This design comes from an exercise in tuning for small area and a short achievable clock period on the open sky130 flow, not from production work. At most, simulation tests tie the RTL to the original design; equivalence was not proved. The series may have gaps, and a smaller design here may also do less where the tests do not look. The RTL of runs 6 to 13 was laid out without a check of its function.

## flow/design.v in outline (module list and top-level ports)
// module full_adder: 10 lines
// module final_adder: 422 lines
// module fp32_unpacker: 20 lines
// module fp32_aligner: 18 lines
// module wallace_tree_8_inputs: 505 lines
// module fp32_normalizer_rounder: 378 lines
// module fp32_packer: 14 lines
// module fp32_adder_tree_8_inputs: 268 lines
module fp32_adder_tree_8_inputs (
    input wire clk,
    input wire rst_n,
    input wire [127:0] dvr_fp32addtree8to1_s0,
    input wire [127:0] dvr_fp32addtree8to1_s1,
    input wire [2:0] cru_fp32addtree8to1,
    output wire [127:0] dr_fp32addtree8to1_d
);
  // ...
==> flow/flow/run.sh <==
#!/bin/bash
# Layout flow: ORFS, with two changes to its synthesis script and a setup
# margin for timing repair.
#  - synthesis: Yosys's generic synth step runs without its quick ABC pass, so
#    the full adders written in the RTL reach extract_fa as written (no
#    inverters around them); the final ABC mapping uses flow/abc.script.
#  - layout: standard steps; repair_timing aims at SETUP_SLACK_MARGIN.
# Each tool's output goes to ORFS's own logs (orfs/logs/...); make's output to flow.log.
set -euo pipefail
HERE=$(pwd)
FL=$HERE/flow
source $FL/params.sh
sed -e 's#^source \$::env(SCRIPTS_DIR)/synth_preamble.tcl#&\nset abc_args [lreplace $abc_args 1 1 '"$FL"'/abc.script]#' \
    -e 's#synth -top \$::env(DESIGN_NAME) -run fine: {\*}\$synth_full_args#& -noabc#' \
    $FLOW_HOME/scripts/synth.tcl > $HERE/my_synth.tcl
grep -q -- '-noabc' $HERE/my_synth.tcl
grep -q 'abc.script\]' $HERE/my_synth.tcl
sed -e "s#source \$::env(SCRIPTS_DIR)/synth.tcl#source $HERE/my_synth.tcl#" synth_recipe.tcl > my_synth_recipe.tcl
grep -q my_synth.tcl my_synth_recipe.tcl
sed -e "s#SYNTH_SCRIPT=[^ ]*#SYNTH_SCRIPT=$HERE/my_synth_recipe.tcl#" standard.sh > my_standard.sh
grep -q my_synth_recipe.tcl my_standard.sh
export SETUP_SLACK_MARGIN=$MARGIN
bash my_standard.sh finish > flow.log 2>&1
==> flow/flow/abc.script <==
strash
dch
map -B 0.9
topo
stime -c
buffer -c
upsize -c
dnsize -c
==> flow/flow/params.sh <==
MARGIN=35
==> flow/standard.sh <==
#!/bin/bash
# synth_recipe.tcl (not shown) runs the flow's synth.tcl, then flattens the netlist and writes it again
# the make line also repeats each setting of config.mk as NAME=value (left out here)
make -C /OpenROAD-flow-scripts/flow DESIGN_CONFIG=/design/flow/config.mk WORK_HOME=/design/flow/orfs CLKGATE_MAP_FILE= SYNTH_SCRIPT=/design/flow/synth_recipe.tcl "${@:-finish}"
==> flow/config.mk <==
export PLATFORM = sky130hd
export DESIGN_NAME = fp32_adder_tree_8_inputs
export DESIGN_NICKNAME = fp32_adder_tree_8_inputs
export VERILOG_FILES = /design/flow/design.v
export SDC_FILE = /design/flow/constraint.sdc
export NUM_CORES = 8
export LEC_CHECK = 0
export ABC_AREA = 1
export CAP_MARGIN = 20
export CORE_MARGIN = 2
export CORE_UTILIZATION = 40
export SLEW_MARGIN = 20
==> flow/constraint.sdc <==
create_clock -name core_clock -period 64.0 [get_ports {clk}]
set_input_delay 12.8000 -clock core_clock [delete_from_list [all_inputs] [get_ports {clk}]]
set_output_delay 12.8000 -clock core_clock [all_outputs]
set_load 0.01 [all_outputs]
run_1/io_fan.png
Scale bar: 100 um.
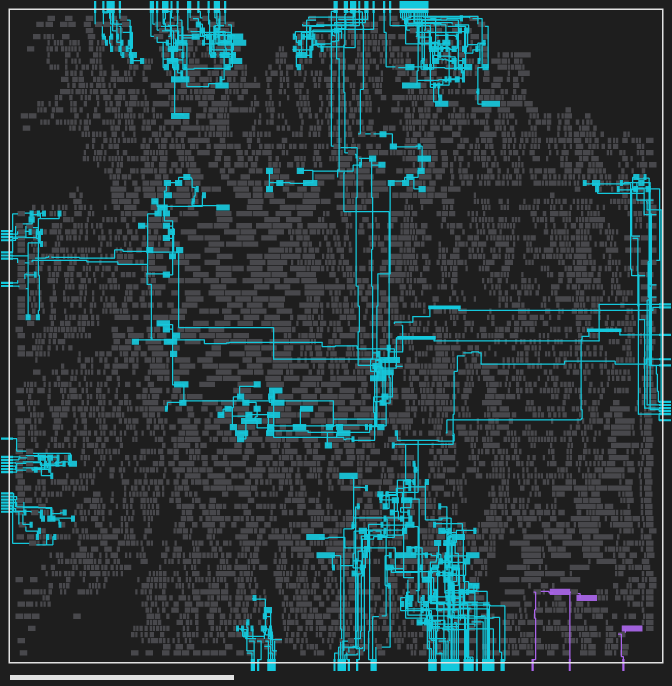
| colour | port | bits | direction | edge | end cells | buffers | wire |
|---|---|---|---|---|---|---|---|
| purple | cru_fp32addtree8to1 | 3 | input | bottom | 3 | 3 | 90.1 um |
| cyan | dvr_fp32addtree8to1_s1 | 128 | input | 50 top, 44 bottom, 23 left, 11 right | 374 | 132 | 9380 um |
I/O Pins: 389
number of port buffers: 388

run_1/clocks.png
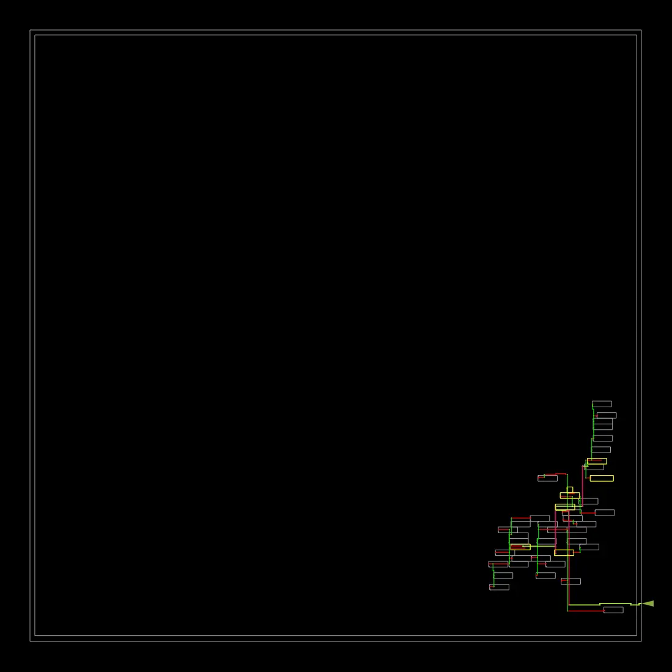
Num CTS Buffers: 5
Clock Buffer Count: 5

run_1/placement_by_type.png
Scale bar: 100 um.
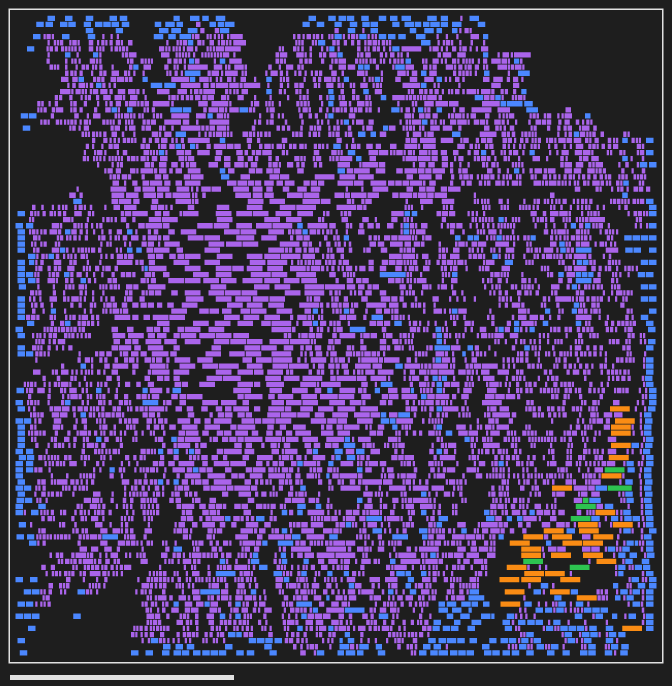
| colour | class | cells | share of their area |
|---|---|---|---|
| purple | combinational and other logic | 5295 | 82% |
| orange | sequential cells | 35 | 2.1% |
| blue | remaining buffers and delay cells | 654 | 15% |
| green | clock drivers and dummy loads | 7 | 0.39% |

==> flow_metrics.py, run 1 <==
metrics = {
    "clocking": {
        "cts-root-buf": "clkbuf_16",
        "cts_resized": 279,
        "post_cts_buffers": 73,
    },
    "logic_synthesis": {
        "synth-xor-area-share_pct": 10.52,
        "yosys.area_share.simple_pct": 37.24,
        "synth_top_family_by_area": "simple AND/OR/NAND/NOR gates",
        "synth_common_cells": "nand2_1 (1496), inv_1 (558), o21ai_0 (556)",
        "ys_seq_elements": 35,
        "synth-async-reset-ratio_pct": 100.0,
    },
    "floorplan": {
        "dieArea_um2": 84490,
        "die_h_um": 290.7,
        "fp.dieW_um": 290.7,
        "rows": 105,
    },
    "setup_path": {
        "cp.depth": 94,
        "path_class": "in2reg",
        "crit_family": "simple AND/OR/NAND/NOR gates",
    },
    "finish": {
        "largest_reg_flops": 32,
        "layout.cells.most_common": "nand2_1",
        "nNetsFinal": 6607,
        "seq_area_share_pct": 2.050,
        "buf_share_pct": 14.86,
        "layout.cells.non_filler": 7067,
    },
    "global_routing": {
        "use_met1_pct": 42.88,
        "overflow": 0,
    },
    "placement": {
        "place_area_um2": 37370,
        "placed_cells": 6782,
    },
    "sta": {
        "fin_crit_ns": 28.37,
        "fin_crit_sh_pct": 44.32,
    },
    "drt": {
        "vias_per_cell": 5.591,
        "ant_nets": 0,
        "drtPass1Iterations": 7,
    },
    "worst_hold_path": {
        "min-delay-path-class": "in2async",
    },
    "status": {
        "run_status": "no timing/DRC/antenna violations",
    },
}
run_1/routing.png
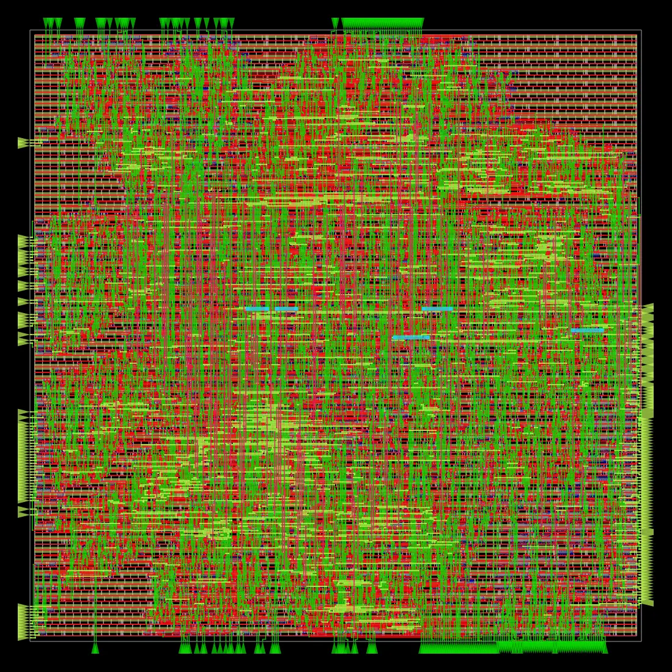

## Run 2: what changed since run 1
==> flow/flow/params.sh (replaced) <==
MARGIN=37
run_2/routing.png
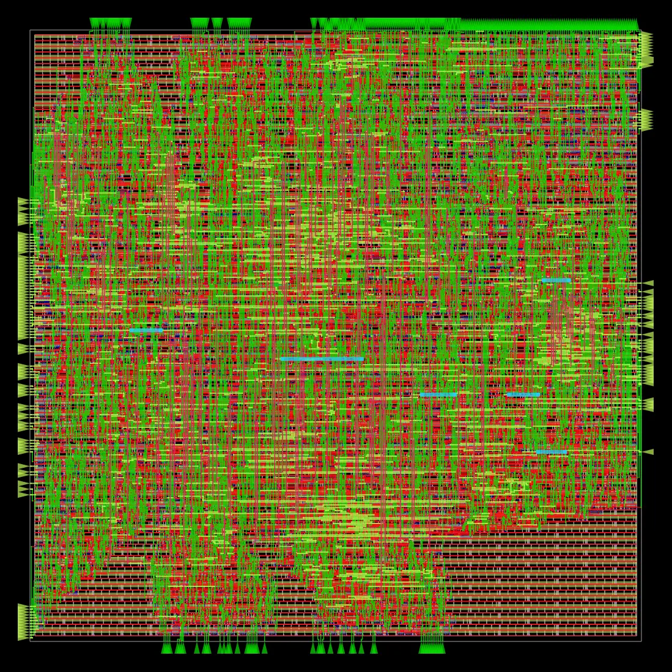
metal2 WL: 72.09 mm
total number of vias: 41310
total track usage: 34.20%
final wirelength: 153.9 mm

run_2/io_fan.png
Scale bar: 100 um.
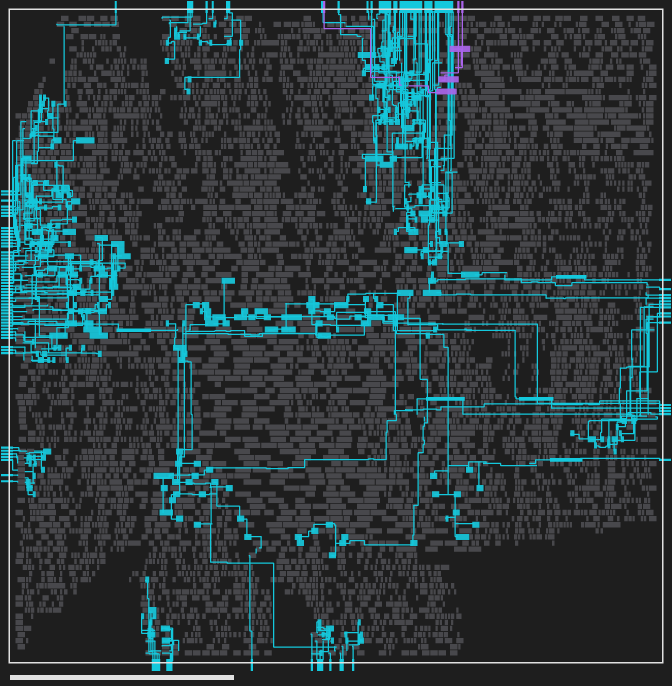

==> flow_metrics.py, run 2 <==
metrics = {
    "floorplan": {
        "rows": 105,
        "fp.dieW_um": 290.7,
        "boundaryPins": 389,
        "die_h_um": 290.7,
        "dieArea_um2": 84490,
    },
    "global_routing": {
        "use_met1_pct": 43.09,
        "overflow": 0,
        "grt_use_met2_pct": 58.12,
    },
    "sta": {
        "fin_crit_ns": 27.76,
    },
    "clocking": {
        "cts_resized": 972,
        "post_cts_buffers": 353,
        "numCtsBuffers": 5,
        "cts-root-buf": "clkbuf_16",
    },
    "finish": {
        "layout.cells.most_common": "nand2_1",
        "layout.cells.non_filler": 7335,
        "buf_share_pct": 18.21,
        "nNetsFinal": 6877,
        "largest_reg_flops": 32,
        "clkbuf_count": 8,
    },
    "placement": {
        "port_buffers": 388,
        "placed_cells": 6783,
    },
    "logic_synthesis": {
        "ys_seq_elements": 35,
        "synth_top_family_by_area": "simple AND/OR/NAND/NOR gates",
        "synth-xor-area-share_pct": 10.52,
        "yosys.area_share.simple_pct": 37.24,
    },
    "worst_hold_path": {
        "min-delay-path-class": "in2async",
    },
    "status": {
        "run_status": "no timing/DRC/antenna violations",
    },
    "drt": {
        "vias_per_cell": 5.632,
        "ant_nets": 0,
        "drtPass1Iterations": 6,
    },
    "setup_path": {
        "crit_path_end_kind": "register",
        "cp.depth": 106,
        "crit_family": "buffers and inverters",
        "path_class": "in2reg",
    },
}
run_2/placement_by_type.png
Scale bar: 100 um.
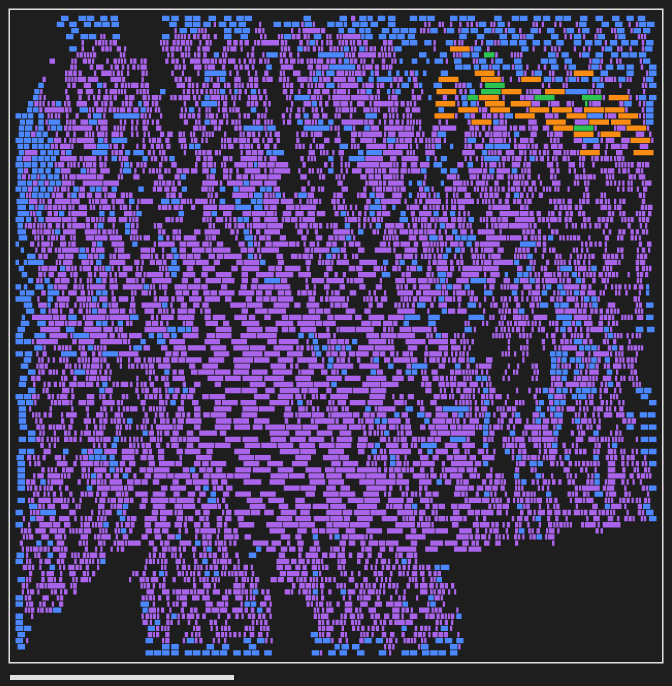
| colour | class | cells | share of their area |
|---|---|---|---|
| blue | remaining buffers and delay cells | 921 | 19% |
| orange | sequential cells | 35 | 1.9% |
| green | clock drivers and dummy loads | 8 | 0.34% |
| purple | combinational and other logic | 5298 | 79% |
Seq area share: 1.871%
core footprint: 81720 um2

run_2/power_grid.png
Scale bar: 100 um. Pins as bars on the die edge.
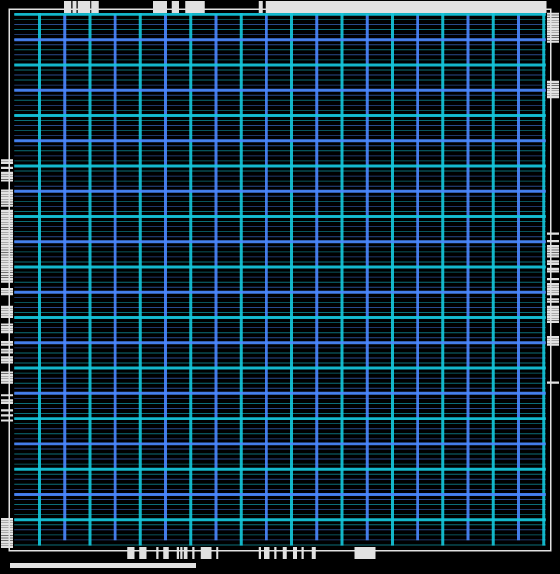

## Run 3: what changed since run 2
==> flow/flow/params.sh (replaced) <==
MARGIN=40
run_3/power_grid.png
Scale bar: 100 um. Pins as bars on the die edge.
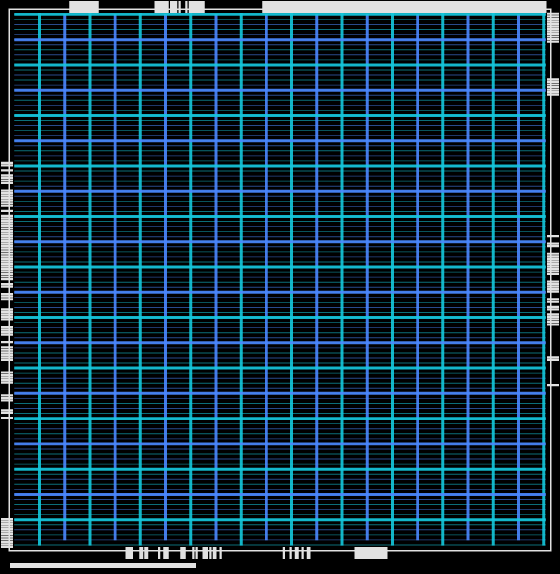
| colour | net |
|---|---|
| blue | VDD |
| cyan | VSS |
met1 rails: 106
rows: 105
met5 straps: 21
signal pins: 389
met4 straps: 21

run_3/io_fan.png
Scale bar: 100 um.
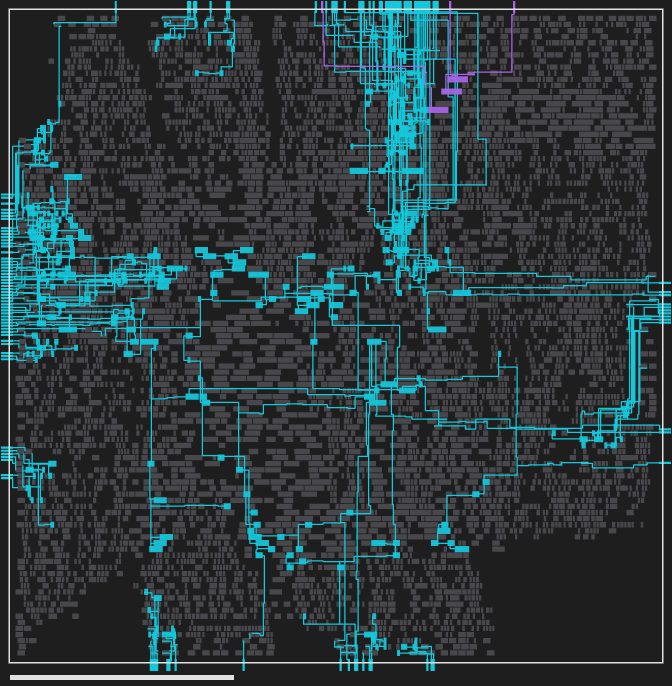
| colour | port | bits | direction | edge | end cells | buffers | wire |
|---|---|---|---|---|---|---|---|
| cyan | dvr_fp32addtree8to1_s1 | 128 | input | 53 left, 44 top, 18 bottom, 13 right | 374 | 135 | 10500 um |
| purple | cru_fp32addtree8to1 | 3 | input | top | 3 | 3 | 191 um |

==> flow_metrics.py, run 3 <==
metrics = {
    "drt": {
        "vias_per_cell": 5.621,
        "drtPass1Iterations": 6,
        "ant_nets": 0,
    },
    "status": {
        "run_status": "no timing/DRC/antenna violations",
    },
    "sta": {
        "fin_crit_ns": 27.80,
        "fin_crit_sh_pct": 43.44,
    },
    "floorplan": {
        "rows": 105,
        "dieArea_um2": 84490,
        "fp.dieW_um": 290.7,
        "boundaryPins": 389,
    },
    "global_routing": {
        "grt_use_met2_pct": 56.31,
        "use_met1_pct": 44.74,
        "track_usage_pct": 33.44,
    },
    "placement": {
        "port_buffers": 388,
        "place_area_um2": 38040,
    },
    "finish": {
        "nNetsFinal": 6709,
        "largest_reg_flops": 32,
        "layout.cells.non_filler": 7166,
        "buf_share_pct": 15.93,
        "clkbuf_count": 6,
        "seq_area_share_pct": 1.954,
        "layout.cells.most_common": "nand2_1",
    },
    "logic_synthesis": {
        "ys_seq_elements": 35,
        "synth_common_cells": "nand2_1 (1496), inv_1 (558), o21ai_0 (556)",
        "synth-async-reset-ratio_pct": 100.0,
        "synth_top_family_by_area": "simple AND/OR/NAND/NOR gates",
    },
    "clocking": {
        "cts_resized": 662,
        "post_cts_buffers": 213,
        "numCtsBuffers": 5,
        "cts-root-buf": "clkbuf_16",
    },
    "worst_hold_path": {
        "min-delay-path-class": "in2async",
    },
    "setup_path": {
        "crit_family": "simple AND/OR/NAND/NOR gates",
    },
}
run_3/wires.png
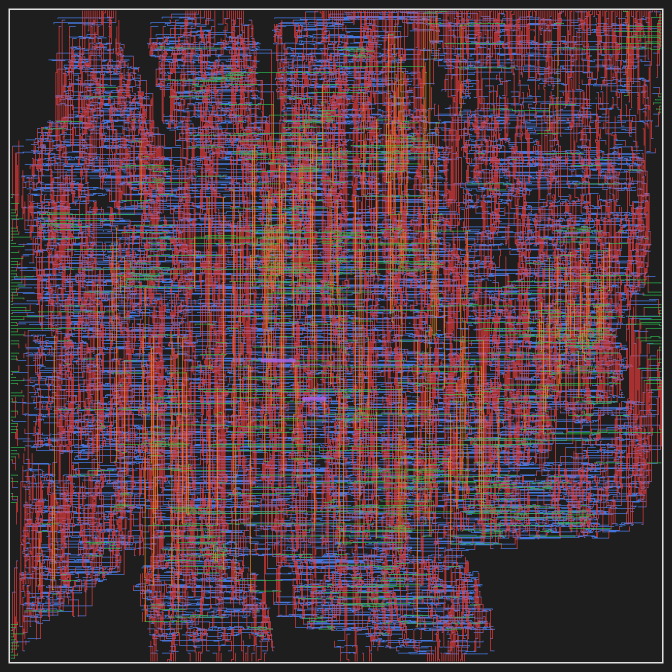
| colour | layer | wire length |
|---|---|---|
| green | metal 3 | 9500 um |
| orange | metal 4 | 7420 um |
| blue | metal 1 | 63.4 mm |
| red | metal 2 | 69.9 mm |
| purple | metal 5 | 23.0 um |
total number of vias: 40280
final wirelength: 150.2 mm

run_3/placement_by_type.png
Scale bar: 100 um.
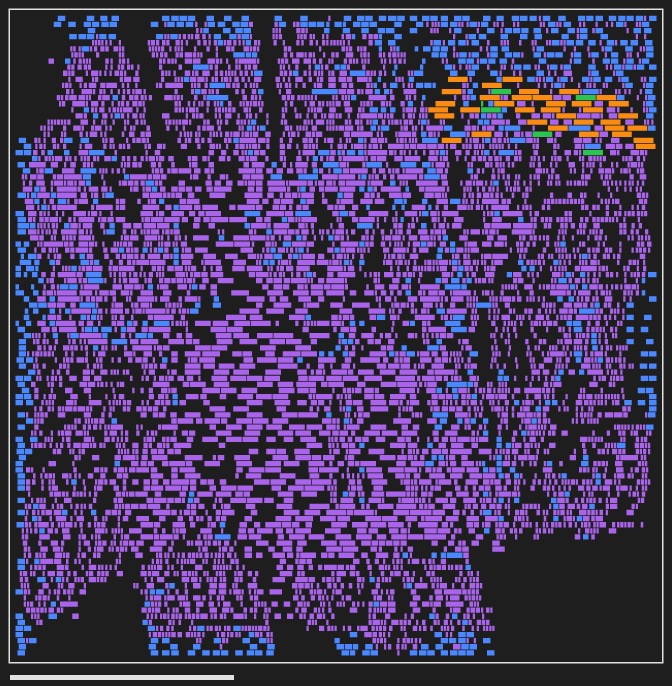

## Run 4: what changed since run 3
==> flow/flow/params.sh (replaced) <==
MARGIN=33
run_4/placement_by_type.png
Scale bar: 100 um.
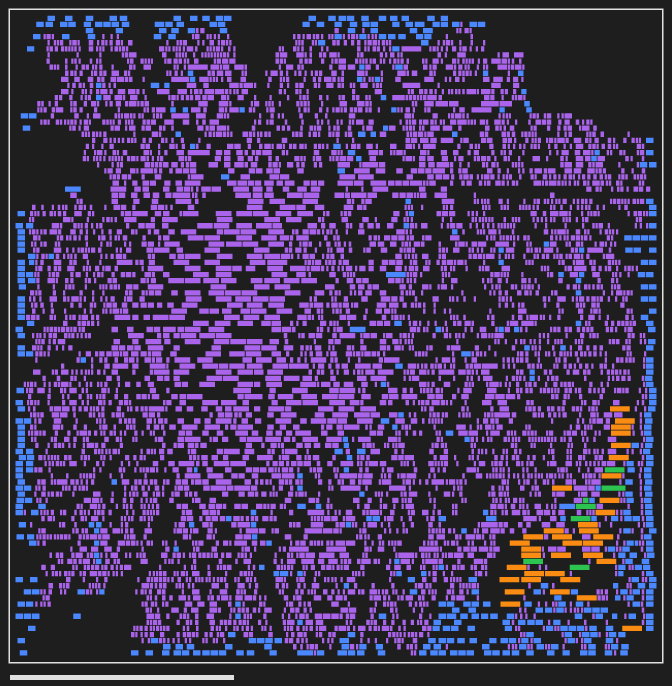
| colour | class | cells | share of their area |
|---|---|---|---|
| purple | combinational and other logic | 5267 | 84% |
| orange | sequential cells | 35 | 2.3% |
| green | clock drivers and dummy loads | 7 | 0.43% |
| blue | remaining buffers and delay cells | 503 | 13% |

run_4/power_grid.png
Scale bar: 100 um. Pins as bars on the die edge.
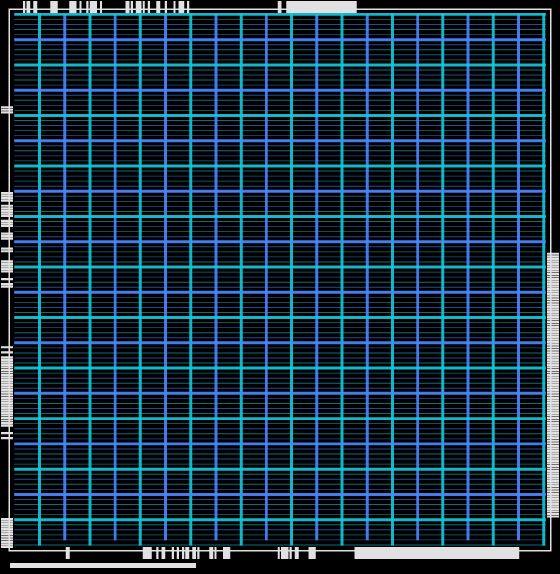
die height: 290.7 um
chip width: 290.7 um

==> flow_metrics.py, run 4 <==
metrics = {
    "logic_synthesis": {
        "ys_seq_elements": 35,
        "synth-xor-area-share_pct": 10.52,
        "synth_common_cells": "nand2_1 (1496), inv_1 (558), o21ai_0 (556)",
        "yosys.area_share.simple_pct": 37.24,
        "synth-async-reset-ratio_pct": 100.0,
        "synth_top_family_by_area": "simple AND/OR/NAND/NOR gates",
    },
    "sta": {
        "fin_crit_sh_pct": 46.50,
        "fin_crit_ns": 29.76,
    },
    "drt": {
        "ant_nets": 0,
        "wl_mm": 139.6,
        "vias": 37990,
        "vias_per_cell": 5.514,
        "drtPass1Iterations": 6,
    },
    "clocking": {
        "numCtsBuffers": 5,
        "cts_resized": 61,
    },
    "finish": {
        "largest_reg_flops": 32,
        "seq_area_share_pct": 2.237,
        "layout.cells.most_common": "nand2_1",
        "buf_share_pct": 12.42,
        "layout.cells.non_filler": 6890,
    },
    "placement": {
        "place_area_um2": 37370,
        "placed_cells": 6782,
        "port_buffers": 388,
    },
    "floorplan": {
        "boundaryPins": 389,
        "core_um2": 81720,
        "rows": 105,
    },
    "status": {
        "run_status": "no timing/DRC/antenna violations",
    },
    "global_routing": {
        "grt_use_met2_pct": 51.97,
        "use_met1_pct": 41.71,
    },
    "setup_path": {
        "crit_path_end_kind": "register",
        "cp.depth": 111,
    },
    "worst_hold_path": {
        "min-delay-path-class": "in2async",
    },
}
run_4/io_fan.png
Scale bar: 100 um.
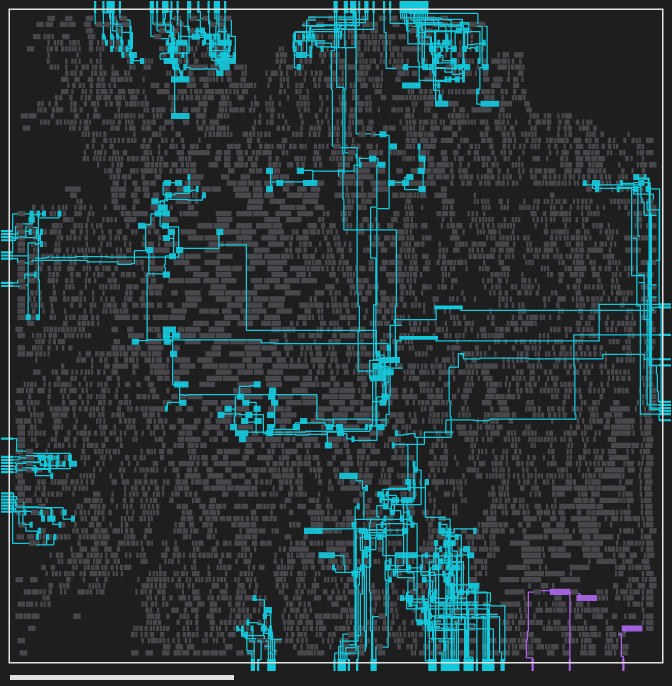
| colour | port | bits | direction | edge | end cells | buffers | wire |
|---|---|---|---|---|---|---|---|
| cyan | dvr_fp32addtree8to1_s1 | 128 | input | 50 top, 44 bottom, 23 left, 11 right | 374 | 132 | 9300 um |
| purple | cru_fp32addtree8to1 | 3 | input | bottom | 3 | 3 | 92.5 um |

run_4/wires.png
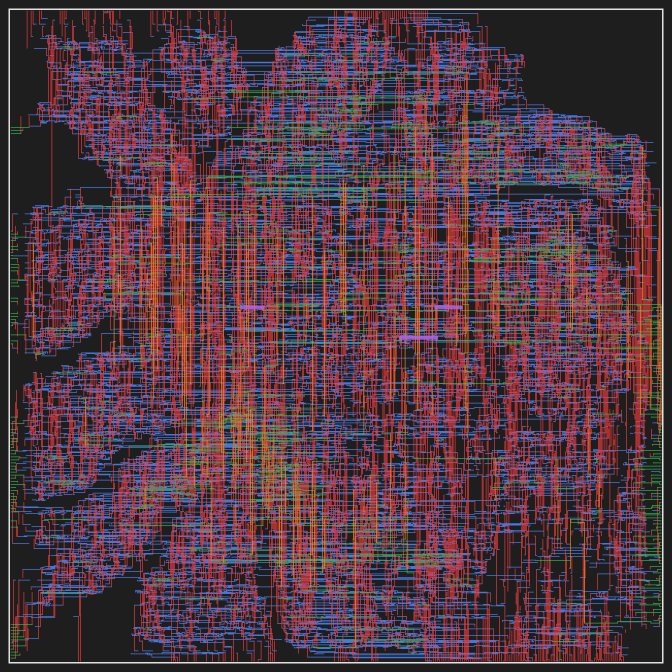

## Run 5: what changed since run 4
--- a/flow/flow/run.sh
+++ b/flow/flow/run.sh
@@ -4,7 +4,8 @@
 #  - synthesis: Yosys's generic synth step runs without its quick ABC pass, so
 #    the full adders written in the RTL reach extract_fa as written (no
 #    inverters around them); the final ABC mapping uses flow/abc.script.
-#  - layout: standard steps; repair_timing aims at SETUP_SLACK_MARGIN.
+#  - layout: standard steps; repair_timing aims at SETUP_SLACK_MARGIN; the
+#    port buffers are the platform's smallest buffer.
 # Each tool's output goes to ORFS's own logs (orfs/logs/...); make's output to flow.log.
 set -euo pipefail
 HERE=$(pwd)
@@ -20,4 +21,6 @@
 sed -e "s#SYNTH_SCRIPT=[^ ]*#SYNTH_SCRIPT=$HERE/my_synth_recipe.tcl#" standard.sh > my_standard.sh
 grep -q my_synth_recipe.tcl my_standard.sh
 export SETUP_SLACK_MARGIN=$MARGIN
+# every port still gets a buffer, the smallest one
+export BUFFER_PORTS_ARGS="${PORTBUF:--buffer_cell sky130_fd_sc_hd__buf_1}"
 bash my_standard.sh finish > flow.log 2>&1
run_5/wires.png
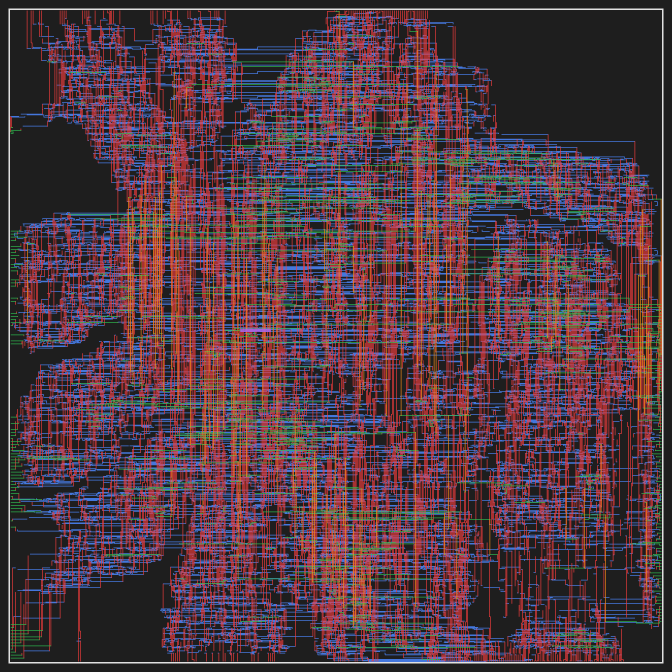
| colour | layer | wire length |
|---|---|---|
| orange | metal 4 | 5750 um |
| blue | metal 1 | 58.9 mm |
| green | metal 3 | 8660 um |
| red | metal 2 | 62.7 mm |
| purple | metal 5 | 12.0 um |

run_5/routing.png
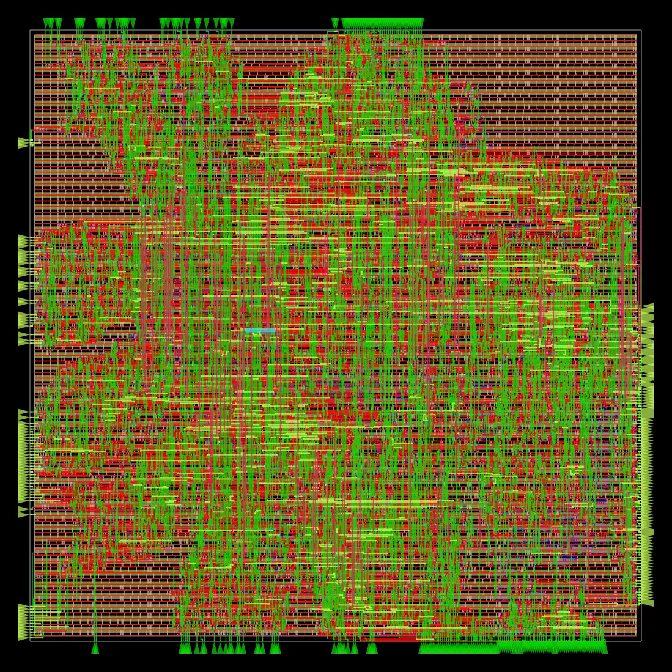
Routed wire per std cell: 19.73 um
Highest Signal Layer: met5

run_5/io_fan.png
Scale bar: 100 um.
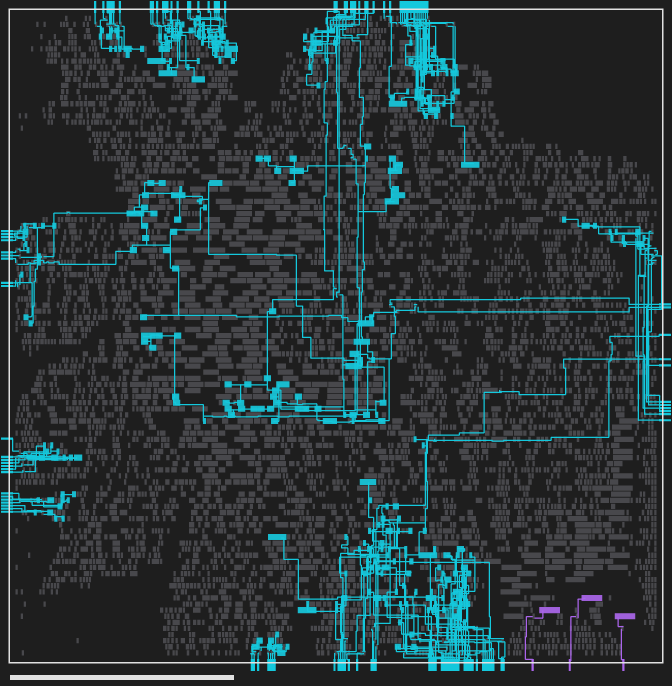
| colour | port | bits | direction | edge | end cells | buffers | wire |
|---|---|---|---|---|---|---|---|
| purple | cru_fp32addtree8to1 | 3 | input | bottom | 3 | 3 | 89.9 um |
| cyan | dvr_fp32addtree8to1_s1 | 128 | input | 50 top, 44 bottom, 23 left, 11 right | 374 | 133 | 8710 um |

==> flow_metrics.py, run 5 <==
metrics = {
    "setup_path": {
        "crit_family": "simple AND/OR/NAND/NOR gates",
        "path_class": "in2reg",
    },
    "logic_synthesis": {
        "ys_seq_area_share_pct": 2.664,
        "synth_top_family_by_area": "simple AND/OR/NAND/NOR gates",
        "synth-async-reset-ratio_pct": 100.0,
        "yosys.area_share.simple_pct": 37.24,
        "synth-xor-area-share_pct": 10.52,
        "synth-compound-area-share_pct": 16.49,
        "ys_seq_elements": 35,
        "synth_common_cells": "nand2_1 (1496), inv_1 (558), o21ai_0 (556)",
        "synthTopCellsByArea": "nand2_1 (17%), fa_1 (13%), xor2_1 (9.4%)",
        "synth_cell_types": 62,
    },
    "finish": {
        "drive_above_1_share_pct": 8.392,
        "clkbuf_count": 5,
        "layout.cells.non_filler": 6897,
        "buf_share_pct": 6.748,
        "seq_area_share_pct": 2.392,
        "layout.cells.most_common": "nand2_1",
        "nNetsFinal": 6430,
        "finalInstanceArea_um2": 36620,
    },
    "global_routing": {
        "track_usage_pct": 30.26,
        "grt_use_met2_pct": 51.04,
        "overflow": 0,
        "use_met1_pct": 40.31,
    },
    "drt": {
        "ant_nets": 0,
        "vias": 38030,
        "vias_per_cell": 5.514,
        "drtPass1Iterations": 6,
        "wl_mm": 136.1,
    },
    "status": {
        "run_status": "no timing/DRC/antenna violations",
    },
    "floorplan": {
        "rows": 105,
        "core_um2": 81720,
        "die_h_um": 290.7,
        "dieArea_um2": 84490,
        "fp.dieW_um": 290.7,
    },
    "placement": {
        "gp_congestion": 1.033,
        "port_buffers": 388,
        "place_area_um2": 34950,
        "placed_cells": 6780,
    },
    "worst_hold_path": {
        "min-delay-path-class": "in2async",
    },
    "clocking": {
        "numCtsBuffers": 5,
        "cts-root-buf": "clkbuf_16",
        "post_cts_buffers": 4,
        "cts_resized": 37,
    },
    "sta": {
        "fin_crit_ns": 29.80,
        "fin_crit_sh_pct": 46.56,
    },
}
run_5/placement_by_type.png
Scale bar: 100 um.
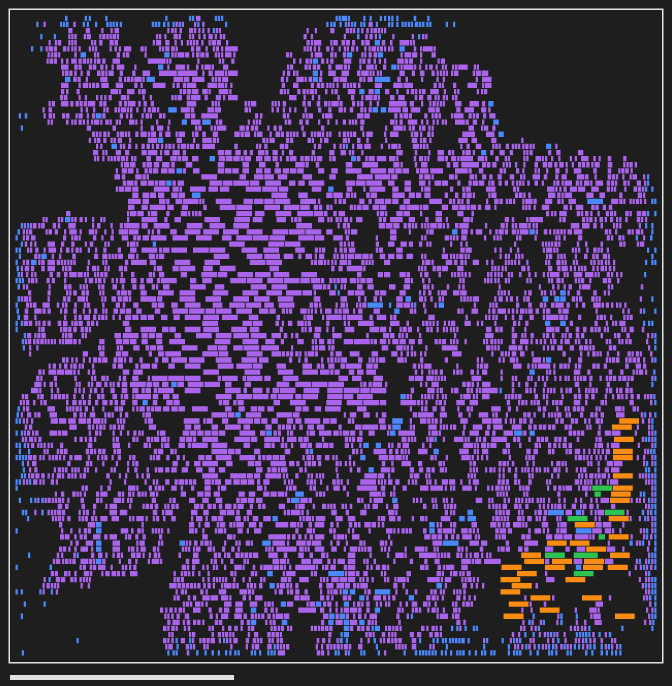

## Run 6: what changed since run 5
--- a/flow/design.v
+++ b/flow/design.v
@@ -1390,23 +1390,53 @@
     wire res_nan = (|nan) | (pinf & ninf);
     wire res_inf = pinf | ninf;
     wire all_neg = &sgn;
-    function [7:0] max2(input [7:0] a, input [7:0] b);
+    function cmp_ge(input [7:0] a, input [7:0] b);
         reg c;
         integer k;
         begin
             c = 1'b1;
             for (k = 0; k < 8; k = k + 1)
                 c = (a[k] & ~b[k]) | ((a[k] | ~b[k]) & c);
-            max2 = c ? a : b;
+            cmp_ge = c;
         end
     endfunction
-    wire [7:0] m01 = max2(ex[0], ex[1]);
-    wire [7:0] m23 = max2(ex[2], ex[3]);
-    wire [7:0] m45 = max2(ex[4], ex[5]);
-    wire [7:0] m67 = max2(ex[6], ex[7]);
-    wire [7:0] m03 = max2(m01, m23);
-    wire [7:0] m47 = max2(m45, m67);
-    wire [7:0] emax = max2(m03, m47);
+    wire ge_0_1 = cmp_ge(ex[0], ex[1]);
+    wire ge_0_2 = cmp_ge(ex[0], ex[2]);
+    wire ge_0_3 = cmp_ge(ex[0], ex[3]);
+    wire ge_0_4 = cmp_ge(ex[0], ex[4]);
+    wire ge_0_5 = cmp_ge(ex[0], ex[5]);
+    wire ge_0_6 = cmp_ge(ex[0], ex[6]);
+    wire ge_0_7 = cmp_ge(ex[0], ex[7]);
+    wire ge_1_2 = cmp_ge(ex[1], ex[2]);
+    wire ge_1_3 = cmp_ge(ex[1], ex[3]);
+    wire ge_1_4 = cmp_ge(ex[1], ex[4]);
+    wire ge_1_5 = cmp_ge(ex[1], ex[5]);
+    wire ge_1_6 = cmp_ge(ex[1], ex[6]);
+    wire ge_1_7 = cmp_ge(ex[1], ex[7]);
+    wire ge_2_3 = cmp_ge(ex[2], ex[3]);
+    wire ge_2_4 = cmp_ge(ex[2], ex[4]);
+    wire ge_2_5 = cmp_ge(ex[2], ex[5]);
+    wire ge_2_6 = cmp_ge(ex[2], ex[6]);
+    wire ge_2_7 = cmp_ge(ex[2], ex[7]);
+    wire ge_3_4 = cmp_ge(ex[3], ex[4]);
+    wire ge_3_5 = cmp_ge(ex[3], ex[5]);
+    wire ge_3_6 = cmp_ge(ex[3], ex[6]);
+    wire ge_3_7 = cmp_ge(ex[3], ex[7]);
+    wire ge_4_5 = cmp_ge(ex[4], ex[5]);
+    wire ge_4_6 = cmp_ge(ex[4], ex[6]);
+    wire ge_4_7 = cmp_ge(ex[4], ex[7]);
+    wire ge_5_6 = cmp_ge(ex[5], ex[6]);
+    wire ge_5_7 = cmp_ge(ex[5], ex[7]);
+    wire ge_6_7 = cmp_ge(ex[6], ex[7]);
+    wire win_0 = ge_0_1 & ge_0_2 & ge_0_3 & ge_0_4 & ge_0_5 & ge_0_6 & ge_0_7;
+    wire win_1 = ~ge_0_1 & ge_1_2 & ge_1_3 & ge_1_4 & ge_1_5 & ge_1_6 & ge_1_7;
+    wire win_2 = ~ge_0_2 & ~ge_1_2 & ge_2_3 & ge_2_4 & ge_2_5 & ge_2_6 & ge_2_7;
+    wire win_3 = ~ge_0_3 & ~ge_1_3 & ~ge_2_3 & ge_3_4 & ge_3_5 & ge_3_6 & ge_3_7;
+    wire win_4 = ~ge_0_4 & ~ge_1_4 & ~ge_2_4 & ~ge_3_4 & ge_4_5 & ge_4_6 & ge_4_7;
+    wire win_5 = ~ge_0_5 & ~ge_1_5 & ~ge_2_5 & ~ge_3_5 & ~ge_4_5 & ge_5_6 & ge_5_7;
+    wire win_6 = ~ge_0_6 & ~ge_1_6 & ~ge_2_6 & ~ge_3_6 & ~ge_4_6 & ~ge_5_6 & ge_6_7;
+    wire win_7 = ~ge_0_7 & ~ge_1_7 & ~ge_2_7 & ~ge_3_7 & ~ge_4_7 & ~ge_5_7 & ~ge_6_7;
+    wire [7:0] emax = ({8{win_0}} & ex[0]) | ({8{win_1}} & ex[1]) | ({8{win_2}} & ex[2]) | ({8{win_3}} & ex[3]) | ({8{win_4}} & ex[4]) | ({8{win_5}} & ex[5]) | ({8{win_6}} & ex[6]) | ({8{win_7}} & ex[7]);
     wire [255:0] aligned;
     generate
         for (i = 0; i < 8; i = i + 1) begin : align_gen
--- a/flow/flow/run.sh
+++ b/flow/flow/run.sh
@@ -4,8 +4,7 @@
 #  - synthesis: Yosys's generic synth step runs without its quick ABC pass, so
 #    the full adders written in the RTL reach extract_fa as written (no
 #    inverters around them); the final ABC mapping uses flow/abc.script.
-#  - layout: standard steps; repair_timing aims at SETUP_SLACK_MARGIN; the
-#    port buffers are the platform's smallest buffer.
+#  - layout: standard steps; repair_timing aims at SETUP_SLACK_MARGIN.
 # Each tool's output goes to ORFS's own logs (orfs/logs/...); make's output to flow.log.
 set -euo pipefail
 HERE=$(pwd)
@@ -21,6 +20,4 @@
 sed -e "s#SYNTH_SCRIPT=[^ ]*#SYNTH_SCRIPT=$HERE/my_synth_recipe.tcl#" standard.sh > my_standard.sh
 grep -q my_synth_recipe.tcl my_standard.sh
 export SETUP_SLACK_MARGIN=$MARGIN
-# every port still gets a buffer, the smallest one
-export BUFFER_PORTS_ARGS="${PORTBUF:--buffer_cell sky130_fd_sc_hd__buf_1}"
 bash my_standard.sh finish > flow.log 2>&1
==> flow/flow/params.sh (replaced) <==
MARGIN=31
run_6/placement_by_type.png
Scale bar: 100 um.
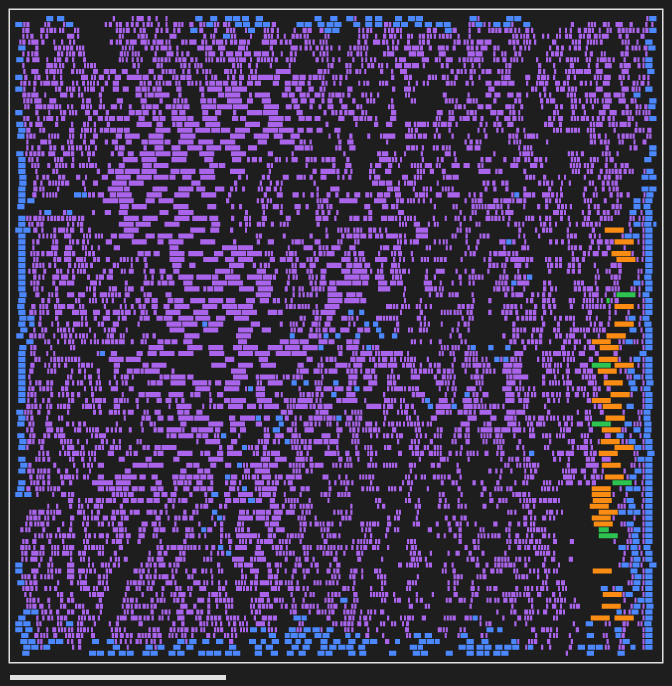
Seq area share: 2.178%
final instance area: 40210 um2
final core utilization: 45.64%
row count: 109
core footprint: 88100 um2

run_6/wires.png
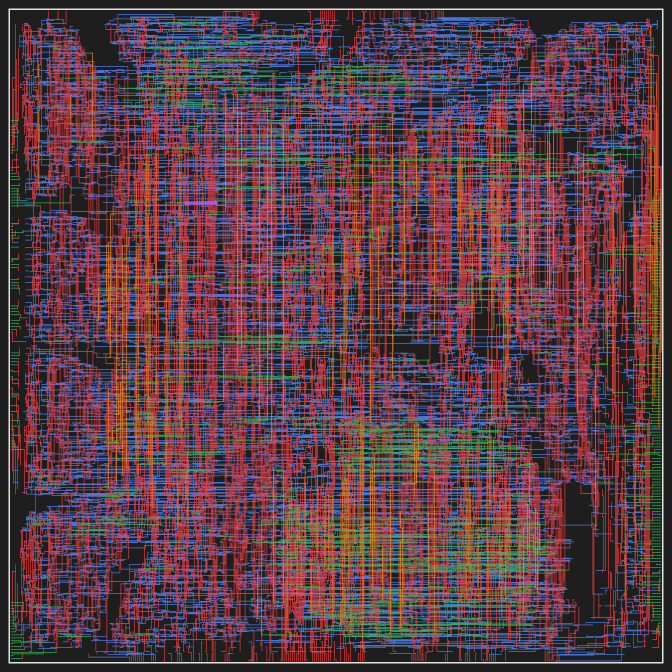
| colour | layer | wire length |
|---|---|---|
| orange | metal 4 | 8560 um |
| green | metal 3 | 13200 um |
| purple | metal 5 | 13.8 um |
| red | metal 2 | 78.9 mm |
| blue | metal 1 | 72.4 mm |
Routed wire per std cell: 23.07 um
total number of vias: 42150
final wirelength: 173.1 mm
total track usage: 36.69%

==> flow_metrics.py, run 6 <==
metrics = {
    "finish": {
        "drive_above_1_share_pct": 4.650,
        "layout.cells.most_common": "nand2_1",
        "nNetsFinal": 6939,
        "multi_input_gates": 5144,
        "buf_share_pct": 10.97,
        "layout.cells.non_filler": 7502,
        "signal_buffers": 459,
        "largest_reg_flops": 32,
        "clkbuf_count": 6,
    },
    "placement": {
        "gp_congestion": 1.117,
        "port_buffers": 388,
    },
    "floorplan": {
        "die_h_um": 301.8,
        "fp.dieW_um": 301.8,
        "dieArea_um2": 91100,
        "boundaryPins": 389,
    },
    "clocking": {
        "numCtsBuffers": 5,
        "post_cts_buffers": 0,
        "cts-root-buf": "clkbuf_16",
        "cts_resized": 0,
    },
    "logic_synthesis": {
        "ys_seq_elements": 35,
        "ys_seq_area_share_pct": 2.469,
        "synthTopCellsByArea": "nand2_1 (17%), fa_1 (12%), xor2_1 (8.0%)",
        "synth-compound-area-share_pct": 15.70,
        "synth_top_family_by_area": "simple AND/OR/NAND/NOR gates",
        "yosys.area_share.simple_pct": 39.59,
        "synth_top_area_share_pct": 17.34,
        "synth_flop_cell": "dfrtp_1",
        "synth-xor-area-share_pct": 9.888,
        "synth_cell_types": 65,
        "synth_common_cells": "nand2_1 (1639), nor2_1 (650), inv_1 (589)",
        "synth-async-reset-ratio_pct": 100.0,
    },
    "sta": {
        "fin_crit_sh_pct": 49.54,
        "fin_crit_ns": 31.70,
    },
    "global_routing": {
        "grt_use_met2_pct": 60.33,
        "grt_first_pass_wirelength_mm": 251.5,
        "use_met1_pct": 47.64,
        "overflow": 0,
    },
    "status": {
        "run_status": "no timing/DRC/antenna violations",
    },
    "drt": {
        "drtPass1Iterations": 8,
        "ant_nets": 0,
        "top_layer": "met5",
        "vias_per_cell": 5.618,
    },
    "setup_path": {
        "cp.depth": 84,
        "cp.required_ns": 64.16,
        "path_class": "in2reg",
        "crit_family": "simple AND/OR/NAND/NOR gates",
        "crit_path_end_kind": "register",
    },
}
run_6/routing.png
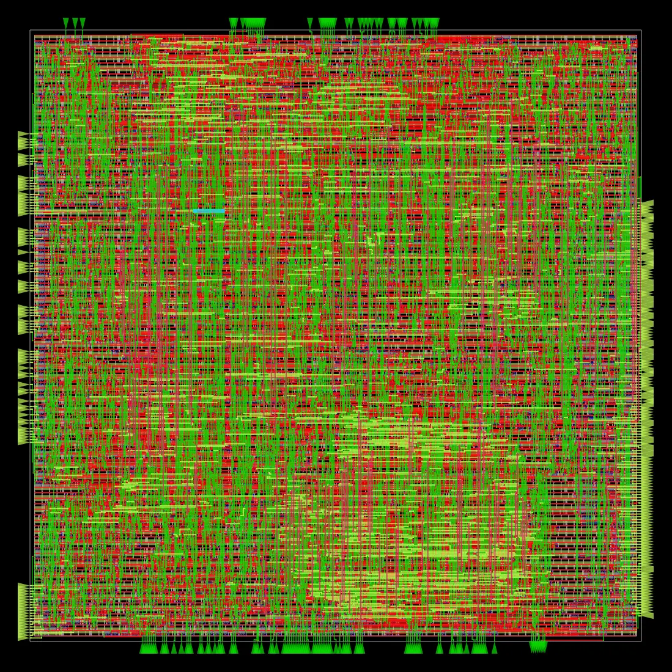
Met1 Routed Length: 72.40 mm
metal2 WL: 78.88 mm

run_6/power_grid.png
Scale bar: 100 um. Pins as bars on the die edge.
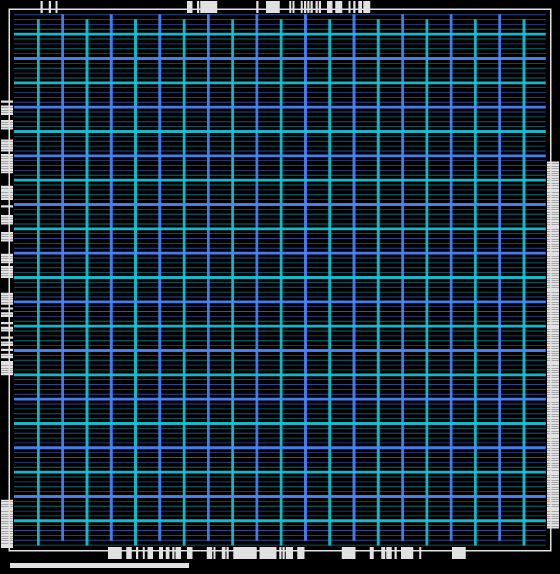

--- run 7: outline of the changes from run 6 ---
flow/design.v: 1665 -> 1404 lines; modules unchanged: 4
  final_adder: edited, 422 -> 422 lines
  wallace_tree_8_inputs: edited, 505 -> 507 lines
  fp32_normalizer_rounder: edited, 378 -> 329 lines
  fp32_adder_tree_8_inputs: edited, 298 -> 84 lines
==> module fp32_adder_tree_8_inputs as of run 7 <==
module fp32_adder_tree_8_inputs (
    input wire clk,
    input wire rst_n,
    input wire [127:0] dvr_fp32addtree8to1_s0,
    input wire [127:0] dvr_fp32addtree8to1_s1,
    input wire [2:0] cru_fp32addtree8to1,
    output wire [127:0] dr_fp32addtree8to1_d
);
    genvar i;
    wire [7:0] sgn, hid, inf, nan;
    wire [7:0] ex [0:7];
    wire [22:0] man [0:7];
    generate
        for (i = 0; i < 8; i = i + 1) begin : unpack_gen
            fp32_unpacker u (
                .fp_in({dvr_fp32addtree8to1_s1[16*i +: 16], dvr_fp32addtree8to1_s0[16*i +: 16]}),
                .sign(sgn[i]), .exponent(ex[i]), .hidden(hid[i]), .mantissa(man[i]),
                .is_inf(inf[i]), .is_nan(nan[i]));
        end
    endgenerate
    wire pinf = |(inf & ~sgn);
    wire ninf = |(inf & sgn);
    wire res_nan = (|nan) | (pinf & ninf);
    wire res_inf = pinf | ninf;
    wire all_neg = &sgn;
    function [7:0] max2(input [7:0] a, input [7:0] b);
        reg c;
        integer k;
        begin
            c = 1'b1;
            for (k = 0; k < 8; k = k + 1)
                c = (a[k] & ~b[k]) | ((a[k] | ~b[k]) & c);
            max2 = c ? a : b;
        end
    endfunction
    wire [7:0] m01 = max2(ex[0], ex[1]);
    wire [7:0] m23 = max2(ex[2], ex[3]);
    wire [7:0] m45 = max2(ex[4], ex[5]);
    wire [7:0] m67 = max2(ex[6], ex[7]);
    wire [7:0] m03 = max2(m01, m23);
    wire [7:0] m47 = max2(m45, m67);
    wire [7:0] emax = max2(m03, m47);
    wire [255:0] aligned;
    generate
        for (i = 0; i < 8; i = i + 1) begin : align_gen
            fp32_aligner a (
                .sign(sgn[i]), .hidden(hid[i]), .mantissa(man[i]),
                .diff(emax - ex[i]),
                .aligned(aligned[32*i +: 32]));
        end
    endgenerate
    wire [35:0] row_a, row_b, sum;
    wallace_tree_8_inputs tree (.data_in(aligned), .sgn(sgn), .row_a(row_a), .row_b(row_b));
    final_adder cpa (.a(row_a), .b(row_b), .sum(sum));
    wire neg = sum[35];
    wire [34:0] mag = sum[34:0] ^ {35{neg}};
    wire zero = ~|mag;
    wire sign = zero ? all_neg : neg;
    wire [30:0] res;
    wire overflow;
    fp32_normalizer_rounder nr (.mag(mag), .exp_in(emax), .res(res), .overflow(overflow));
    wire [31:0] fp_sum_result;
    fp32_packer pk (.res_nan(res_nan), .res_inf(res_inf), .inf_sign(ninf),
                    .overflow(overflow), .sign(sign), .res(res), .fp_out(fp_sum_result));
    reg [31:0] sum_q;
    reg        valid_q;
    reg [1:0]  seg_q;
    always @(posedge clk or negedge rst_n) begin
        if (!rst_n) begin
            sum_q   <= 32'b0;
            valid_q <= 1'b0;
            seg_q   <= 2'b0;
        end else begin
            sum_q   <= fp_sum_result;
            valid_q <= cru_fp32addtree8to1[2];
            seg_q   <= cru_fp32addtree8to1[1:0];
        end
    end
    assign dr_fp32addtree8to1_d = {
        {32{valid_q & (seg_q == 2'b11)}} & sum_q,
        {32{valid_q & (seg_q == 2'b10)}} & sum_q,
        {32{valid_q & (seg_q == 2'b01)}} & sum_q,
        {32{valid_q & (seg_q == 2'b00)}} & sum_q};
endmodule
--- a/flow/flow/run.sh
+++ b/flow/flow/run.sh
@@ -5,5 +5,6 @@
 #    the full adders written in the RTL reach extract_fa as written (no
 #    inverters around them); the final ABC mapping uses flow/abc.script.
-#  - layout: standard steps; repair_timing aims at SETUP_SLACK_MARGIN.
+#  - layout: standard steps; repair_timing aims at SETUP_SLACK_MARGIN; the
+#    port buffers are the platform's smallest buffer.
 # Each tool's output goes to ORFS's own logs (orfs/logs/...); make's output to flow.log.
 set -euo pipefail
@@ -21,3 +22,5 @@
 grep -q my_synth_recipe.tcl my_standard.sh
 export SETUP_SLACK_MARGIN=$MARGIN
+# every port still gets a buffer, the smallest one
+export BUFFER_PORTS_ARGS="${PORTBUF:--buffer_cell sky130_fd_sc_hd__buf_1}"
 bash my_standard.sh finish > flow.log 2>&1
==> flow/flow/params.sh (replaced) <==
MARGIN=35
run_7/power_grid.png
Scale bar: 100 um. Pins as bars on the die edge.
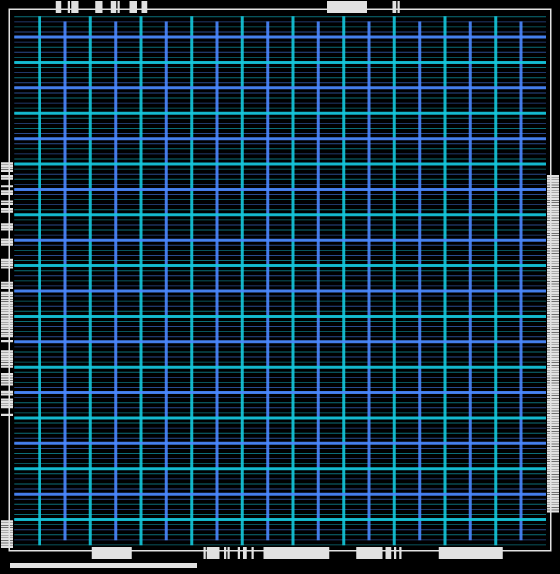
chip width: 289.2 um
die height: 289.2 um

run_7/routing.png
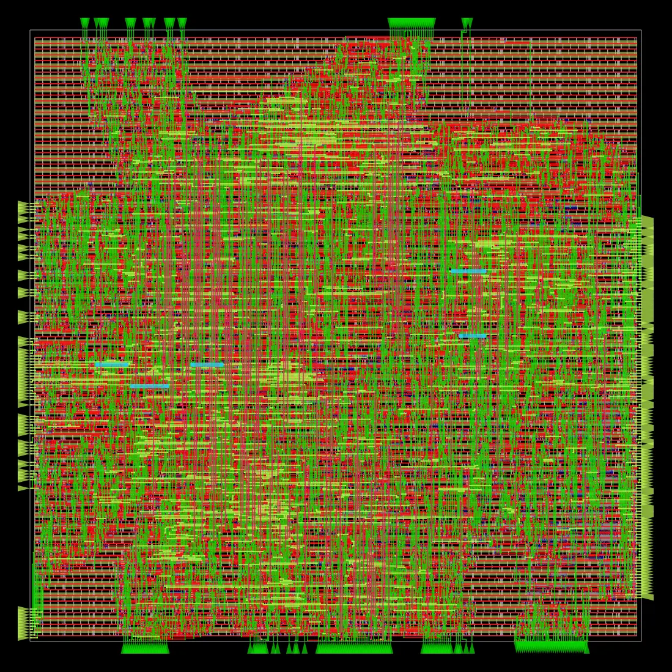
Met1 Routed Length: 60.36 mm
metal2 WL: 65.08 mm

==> flow_metrics.py, run 7 <==
metrics = {
    "worst_hold_path": {
        "min-delay-path-class": "in2async",
    },
    "finish": {
        "drive_above_1_share_pct": 12.96,
        "seq_area_share_pct": 2.291,
        "multi_input_gates": 4558,
        "buf_share_pct": 8.767,
        "finalInstanceArea_um2": 38230,
    },
    "clocking": {
        "cts_resized": 139,
        "cts-root-buf": "clkbuf_16",
        "numCtsBuffers": 5,
    },
    "logic_synthesis": {
        "synth_flop_cell": "dfrtp_1",
        "synth-async-reset-ratio_pct": 100.0,
        "synthTopCellsByArea": "nand2_1 (17%), fa_1 (13%), xor2_1 (9.8%)",
        "synth-compound-area-share_pct": 17.66,
        "synth_common_cells": "nand2_1 (1459), o21ai_0 (595), inv_1 (535)",
        "yosys.area_share.simple_pct": 35.98,
        "synth_cell_types": 65,
        "synth-xor-area-share_pct": 10.28,
    },
    "floorplan": {
        "rows": 104,
        "boundaryPins": 389,
        "dieArea_um2": 83650,
    },
    "status": {
        "run_status": "no timing/DRC/antenna violations",
    },
    "setup_path": {
        "path_class": "in2reg",
        "crit_path_end_kind": "register",
    },
    "drt": {
        "wire_per_inst_um": 21.10,
        "top_layer": "met5",
        "drtPass1Iterations": 6,
    },
    "sta": {
        "fin_crit_sh_pct": 44.02,
    },
    "global_routing": {
        "track_usage_pct": 32.46,
        "grt_use_met2_pct": 53.51,
    },
    "placement": {
        "place_area_um2": 34640,
    },
}
run_7/placement_by_type.png
Scale bar: 100 um.
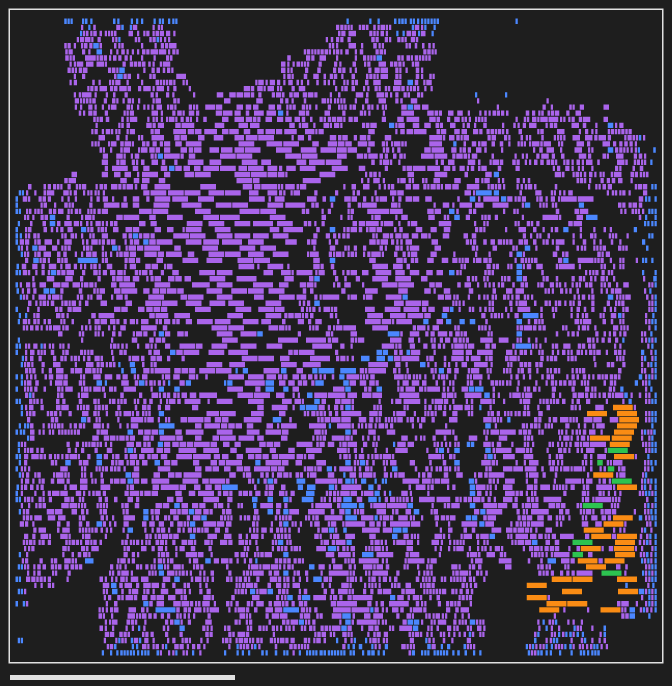
| colour | class | cells | share of their area |
|---|---|---|---|
| blue | remaining buffers and delay cells | 602 | 9.1% |
| green | clock drivers and dummy loads | 8 | 0.42% |
| purple | combinational and other logic | 5165 | 88% |
| orange | sequential cells | 35 | 2.4% |

run_7/clocks.png
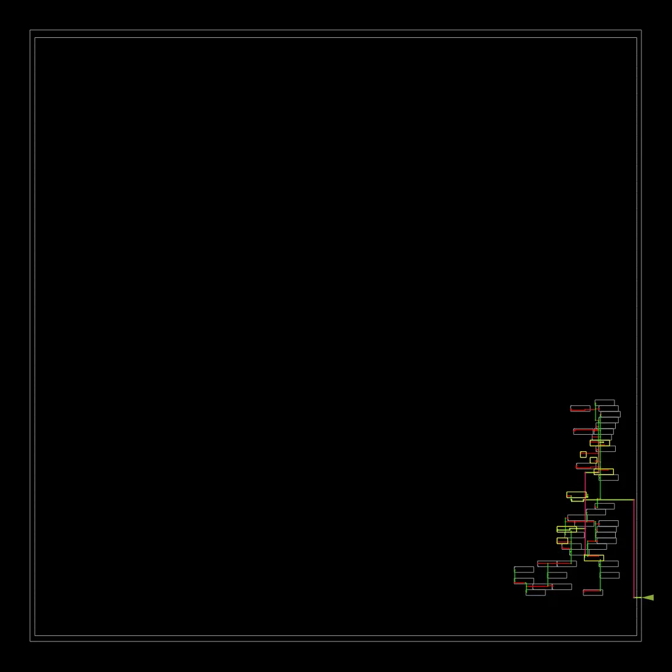

## Run 8: what changed since run 7
--- a/flow/design.v
+++ b/flow/design.v
@@ -392,42 +392,195 @@
     wire fa_376 = fa_368 & fa_144;
     wire fa_377 = fa_369 | (fa_370 & fa_145);
     wire fa_378 = fa_370 & fa_146;
+    wire fa_379 = fa_38 & fa_37;
+    wire fa_380 = fa_39 & fa_38;
+    wire fa_381 = fa_40 & fa_39;
+    wire fa_382 = fa_41 & fa_40;
+    wire fa_383 = fa_42 & fa_41;
+    wire fa_384 = fa_43 & fa_42;
+    wire fa_385 = fa_44 & fa_43;
+    wire fa_386 = fa_45 & fa_44;
+    wire fa_387 = fa_46 & fa_45;
+    wire fa_388 = fa_47 & fa_46;
+    wire fa_389 = fa_48 & fa_47;
+    wire fa_390 = fa_49 & fa_48;
+    wire fa_391 = fa_50 & fa_49;
+    wire fa_392 = fa_51 & fa_50;
+    wire fa_393 = fa_52 & fa_51;
+    wire fa_394 = fa_53 & fa_52;
+    wire fa_395 = fa_54 & fa_53;
+    wire fa_396 = fa_55 & fa_54;
+    wire fa_397 = fa_56 & fa_55;
+    wire fa_398 = fa_57 & fa_56;
+    wire fa_399 = fa_58 & fa_57;
+    wire fa_400 = fa_59 & fa_58;
+    wire fa_401 = fa_60 & fa_59;
+    wire fa_402 = fa_61 & fa_60;
+    wire fa_403 = fa_62 & fa_61;
+    wire fa_404 = fa_63 & fa_62;
+    wire fa_405 = fa_64 & fa_63;
+    wire fa_406 = fa_65 & fa_64;
+    wire fa_407 = fa_66 & fa_65;
+    wire fa_408 = fa_67 & fa_66;
+    wire fa_409 = fa_68 & fa_67;
+    wire fa_410 = fa_69 & fa_68;
+    wire fa_411 = fa_70 & fa_69;
+    wire fa_412 = fa_71 & fa_70;
+    wire fa_413 = fa_72 & fa_71;
+    wire fa_414 = fa_380 & fa_37;
+    wire fa_415 = fa_381 & fa_379;
+    wire fa_416 = fa_382 & fa_380;
+    wire fa_417 = fa_383 & fa_381;
+    wire fa_418 = fa_384 & fa_382;
+    wire fa_419 = fa_385 & fa_383;
+    wire fa_420 = fa_386 & fa_384;
+    wire fa_421 = fa_387 & fa_385;
+    wire fa_422 = fa_388 & fa_386;
+    wire fa_423 = fa_389 & fa_387;
+    wire fa_424 = fa_390 & fa_388;
+    wire fa_425 = fa_391 & fa_389;
+    wire fa_426 = fa_392 & fa_390;
+    wire fa_427 = fa_393 & fa_391;
+    wire fa_428 = fa_394 & fa_392;
+    wire fa_429 = fa_395 & fa_393;
+    wire fa_430 = fa_396 & fa_394;
+    wire fa_431 = fa_397 & fa_395;
+    wire fa_432 = fa_398 & fa_396;
+    wire fa_433 = fa_399 & fa_397;
+    wire fa_434 = fa_400 & fa_398;
+    wire fa_435 = fa_401 & fa_399;
+    wire fa_436 = fa_402 & fa_400;
+    wire fa_437 = fa_403 & fa_401;
+    wire fa_438 = fa_404 & fa_402;
+    wire fa_439 = fa_405 & fa_403;
+    wire fa_440 = fa_406 & fa_404;
+    wire fa_441 = fa_407 & fa_405;
+    wire fa_442 = fa_408 & fa_406;
+    wire fa_443 = fa_409 & fa_407;
+    wire fa_444 = fa_410 & fa_408;
+    wire fa_445 = fa_411 & fa_409;
+    wire fa_446 = fa_412 & fa_410;
+    wire fa_447 = fa_413 & fa_411;
+    wire fa_448 = fa_416 & fa_37;
+    wire fa_449 = fa_417 & fa_379;
+    wire fa_450 = fa_418 & fa_414;
+    wire fa_451 = fa_419 & fa_415;
+    wire fa_452 = fa_420 & fa_416;
+    wire fa_453 = fa_421 & fa_417;
+    wire fa_454 = fa_422 & fa_418;
+    wire fa_455 = fa_423 & fa_419;
+    wire fa_456 = fa_424 & fa_420;
+    wire fa_457 = fa_425 & fa_421;
+    wire fa_458 = fa_426 & fa_422;
+    wire fa_459 = fa_427 & fa_423;
+    wire fa_460 = fa_428 & fa_424;
+    wire fa_461 = fa_429 & fa_425;
+    wire fa_462 = fa_430 & fa_426;
+    wire fa_463 = fa_431 & fa_427;
+    wire fa_464 = fa_432 & fa_428;
+    wire fa_465 = fa_433 & fa_429;
+    wire fa_466 = fa_434 & fa_430;
+    wire fa_467 = fa_435 & fa_431;
+    wire fa_468 = fa_436 & fa_432;
+    wire fa_469 = fa_437 & fa_433;
+    wire fa_470 = fa_438 & fa_434;
+    wire fa_471 = fa_439 & fa_435;
+    wire fa_472 = fa_440 & fa_436;
+    wire fa_473 = fa_441 & fa_437;
+    wire fa_474 = fa_442 & fa_438;
+    wire fa_475 = fa_443 & fa_439;
+    wire fa_476 = fa_444 & fa_440;
+    wire fa_477 = fa_445 & fa_441;
+    wire fa_478 = fa_446 & fa_442;
+    wire fa_479 = fa_447 & fa_443;
+    wire fa_480 = fa_452 & fa_37;
+    wire fa_481 = fa_453 & fa_379;
+    wire fa_482 = fa_454 & fa_414;
+    wire fa_483 = fa_455 & fa_415;
+    wire fa_484 = fa_456 & fa_448;
+    wire fa_485 = fa_457 & fa_449;
+    wire fa_486 = fa_458 & fa_450;
+    wire fa_487 = fa_459 & fa_451;
+    wire fa_488 = fa_460 & fa_452;
+    wire fa_489 = fa_461 & fa_453;
+    wire fa_490 = fa_462 & fa_454;
+    wire fa_491 = fa_463 & fa_455;
+    wire fa_492 = fa_464 & fa_456;
+    wire fa_493 = fa_465 & fa_457;
+    wire fa_494 = fa_466 & fa_458;
+    wire fa_495 = fa_467 & fa_459;
+    wire fa_496 = fa_468 & fa_460;
+    wire fa_497 = fa_469 & fa_461;
+    wire fa_498 = fa_470 & fa_462;
+    wire fa_499 = fa_471 & fa_463;
+    wire fa_500 = fa_472 & fa_464;
+    wire fa_501 = fa_473 & fa_465;
+    wire fa_502 = fa_474 & fa_466;
+    wire fa_503 = fa_475 & fa_467;
+    wire fa_504 = fa_476 & fa_468;
+    wire fa_505 = fa_477 & fa_469;
+    wire fa_506 = fa_478 & fa_470;
+    wire fa_507 = fa_479 & fa_471;
+    wire fa_508 = fa_488 & fa_37;
+    wire fa_509 = fa_489 & fa_379;
+    wire fa_510 = fa_490 & fa_414;
+    wire fa_511 = fa_491 & fa_415;
+    wire fa_512 = fa_492 & fa_448;
+    wire fa_513 = fa_493 & fa_449;
+    wire fa_514 = fa_494 & fa_450;
+    wire fa_515 = fa_495 & fa_451;
+    wire fa_516 = fa_496 & fa_480;
+    wire fa_517 = fa_497 & fa_481;
+    wire fa_518 = fa_498 & fa_482;
+    wire fa_519 = fa_499 & fa_483;
+    wire fa_520 = fa_500 & fa_484;
+    wire fa_521 = fa_501 & fa_485;
+    wire fa_522 = fa_502 & fa_486;
+    wire fa_523 = fa_503 & fa_487;
+    wire fa_524 = fa_504 & fa_488;
+    wire fa_525 = fa_505 & fa_489;
+    wire fa_526 = fa_506 & fa_490;
+    wire fa_527 = fa_507 & fa_491;
+    wire fa_528 = fa_524 & fa_37;
+    wire fa_529 = fa_525 & fa_379;
+    wire fa_530 = fa_526 & fa_414;
+    wire fa_531 = fa_527 & fa_415;
     assign s[0] = fa_37 ^ fa_377;
     assign s[1] = fa_38 ^ (fa_1 | (fa_37 & fa_377));
-    assign s[2] = fa_39 ^ (fa_73 | (fa_74 & fa_377));
-    assign s[3] = fa_40 ^ (fa_143 | (fa_144 & fa_377));
-    assign s[4] = fa_41 ^ (fa_145 | (fa_146 & fa_377));
-    assign s[5] = fa_42 ^ (fa_211 | (fa_212 & fa_377));
-    assign s[6] = fa_43 ^ (fa_213 | (fa_214 & fa_377));
-    assign s[7] = fa_44 ^ (fa_215 | (fa_216 & fa_377));
-    assign s[8] = fa_45 ^ (fa_217 | (fa_218 & fa_377));
-    assign s[9] = fa_46 ^ (fa_275 | (fa_276 & fa_377));
-    assign s[10] = fa_47 ^ (fa_277 | (fa_278 & fa_377));
-    assign s[11] = fa_48 ^ (fa_279 | (fa_280 & fa_377));
-    assign s[12] = fa_49 ^ (fa_281 | (fa_282 & fa_377));
-    assign s[13] = fa_50 ^ (fa_283 | (fa_284 & fa_377));
-    assign s[14] = fa_51 ^ (fa_285 | (fa_286 & fa_377));
-    assign s[15] = fa_52 ^ (fa_287 | (fa_288 & fa_377));
-    assign s[16] = fa_53 ^ (fa_289 | (fa_290 & fa_377));
-    assign s[17] = fa_54 ^ (fa_331 | (fa_332 & fa_377));
-    assign s[18] = fa_55 ^ (fa_333 | (fa_334 & fa_377));
-    assign s[19] = fa_56 ^ (fa_335 | (fa_336 & fa_377));
-    assign s[20] = fa_57 ^ (fa_337 | (fa_338 & fa_377));
-    assign s[21] = fa_58 ^ (fa_339 | (fa_340 & fa_377));
-    assign s[22] = fa_59 ^ (fa_341 | (fa_342 & fa_377));
-    assign s[23] = fa_60 ^ (fa_343 | (fa_344 & fa_377));
-    assign s[24] = fa_61 ^ (fa_345 | (fa_346 & fa_377));
-    assign s[25] = fa_62 ^ (fa_347 | (fa_348 & fa_377));
-    assign s[26] = fa_63 ^ (fa_349 | (fa_350 & fa_377));
-    assign s[27] = fa_64 ^ (fa_351 | (fa_352 & fa_377));
-    assign s[28] = fa_65 ^ (fa_353 | (fa_354 & fa_377));
-    assign s[29] = fa_66 ^ (fa_355 | (fa_356 & fa_377));
-    assign s[30] = fa_67 ^ (fa_357 | (fa_358 & fa_377));
-    assign s[31] = fa_68 ^ (fa_359 | (fa_360 & fa_377));
-    assign s[32] = fa_69 ^ (fa_361 | (fa_362 & fa_377));
-    assign s[33] = fa_70 ^ (fa_371 | (fa_372 & fa_377));
-    assign s[34] = fa_71 ^ (fa_373 | (fa_374 & fa_377));
-    assign s[35] = fa_72 ^ (fa_375 | (fa_376 & fa_377));
+    assign s[2] = fa_39 ^ (fa_73 | (fa_379 & fa_377));
+    assign s[3] = fa_40 ^ (fa_143 | (fa_414 & fa_377));
+    assign s[4] = fa_41 ^ (fa_145 | (fa_415 & fa_377));
+    assign s[5] = fa_42 ^ (fa_211 | (fa_448 & fa_377));
+    assign s[6] = fa_43 ^ (fa_213 | (fa_449 & fa_377));
+    assign s[7] = fa_44 ^ (fa_215 | (fa_450 & fa_377));
+    assign s[8] = fa_45 ^ (fa_217 | (fa_451 & fa_377));
+    assign s[9] = fa_46 ^ (fa_275 | (fa_480 & fa_377));
+    assign s[10] = fa_47 ^ (fa_277 | (fa_481 & fa_377));
+    assign s[11] = fa_48 ^ (fa_279 | (fa_482 & fa_377));
+    assign s[12] = fa_49 ^ (fa_281 | (fa_483 & fa_377));
+    assign s[13] = fa_50 ^ (fa_283 | (fa_484 & fa_377));
+    assign s[14] = fa_51 ^ (fa_285 | (fa_485 & fa_377));
+    assign s[15] = fa_52 ^ (fa_287 | (fa_486 & fa_377));
+    assign s[16] = fa_53 ^ (fa_289 | (fa_487 & fa_377));
+    assign s[17] = fa_54 ^ (fa_331 | (fa_508 & fa_377));
+    assign s[18] = fa_55 ^ (fa_333 | (fa_509 & fa_377));
+    assign s[19] = fa_56 ^ (fa_335 | (fa_510 & fa_377));
+    assign s[20] = fa_57 ^ (fa_337 | (fa_511 & fa_377));
+    assign s[21] = fa_58 ^ (fa_339 | (fa_512 & fa_377));
+    assign s[22] = fa_59 ^ (fa_341 | (fa_513 & fa_377));
+    assign s[23] = fa_60 ^ (fa_343 | (fa_514 & fa_377));
+    assign s[24] = fa_61 ^ (fa_345 | (fa_515 & fa_377));
+    assign s[25] = fa_62 ^ (fa_347 | (fa_516 & fa_377));
+    assign s[26] = fa_63 ^ (fa_349 | (fa_517 & fa_377));
+    assign s[27] = fa_64 ^ (fa_351 | (fa_518 & fa_377));
+    assign s[28] = fa_65 ^ (fa_353 | (fa_519 & fa_377));
+    assign s[29] = fa_66 ^ (fa_355 | (fa_520 & fa_377));
+    assign s[30] = fa_67 ^ (fa_357 | (fa_521 & fa_377));
+    assign s[31] = fa_68 ^ (fa_359 | (fa_522 & fa_377));
+    assign s[32] = fa_69 ^ (fa_361 | (fa_523 & fa_377));
+    assign s[33] = fa_70 ^ (fa_371 | (fa_528 & fa_377));
+    assign s[34] = fa_71 ^ (fa_373 | (fa_529 & fa_377));
+    assign s[35] = fa_72 ^ (fa_375 | (fa_530 & fa_377));
     assign sum = s;
 endmodule
 module fp32_unpacker (
@@ -1183,7 +1336,7 @@
     wire normal = nn[34];
     wire g = nn[10];
     wire r = nn[9];
-    wire st = |(mag[8:0] & (9'h1ff >> sh));
+    wire st = |nn[8:0];
     wire rnd = g & (r | st | nn[11]);
     wire [8:0] x3 = {1'b0, exp_in} + 9'd3 - {3'b0, sh};
     wire [8:0] x4 = {1'b0, exp_in} + 9'd4 - {3'b0, sh};
==> flow/flow/params.sh (replaced) <==
MARGIN=33
run_8/clocks.png
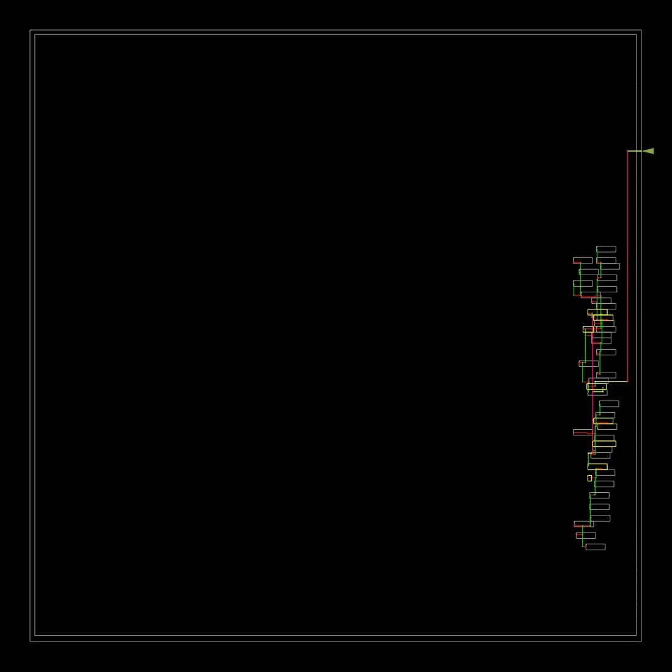
Sink Count: 35
Clock Buffer Count: 6
FF+latch count: 35

run_8/wires.png
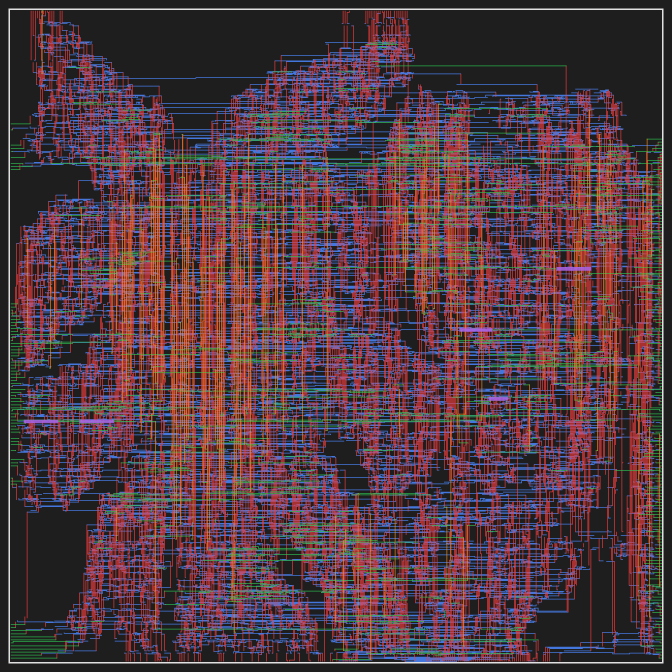
| colour | layer | wire length |
|---|---|---|
| orange | metal 4 | 8500 um |
| purple | metal 5 | 61.6 um |
| red | metal 2 | 63.7 mm |
| green | metal 3 | 9870 um |
| blue | metal 1 | 59.3 mm |
total number of vias: 37800
total track usage: 31.80%
Routed wire per std cell: 20.85 um
final wirelength: 141.4 mm

==> flow_metrics.py, run 8 <==
metrics = {
    "worst_hold_path": {
        "min-delay-path-class": "in2async",
    },
    "logic_synthesis": {
        "synthTopCellsByArea": "nand2_1 (17%), fa_1 (13%), xor2_1 (9.4%)",
        "ys_seq_area_share_pct": 2.669,
        "synth-async-reset-ratio_pct": 100.0,
        "synth_top_family_by_area": "simple AND/OR/NAND/NOR gates",
        "yosys.area_share.simple_pct": 36.50,
        "synth_top_area_share_pct": 16.83,
    },
    "drt": {
        "m1WireLength_mm": 59.31,
        "wl_met2_mm": 63.66,
    },
    "placement": {
        "gp_congestion": 1.078,
        "placed_cells": 6731,
        "port_buffers": 388,
    },
    "status": {
        "run_status": "no timing/DRC/antenna violations",
    },
    "floorplan": {
        "boundaryPins": 389,
        "dieArea_um2": 84340,
        "die_h_um": 290.4,
        "fp.dieW_um": 290.4,
    },
    "clocking": {
        "numCtsBuffers": 5,
        "cts-root-buf": "clkbuf_16",
    },
    "finish": {
        "drive_above_1_share_pct": 6.745,
        "largest_reg_flops": 32,
        "layout.cells.most_common": "nand2_1",
    },
    "global_routing": {
        "grt_use_met2_pct": 52.41,
        "use_met1_pct": 41.21,
        "grt_first_pass_wirelength_mm": 208.0,
    },
}
run_8/placement_by_type.png
Scale bar: 100 um.
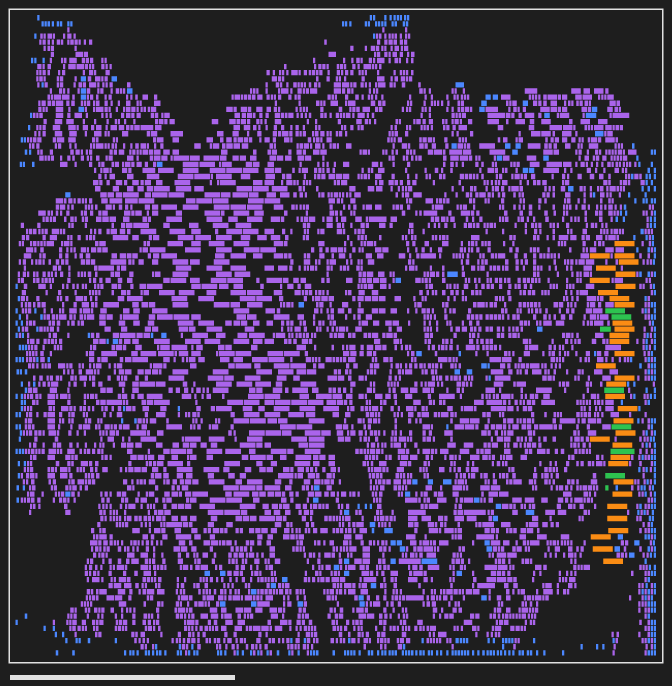
| colour | class | cells | share of their area |
|---|---|---|---|
| orange | sequential cells | 35 | 2.6% |
| blue | remaining buffers and delay cells | 466 | 6.1% |
| purple | combinational and other logic | 5199 | 91% |
| green | clock drivers and dummy loads | 8 | 0.51% |
final instance area: 35690 um2
row count: 105
final core utilization: 43.75%
Seq area share: 2.454%
core footprint: 81580 um2

run_8/power_grid.png
Scale bar: 100 um. Pins as bars on the die edge.
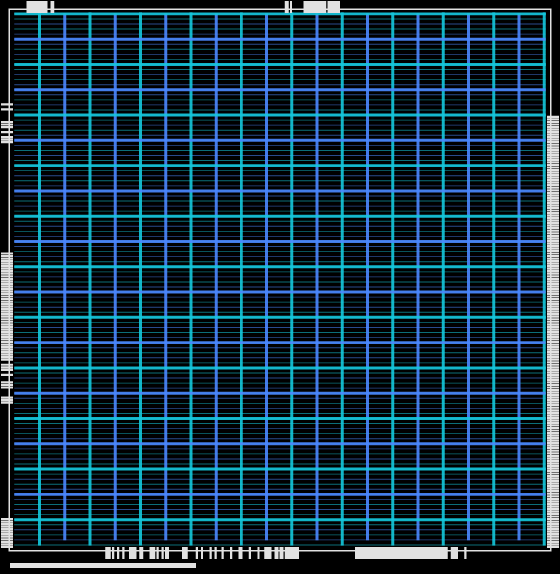

==> run 9: too many edits to list; what changed since run 8 <==
flow/design.v: 1557 -> 1226 lines; modules unchanged: 6
  final_adder: edited, 575 -> 244 lines
  fp32_normalizer_rounder: edited, 329 -> 329 lines
==> flow/flow/params.sh (replaced) <==
MARGIN=35
run_9/power_grid.png
Scale bar: 100 um. Pins as bars on the die edge.
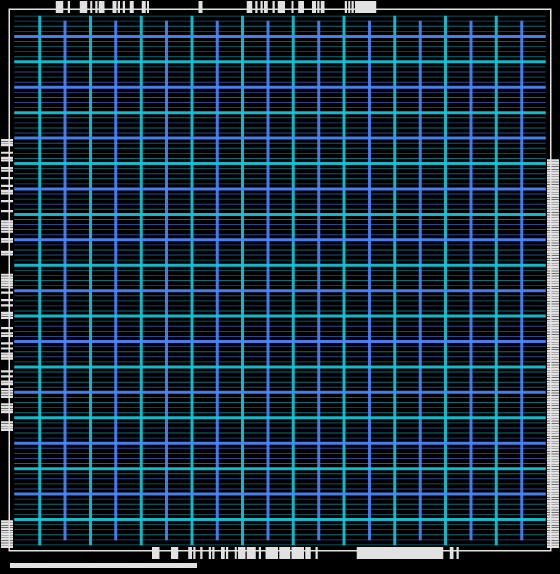
chip width: 288.9 um
die height: 288.9 um
core footprint: 80420 um2

run_9/placement_by_type.png
Scale bar: 100 um.
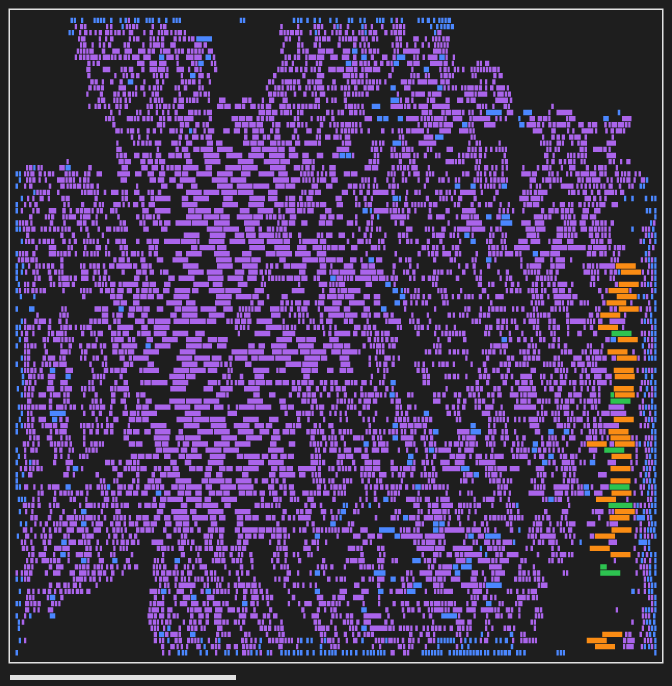
| colour | class | cells | share of their area |
|---|---|---|---|
| purple | combinational and other logic | 5195 | 90% |
| green | clock drivers and dummy loads | 8 | 0.48% |
| blue | remaining buffers and delay cells | 523 | 7.5% |
| orange | sequential cells | 35 | 2.5% |
final core utilization: 45.57%
final instance area: 36650 um2

==> flow_metrics.py, run 9 <==
metrics = {
    "placement": {
        "gp_congestion": 1.012,
        "placed_cells": 6695,
        "place_area_um2": 34580,
    },
    "drt": {
        "ant_nets": 0,
        "drtPass1Iterations": 6,
        "m1WireLength_mm": 59.38,
        "top_layer": "met5",
    },
    "logic_synthesis": {
        "synth_common_cells": "nand2_1 (1456), inv_1 (584), o21ai_0 (580)",
        "ys_seq_area_share_pct": 2.699,
        "synth-async-reset-ratio_pct": 100.0,
    },
    "floorplan": {
        "boundaryPins": 389,
        "dieArea_um2": 83430,
        "rows": 104,
    },
    "finish": {
        "flops_and_latches": 35,
        "seq_area_share_pct": 2.390,
        "drive_above_1_share_pct": 8.801,
        "signal_buffers": 523,
    },
    "global_routing": {
        "grt_use_met2_pct": 52.81,
        "overflow": 0,
        "use_met1_pct": 41.50,
    },
    "clocking": {
        "cts-root-buf": "clkbuf_16",
    },
    "status": {
        "run_status": "no timing/DRC/antenna violations",
    },
}
run_9/wires.png
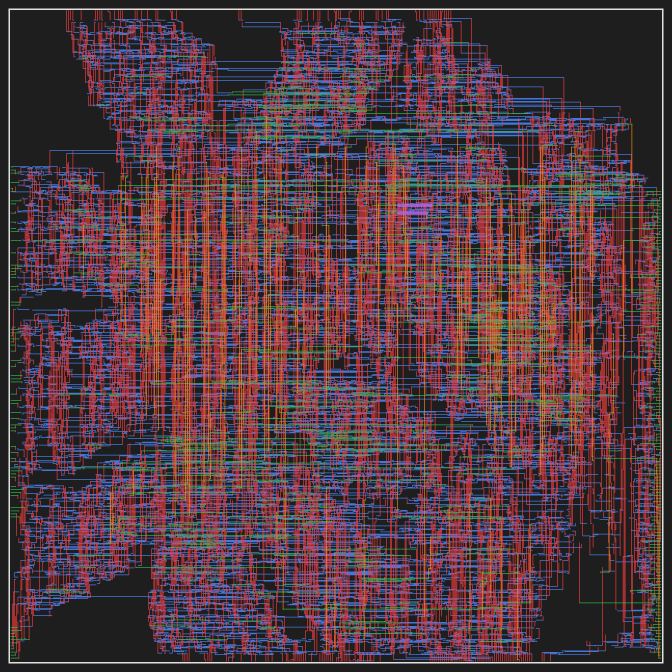
Routed wire per std cell: 20.81 um
total number of vias: 37760
final wirelength: 142.0 mm
total track usage: 31.82%

run_9/clocks.png
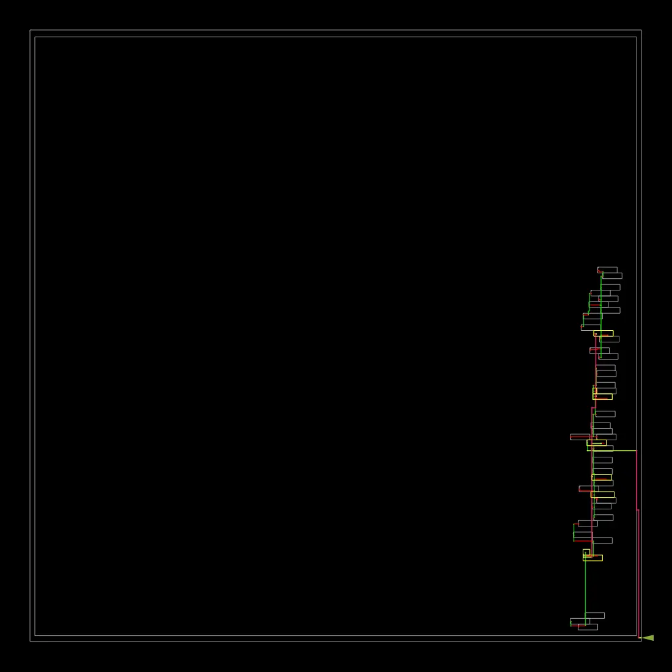

## Run 10: what changed since run 9
==> flow/flow/params.sh (replaced) <==
MARGIN=31
run_10/clocks.png
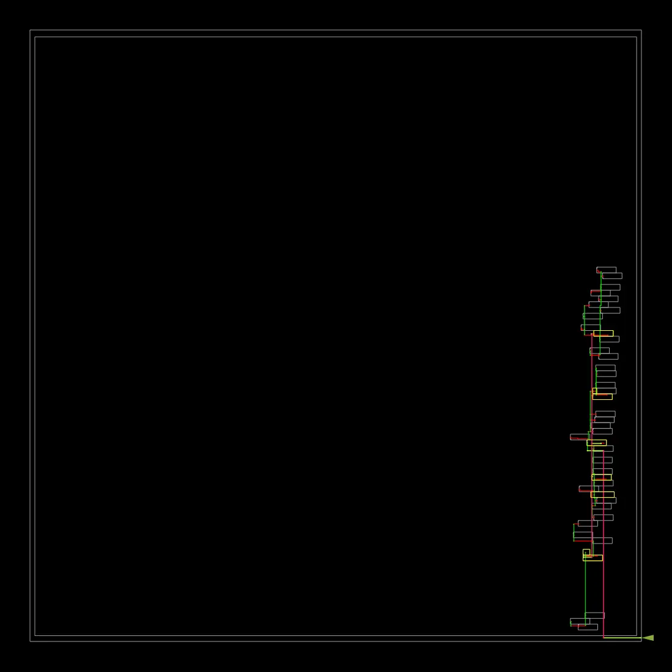
Clock Buffer Count: 5

run_10/placement_by_type.png
Scale bar: 100 um.
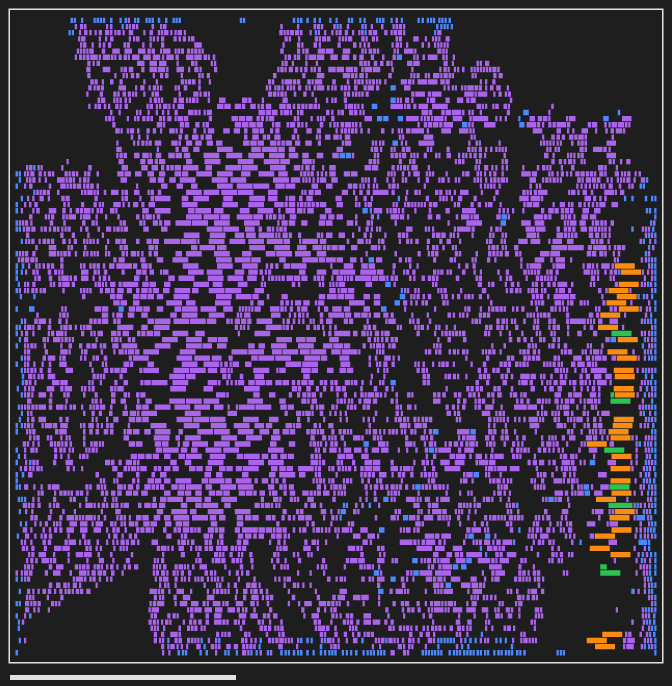
| colour | class | cells | share of their area |
|---|---|---|---|
| blue | remaining buffers and delay cells | 441 | 5.6% |
| green | clock drivers and dummy loads | 8 | 0.51% |
| orange | sequential cells | 35 | 2.6% |
| purple | combinational and other logic | 5159 | 91% |
final instance area: 34770 um2
final core utilization: 43.23%
row count: 104
Seq area share: 2.519%

run_10/wires.png
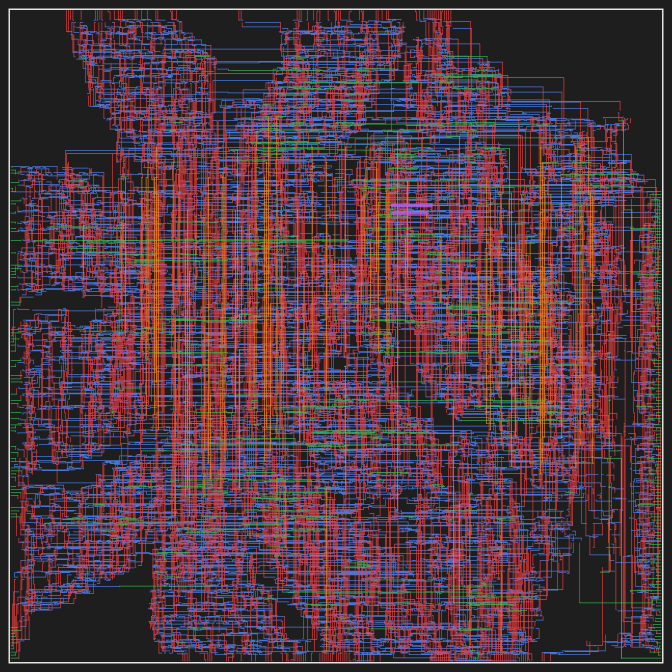
| colour | layer | wire length |
|---|---|---|
| purple | metal 5 | 31.3 um |
| blue | metal 1 | 59.1 mm |
| green | metal 3 | 7440 um |
| red | metal 2 | 61.8 mm |
| orange | metal 4 | 7630 um |

==> flow_metrics.py, run 10 <==
metrics = {
    "global_routing": {
        "overflow": 0,
        "grt_use_met2_pct": 52.01,
        "track_usage_pct": 31.35,
        "use_met1_pct": 41.29,
        "grt_first_pass_wirelength_mm": 201.2,
    },
    "logic_synthesis": {
        "synth-compound-area-share_pct": 16.00,
        "synth-xor-area-share_pct": 10.42,
        "yosys.area_share.simple_pct": 36.58,
        "synth_top_family_by_area": "simple AND/OR/NAND/NOR gates",
        "ys_seq_area_share_pct": 2.699,
        "syn_inst": 5470,
        "ys_seq_elements": 35,
        "synth_common_cells": "nand2_1 (1456), inv_1 (584), o21ai_0 (580)",
        "synth_top_area_share_pct": 16.84,
    },
    "floorplan": {
        "dieArea_um2": 83430,
        "boundaryPins": 389,
        "core_um2": 80420,
        "die_h_um": 288.9,
        "start_util_pct": 40.36,
        "fp.dieW_um": 288.9,
    },
    "drt": {
        "top_layer": "met5",
        "wl_mm": 136.0,
        "wl_met2_mm": 61.78,
        "drtPass1Iterations": 5,
        "vias": 36600,
        "vias_per_cell": 5.458,
        "initialDrtViolationCount": 3481,
        "m1WireLength_mm": 59.12,
        "wire_per_inst_um": 20.28,
    },
    "finish": {
        "multi_input_gates": 4541,
        "largest_reg_flops": 32,
        "layout.cells.most_common": "nand2_1",
        "nNetsFinal": 6261,
        "n_antenna_cell": 3,
        "signal_buffers": 441,
        "layout.cells.non_filler": 6706,
        "flops_and_latches": 35,
        "multi_input_area_um2": 28200,
        "buf_share_pct": 5.359,
    },
    "clocking": {
        "cts_resized": 0,
        "cts-root-buf": "clkbuf_16",
        "numCtsBuffers": 5,
        "clock_sinks": 35,
        "post_cts_buffers": 0,
    },
    "worst_hold_path": {
        "min-delay-path-class": "in2async",
    },
    "setup_path": {
        "crit_path_end_kind": "register",
        "cp.required_ns": 64.15,
        "crit_family": "simple AND/OR/NAND/NOR gates",
        "path_class": "in2reg",
    },
    "status": {
        "run_status": "no timing/DRC/antenna violations",
    },
    "sta": {
        "fin_crit_sh_pct": 48.92,
        "fin_crit_ns": 31.31,
    },
    "placement": {
        "placed_cells": 6695,
        "place_area_um2": 34580,
    },
}
run_10/routing.png
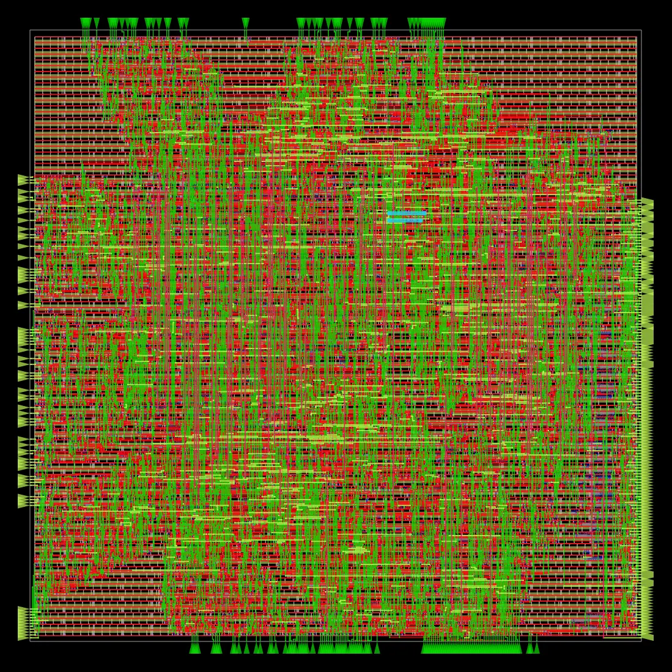

## Run 11: what changed since run 10
==> flow/flow/params.sh (replaced) <==
MARGIN=33
run_11/routing.png
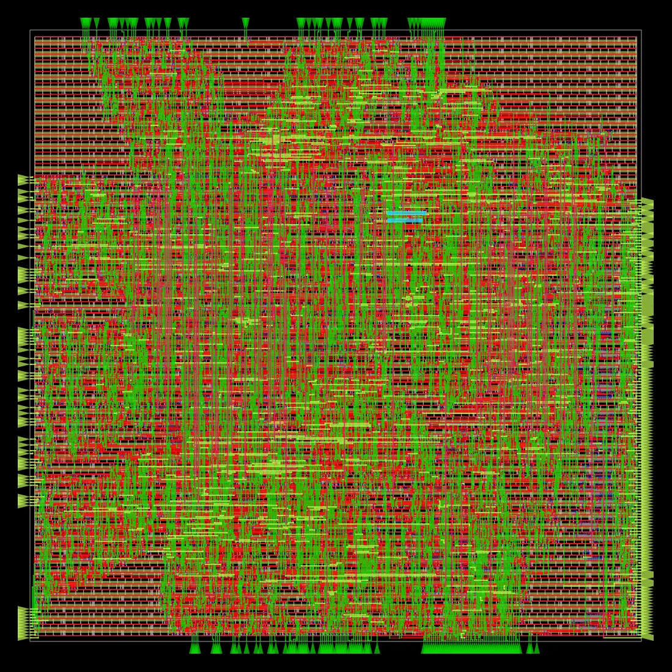
Routed wire per std cell: 20.41 um
Met1 Routed Length: 59.80 mm
final wirelength: 137.5 mm
total track usage: 31.35%
metal2 WL: 62.36 mm

run_11/clocks.png
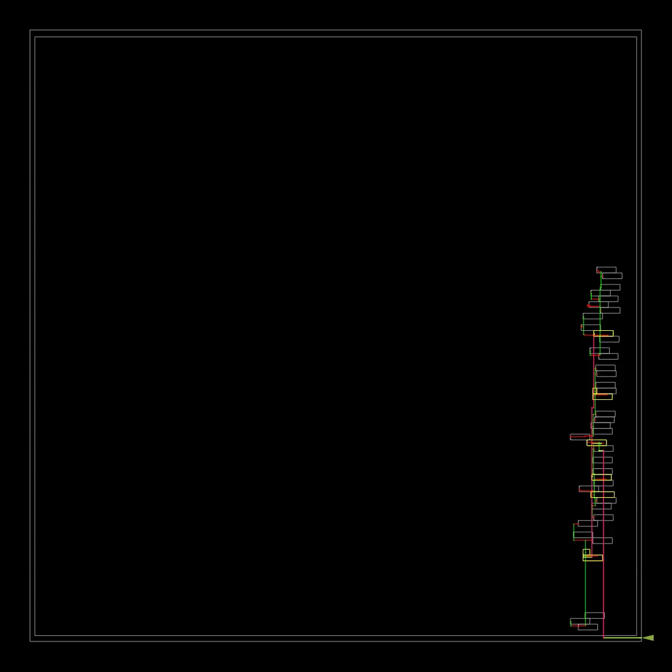

run_11/wires.png
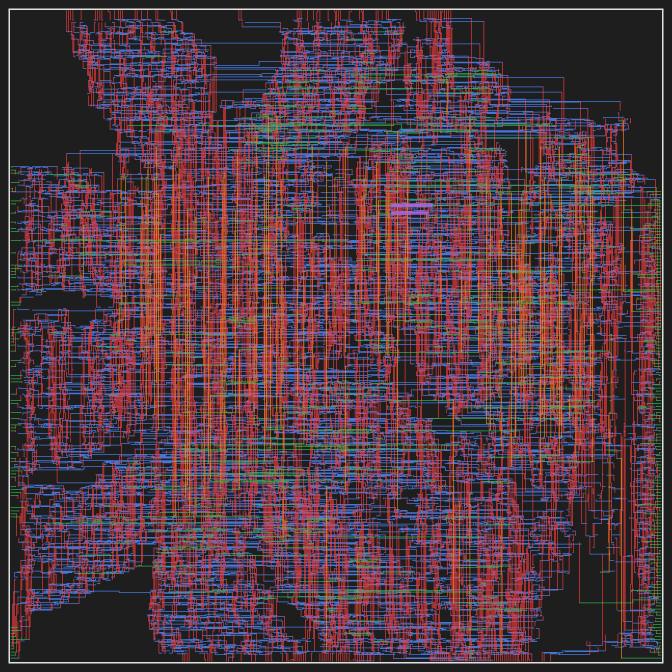
| colour | layer | wire length |
|---|---|---|
| red | metal 2 | 62.4 mm |
| blue | metal 1 | 59.8 mm |
| green | metal 3 | 7550 um |
| orange | metal 4 | 7740 um |
| purple | metal 5 | 31.3 um |
total number of vias: 36790

==> flow_metrics.py, run 11 <==
metrics = {
    "logic_synthesis": {
        "synth-async-reset-ratio_pct": 100.0,
        "synthTopCellsByArea": "nand2_1 (17%), fa_1 (13%), o21ai_0 (8.9%)",
        "ys_seq_elements": 35,
        "synth_flop_cell": "dfrtp_1",
        "syn_inst": 5470,
        "synth_cell_types": 62,
        "synth_top_family_by_area": "simple AND/OR/NAND/NOR gates",
        "yosys.area_share.simple_pct": 36.58,
        "synth-xor-area-share_pct": 10.42,
    },
    "drt": {
        "initialDrtViolationCount": 3427,
        "ant_nets": 0,
        "drtPass1Iterations": 8,
    },
    "floorplan": {
        "die_h_um": 288.9,
        "fp.dieW_um": 288.9,
        "rows": 104,
        "dieArea_um2": 83430,
        "core_um2": 80420,
    },
    "finish": {
        "largest_reg_flops": 32,
        "multi_input_gates": 4542,
        "layout.cells.most_common": "nand2_1",
        "finalInstanceArea_um2": 35130,
        "final_core_util_pct": 43.69,
        "layout.cells.non_filler": 6735,
        "drive_above_1_share_pct": 5.818,
        "nNetsFinal": 6290,
        "multi_input_area_um2": 28310,
    },
    "setup_path": {
        "path_class": "in2reg",
        "crit_path_end_kind": "register",
    },
    "global_routing": {
        "use_met1_pct": 41.29,
        "grt_first_pass_wirelength_mm": 201.2,
        "grt_use_met2_pct": 52.01,
    },
    "placement": {
        "gp_congestion": 1.012,
        "place_area_um2": 34580,
    },
    "status": {
        "run_status": "no timing/DRC/antenna violations",
    },
    "clocking": {
        "cts-root-buf": "clkbuf_16",
        "clock_sinks": 35,
    },
    "sta": {
        "fin_crit_ns": 29.67,
    },
}
run_11/io_fan.png
Scale bar: 100 um.
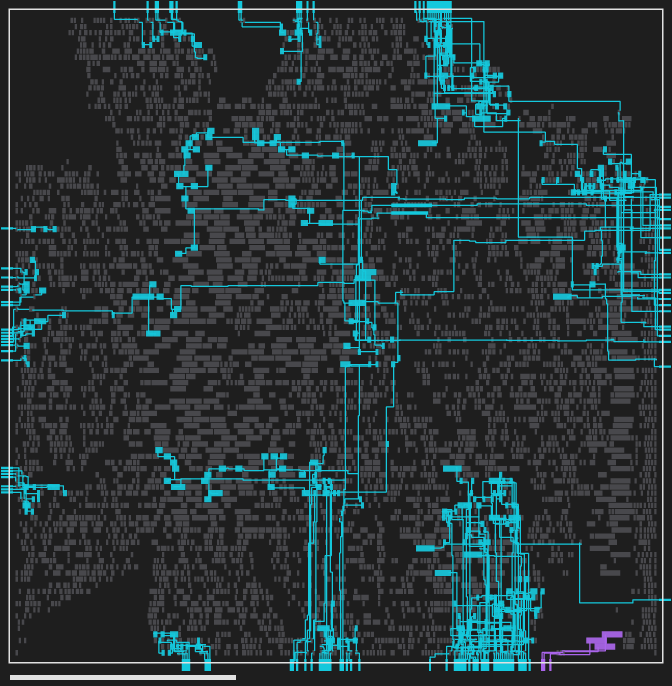

## Run 12: what changed since run 11
==> flow/flow/abc.script (replaced) <==
strash
dch
map -B 0.5
topo
stime -c
buffer -c
upsize -c
dnsize -c
run_12/io_fan.png
Scale bar: 100 um.
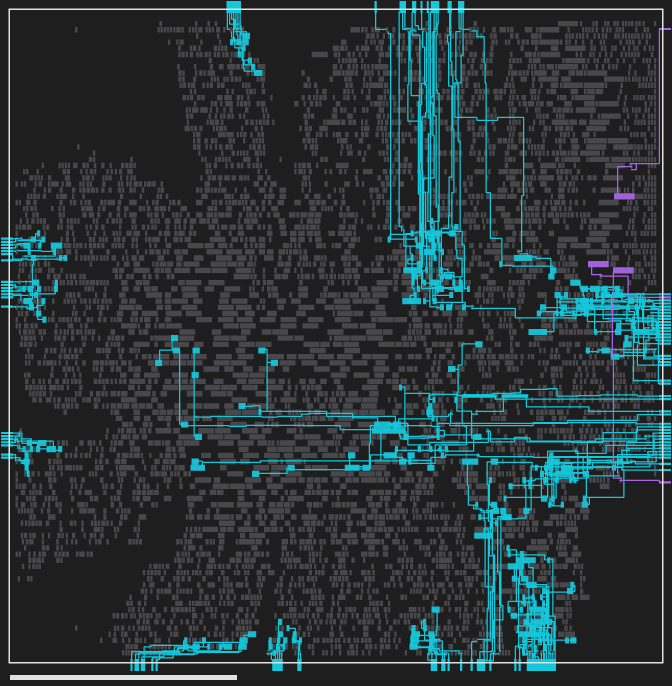

run_12/power_grid.png
Scale bar: 100 um. Pins as bars on the die edge.
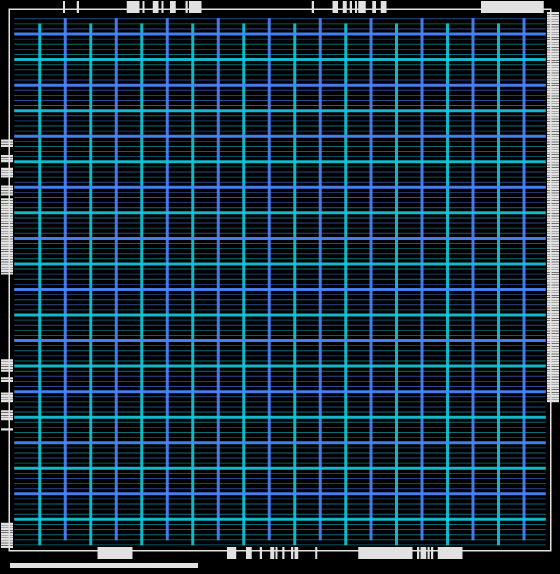
core footprint: 79260 um2
die height: 287.5 um

==> flow_metrics.py, run 12 <==
metrics = {
    "status": {
        "run_status": "no timing/DRC/antenna violations",
    },
    "placement": {
        "port_buffers": 388,
        "gp_congestion": 1.040,
        "place_area_um2": 34100,
    },
    "clocking": {
        "numCtsBuffers": 5,
    },
    "setup_path": {
        "cp.depth": 93,
        "crit_path_end_kind": "register",
        "cp.required_ns": 64.14,
    },
    "logic_synthesis": {
        "syn_inst": 5458,
        "ys_seq_elements": 35,
        "synth_top_area_share_pct": 15.57,
        "synth_common_cells": "nand2_1 (1334), o21ai_0 (622), inv_1 (555)",
        "synth-compound-area-share_pct": 17.97,
    },
    "finish": {
        "finalInstanceArea_um2": 34750,
        "flops_and_latches": 35,
        "nNetsFinal": 6252,
        "signal_buffers": 462,
        "clkbuf_count": 6,
        "multi_input_area_um2": 27980,
    },
    "global_routing": {
        "grt_first_pass_wirelength_mm": 198.5,
    },
    "drt": {
        "wire_per_inst_um": 20.03,
        "top_layer": "met5",
        "wl_met2_mm": 58.77,
    },
    "floorplan": {
        "rows": 103,
    },
}
run_12/placement_by_type.png
Scale bar: 100 um.
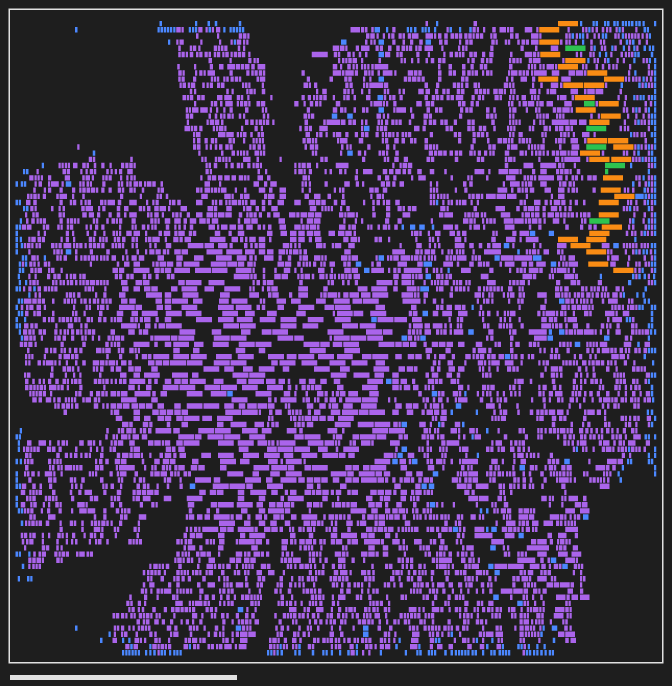
| colour | class | cells | share of their area |
|---|---|---|---|
| green | clock drivers and dummy loads | 7 | 0.43% |
| orange | sequential cells | 35 | 2.6% |
| blue | remaining buffers and delay cells | 462 | 6.1% |
| purple | combinational and other logic | 5129 | 91% |

run_12/clocks.png
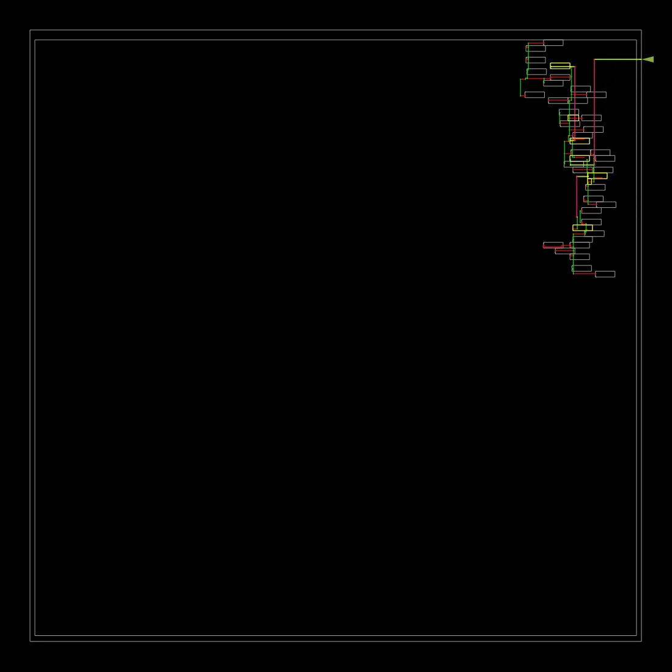

## Run 13: what changed since run 12
==> flow/flow/abc.script (replaced) <==
&get -n
&st
&dch
&nf
&st
&syn2
&if -g -K 6
&synch2
&nf
&st
&syn2
&if -g -K 6
&synch2
&nf
&st
&syn2
&if -g -K 6
&synch2
&nf
&st
&syn2
&if -g -K 6
&synch2
&nf
&st
&syn2
&if -g -K 6
&synch2
&nf
&put
buffer -c
topo
stime -c
upsize -c
dnsize -c
run_13/clocks.png
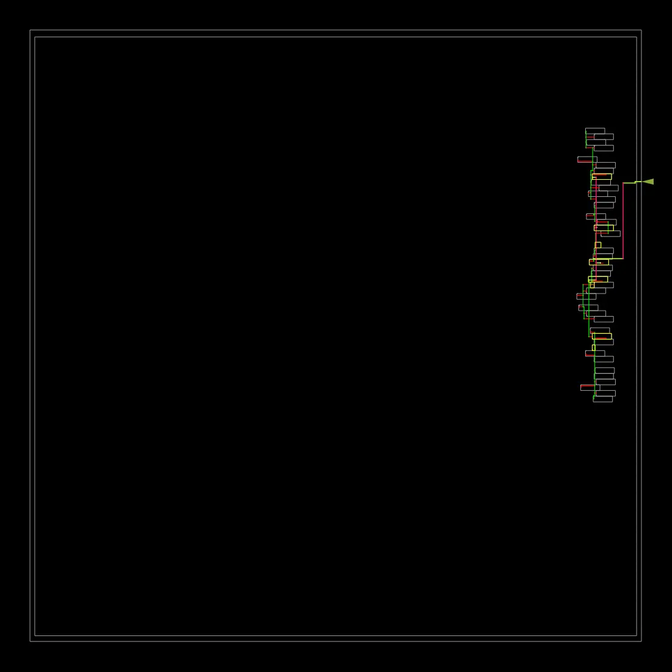
Clock Buffer Count: 6

run_13/power_grid.png
Scale bar: 100 um. Pins as bars on the die edge.
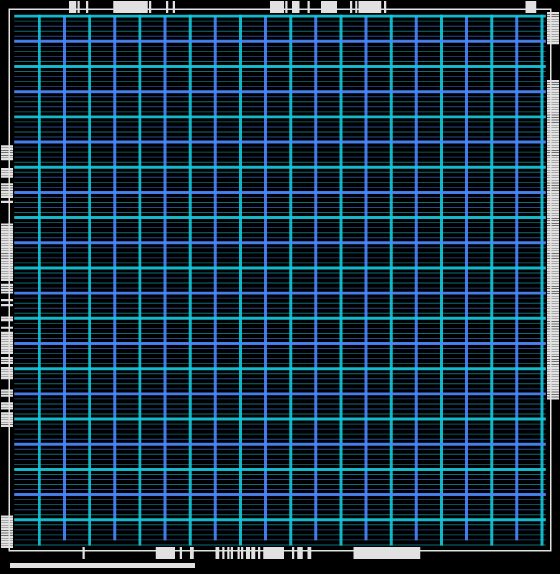
| colour | net |
|---|---|
| cyan | VSS |
| blue | VDD |
rows: 105
met4 straps: 21
met5 straps: 21

run_13/placement_by_type.png
Scale bar: 100 um.
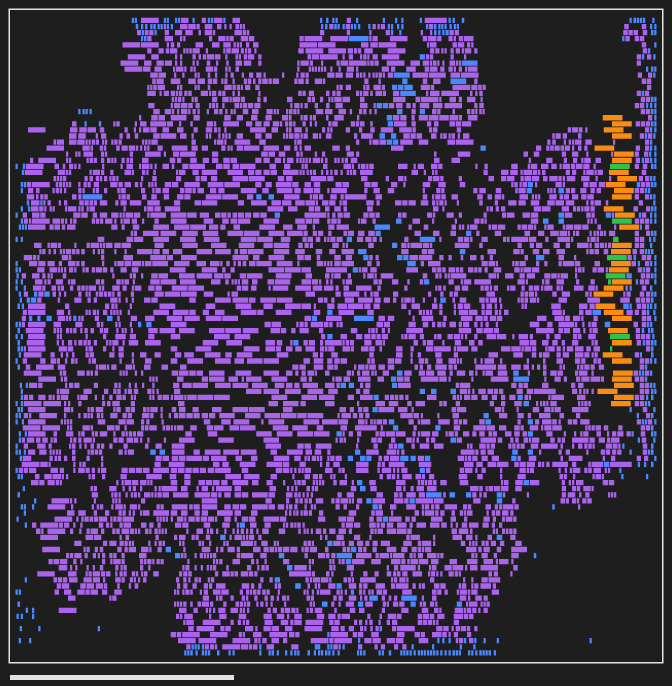
| colour | class | cells | share of their area |
|---|---|---|---|
| green | clock drivers and dummy loads | 8 | 0.39% |
| purple | combinational and other logic | 4215 | 90% |
| blue | remaining buffers and delay cells | 523 | 7.5% |
| orange | sequential cells | 35 | 2.4% |

==> flow_metrics.py, run 13 <==
metrics = {
    "setup_path": {
        "crit_path_end_kind": "register",
        "crit_family": "compound AO/OA/AOI/OAI gates",
    },
    "drt": {
        "vias": 35890,
        "top_layer": "met5",
        "wire_per_inst_um": 23.86,
        "m1WireLength_mm": 59.85,
        "ant_nets": 0,
    },
    "global_routing": {
        "grt_first_pass_wirelength_mm": 205.8,
        "use_met1_pct": 42.78,
        "track_usage_pct": 31.05,
    },
    "floorplan": {
        "dieArea_um2": 85050,
        "start_util_pct": 40.37,
        "fp.dieW_um": 291.6,
        "die_h_um": 291.6,
    },
    "logic_synthesis": {
        "ys_seq_elements": 35,
        "synth_top_family_by_area": "simple AND/OR/NAND/NOR gates",
        "synth_top_area_share_pct": 12.58,
        "synth_common_cells": "nand2_1 (526), nor2_1 (524), a21oi_1 (294)",
        "yosys.area_share.simple_pct": 26.23,
    },
    "clocking": {
        "clock_sinks": 35,
        "numCtsBuffers": 5,
        "cts_resized": 82,
    },
    "finish": {
        "n_antenna_cell": 1,
        "nNetsFinal": 5399,
        "finalInstanceArea_um2": 37150,
        "seq_area_share_pct": 2.358,
        "multi_input_gates": 4092,
    },
    "sta": {
        "fin_crit_sh_pct": 47.63,
    },
    "status": {
        "run_status": "no timing/DRC/antenna violations",
    },
    "placement": {
        "gp_congestion": 1.018,
        "port_buffers": 388,
    },
    "worst_hold_path": {
        "min-delay-path-class": "in2async",
    },
}

==> layout pictures side by side <==
Port wiring.
Scale bar: 100 um.
panel A
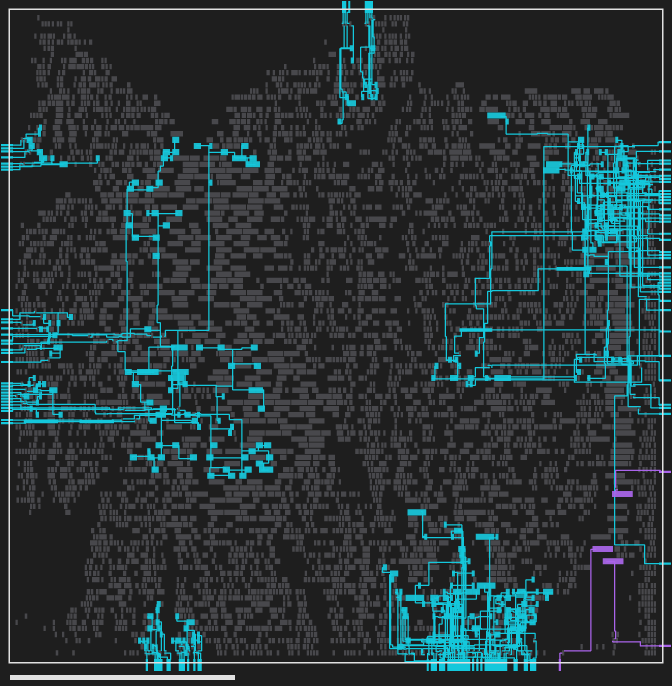
panel B
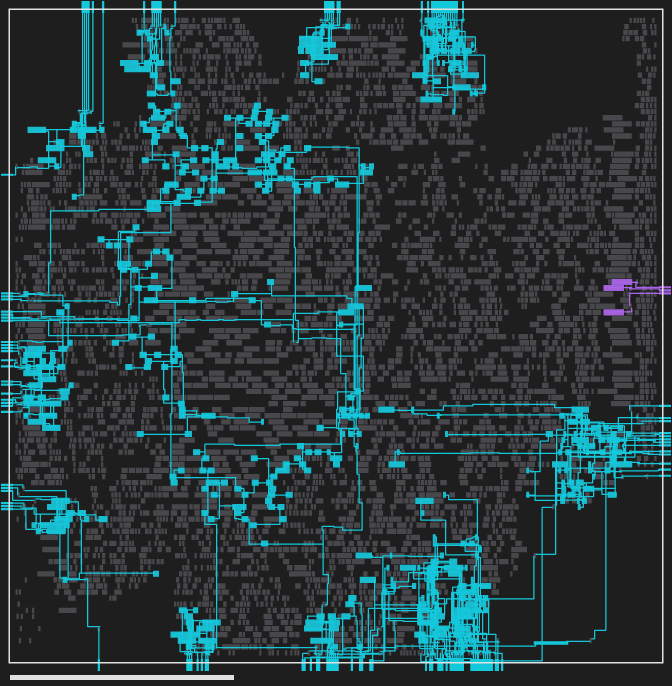
panel C
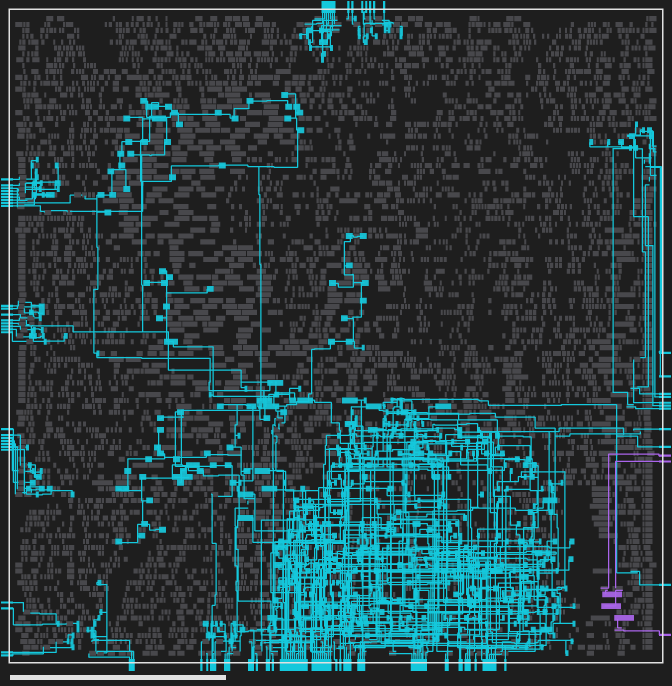
panel D
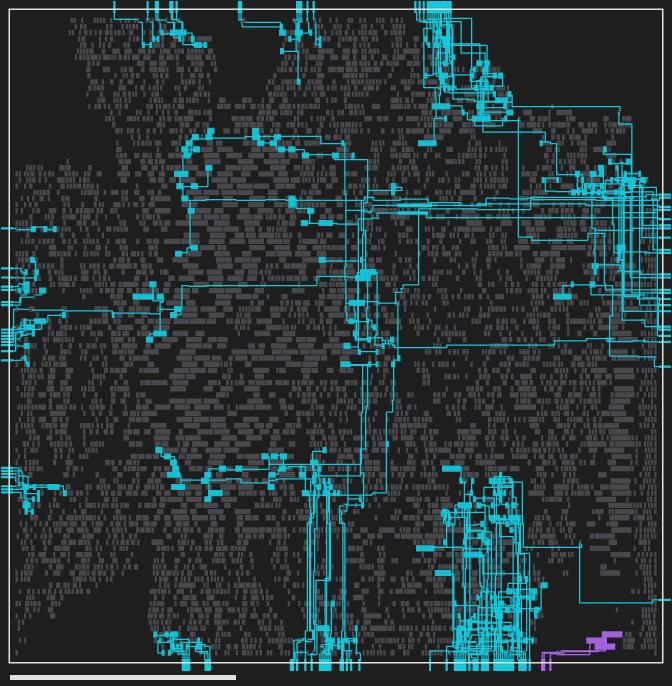
- panel A = run 8
- panel B = run 13
- panel C = run 6
- panel D = run 9
Of these, fewest cells: panel B

Key to panel C:
| colour | port | bits | direction | edge | end cells | buffers | wire |
|---|---|---|---|---|---|---|---|
| purple | cru_fp32addtree8to1 | 3 | input | right | 3 | 3 | 218 um |
| cyan | dvr_fp32addtree8to1_s1 | 128 | input | 76 bottom, 28 left, 14 top, 10 right | 666 | 147 | 19200 um |


==> layout pictures side by side <==
Wiring by layer.
picture 1
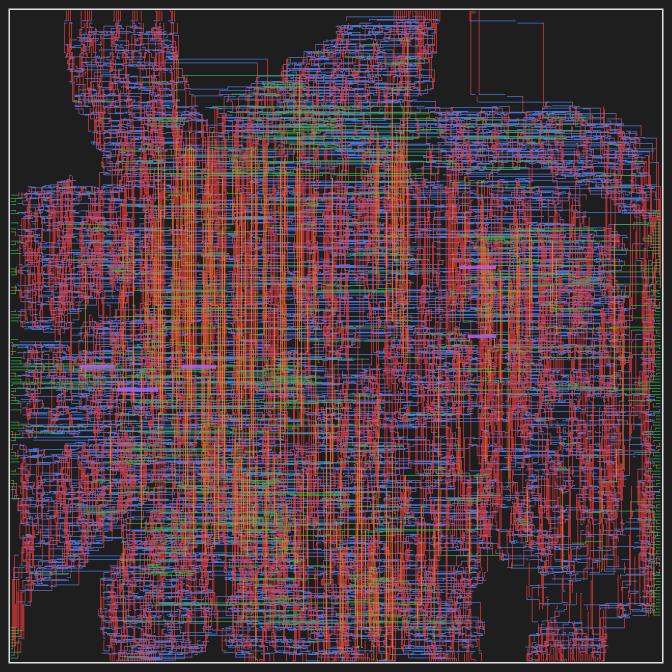
picture 2
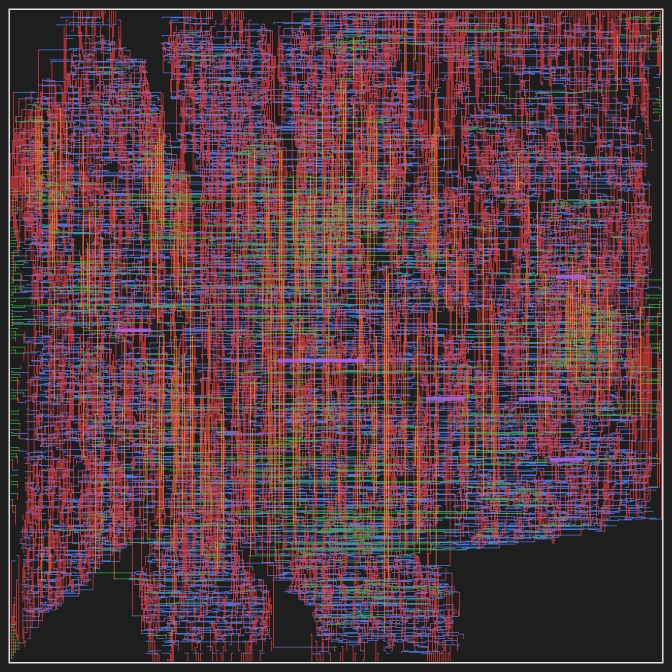
picture 3
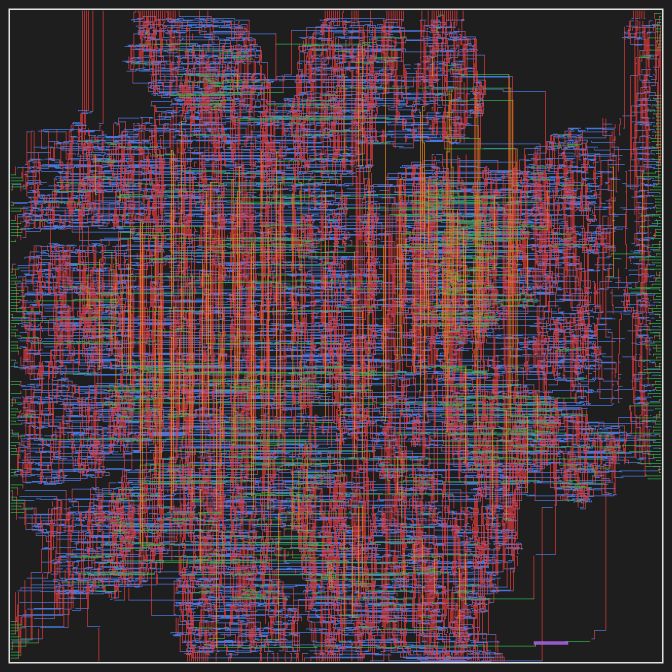
picture 4
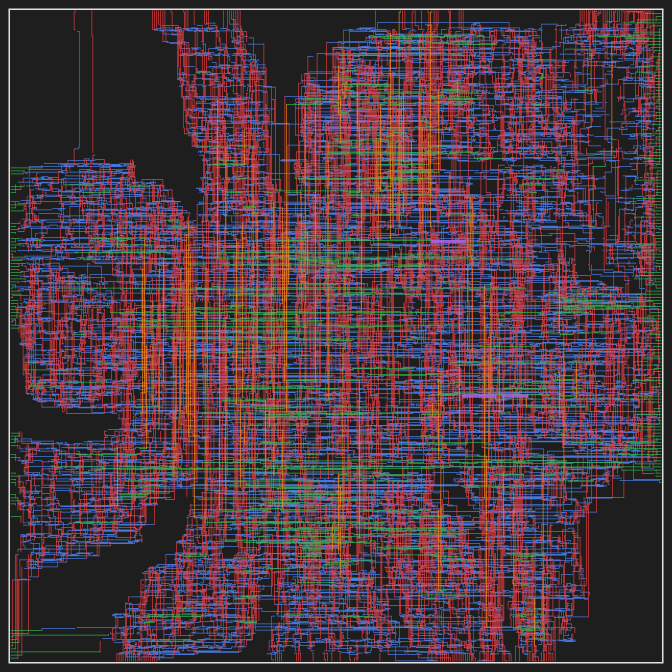
| picture | from |
|---|---|
| picture 3 | run 13 |
| picture 1 | run 7 |
| picture 4 | run 12 |
| picture 2 | run 2 |

==> separate check: timing with driven ports <==
How much do the figures lean on ideal ports? The routed layouts below were timed once more, with nothing changed but the port constraints. Step 1 sets driving cells, clkbuf_16 on the clock port and buf_2 on the other inputs (assumed; they add their load-dependent delay and slew). Step 2 times the ports against the registers' clock, not the clock port: input delays grow and output delays shrink by t, the midpoint of the rising clock arrivals with the driver on. Three values: no drivers, after step 1, after step 2; two values: the first two.
| run | t, ns | slack for setup (ns) | worst register clock-pin slew, ns | pins driven straight from the clock port |
|---|---|---|---|---|
| run 1 | 0.312 | 35.635 / 35.645 / 35.333 | 0.06 / 0.06 | 1 |
| run 2 | 0.306 | 36.238 / 36.242 / 35.936 | 0.05 / 0.05 | 1 |
| run 3 | 0.313 | 36.197 / 36.157 / 35.844 | 0.05 / 0.05 | 1 |
| run 4 | 0.313 | 34.243 / 34.199 / 33.886 | 0.06 / 0.06 | 1 |
| run 5 | 0.314 | 34.204 / 34.220 / 33.906 | 0.06 / 0.06 | 1 |
| run 6 | 0.331 | 32.296 / 32.321 / 31.990 | 0.05 / 0.05 | 1 |
| run 7 | 0.315 | 35.827 / 35.843 / 35.528 | 0.06 / 0.06 | 1 |
| run 8 | 0.325 | 34.179 / 34.187 / 33.862 | 0.06 / 0.06 | 1 |
| run 9 | 0.325 | 35.974 / 35.973 / 35.648 | 0.06 / 0.06 | 1 |
| run 10 | 0.321 | 32.689 / 32.707 / 32.386 | 0.06 / 0.06 | 1 |
| run 11 | 0.320 | 34.333 / 34.353 / 34.033 | 0.06 / 0.06 | 1 |
| run 12 | 0.308 | 34.284 / 34.293 / 33.985 | 0.05 / 0.05 | 1 |
| run 13 | 0.303 | 33.515 / 33.522 / 33.219 | 0.05 / 0.05 | 1 |
After both steps setup and hold are still met in every run listed. For run 4, which loses most, drivers alone change the setup slack by -0.044 ns; drivers and shift together by -0.357 ns.
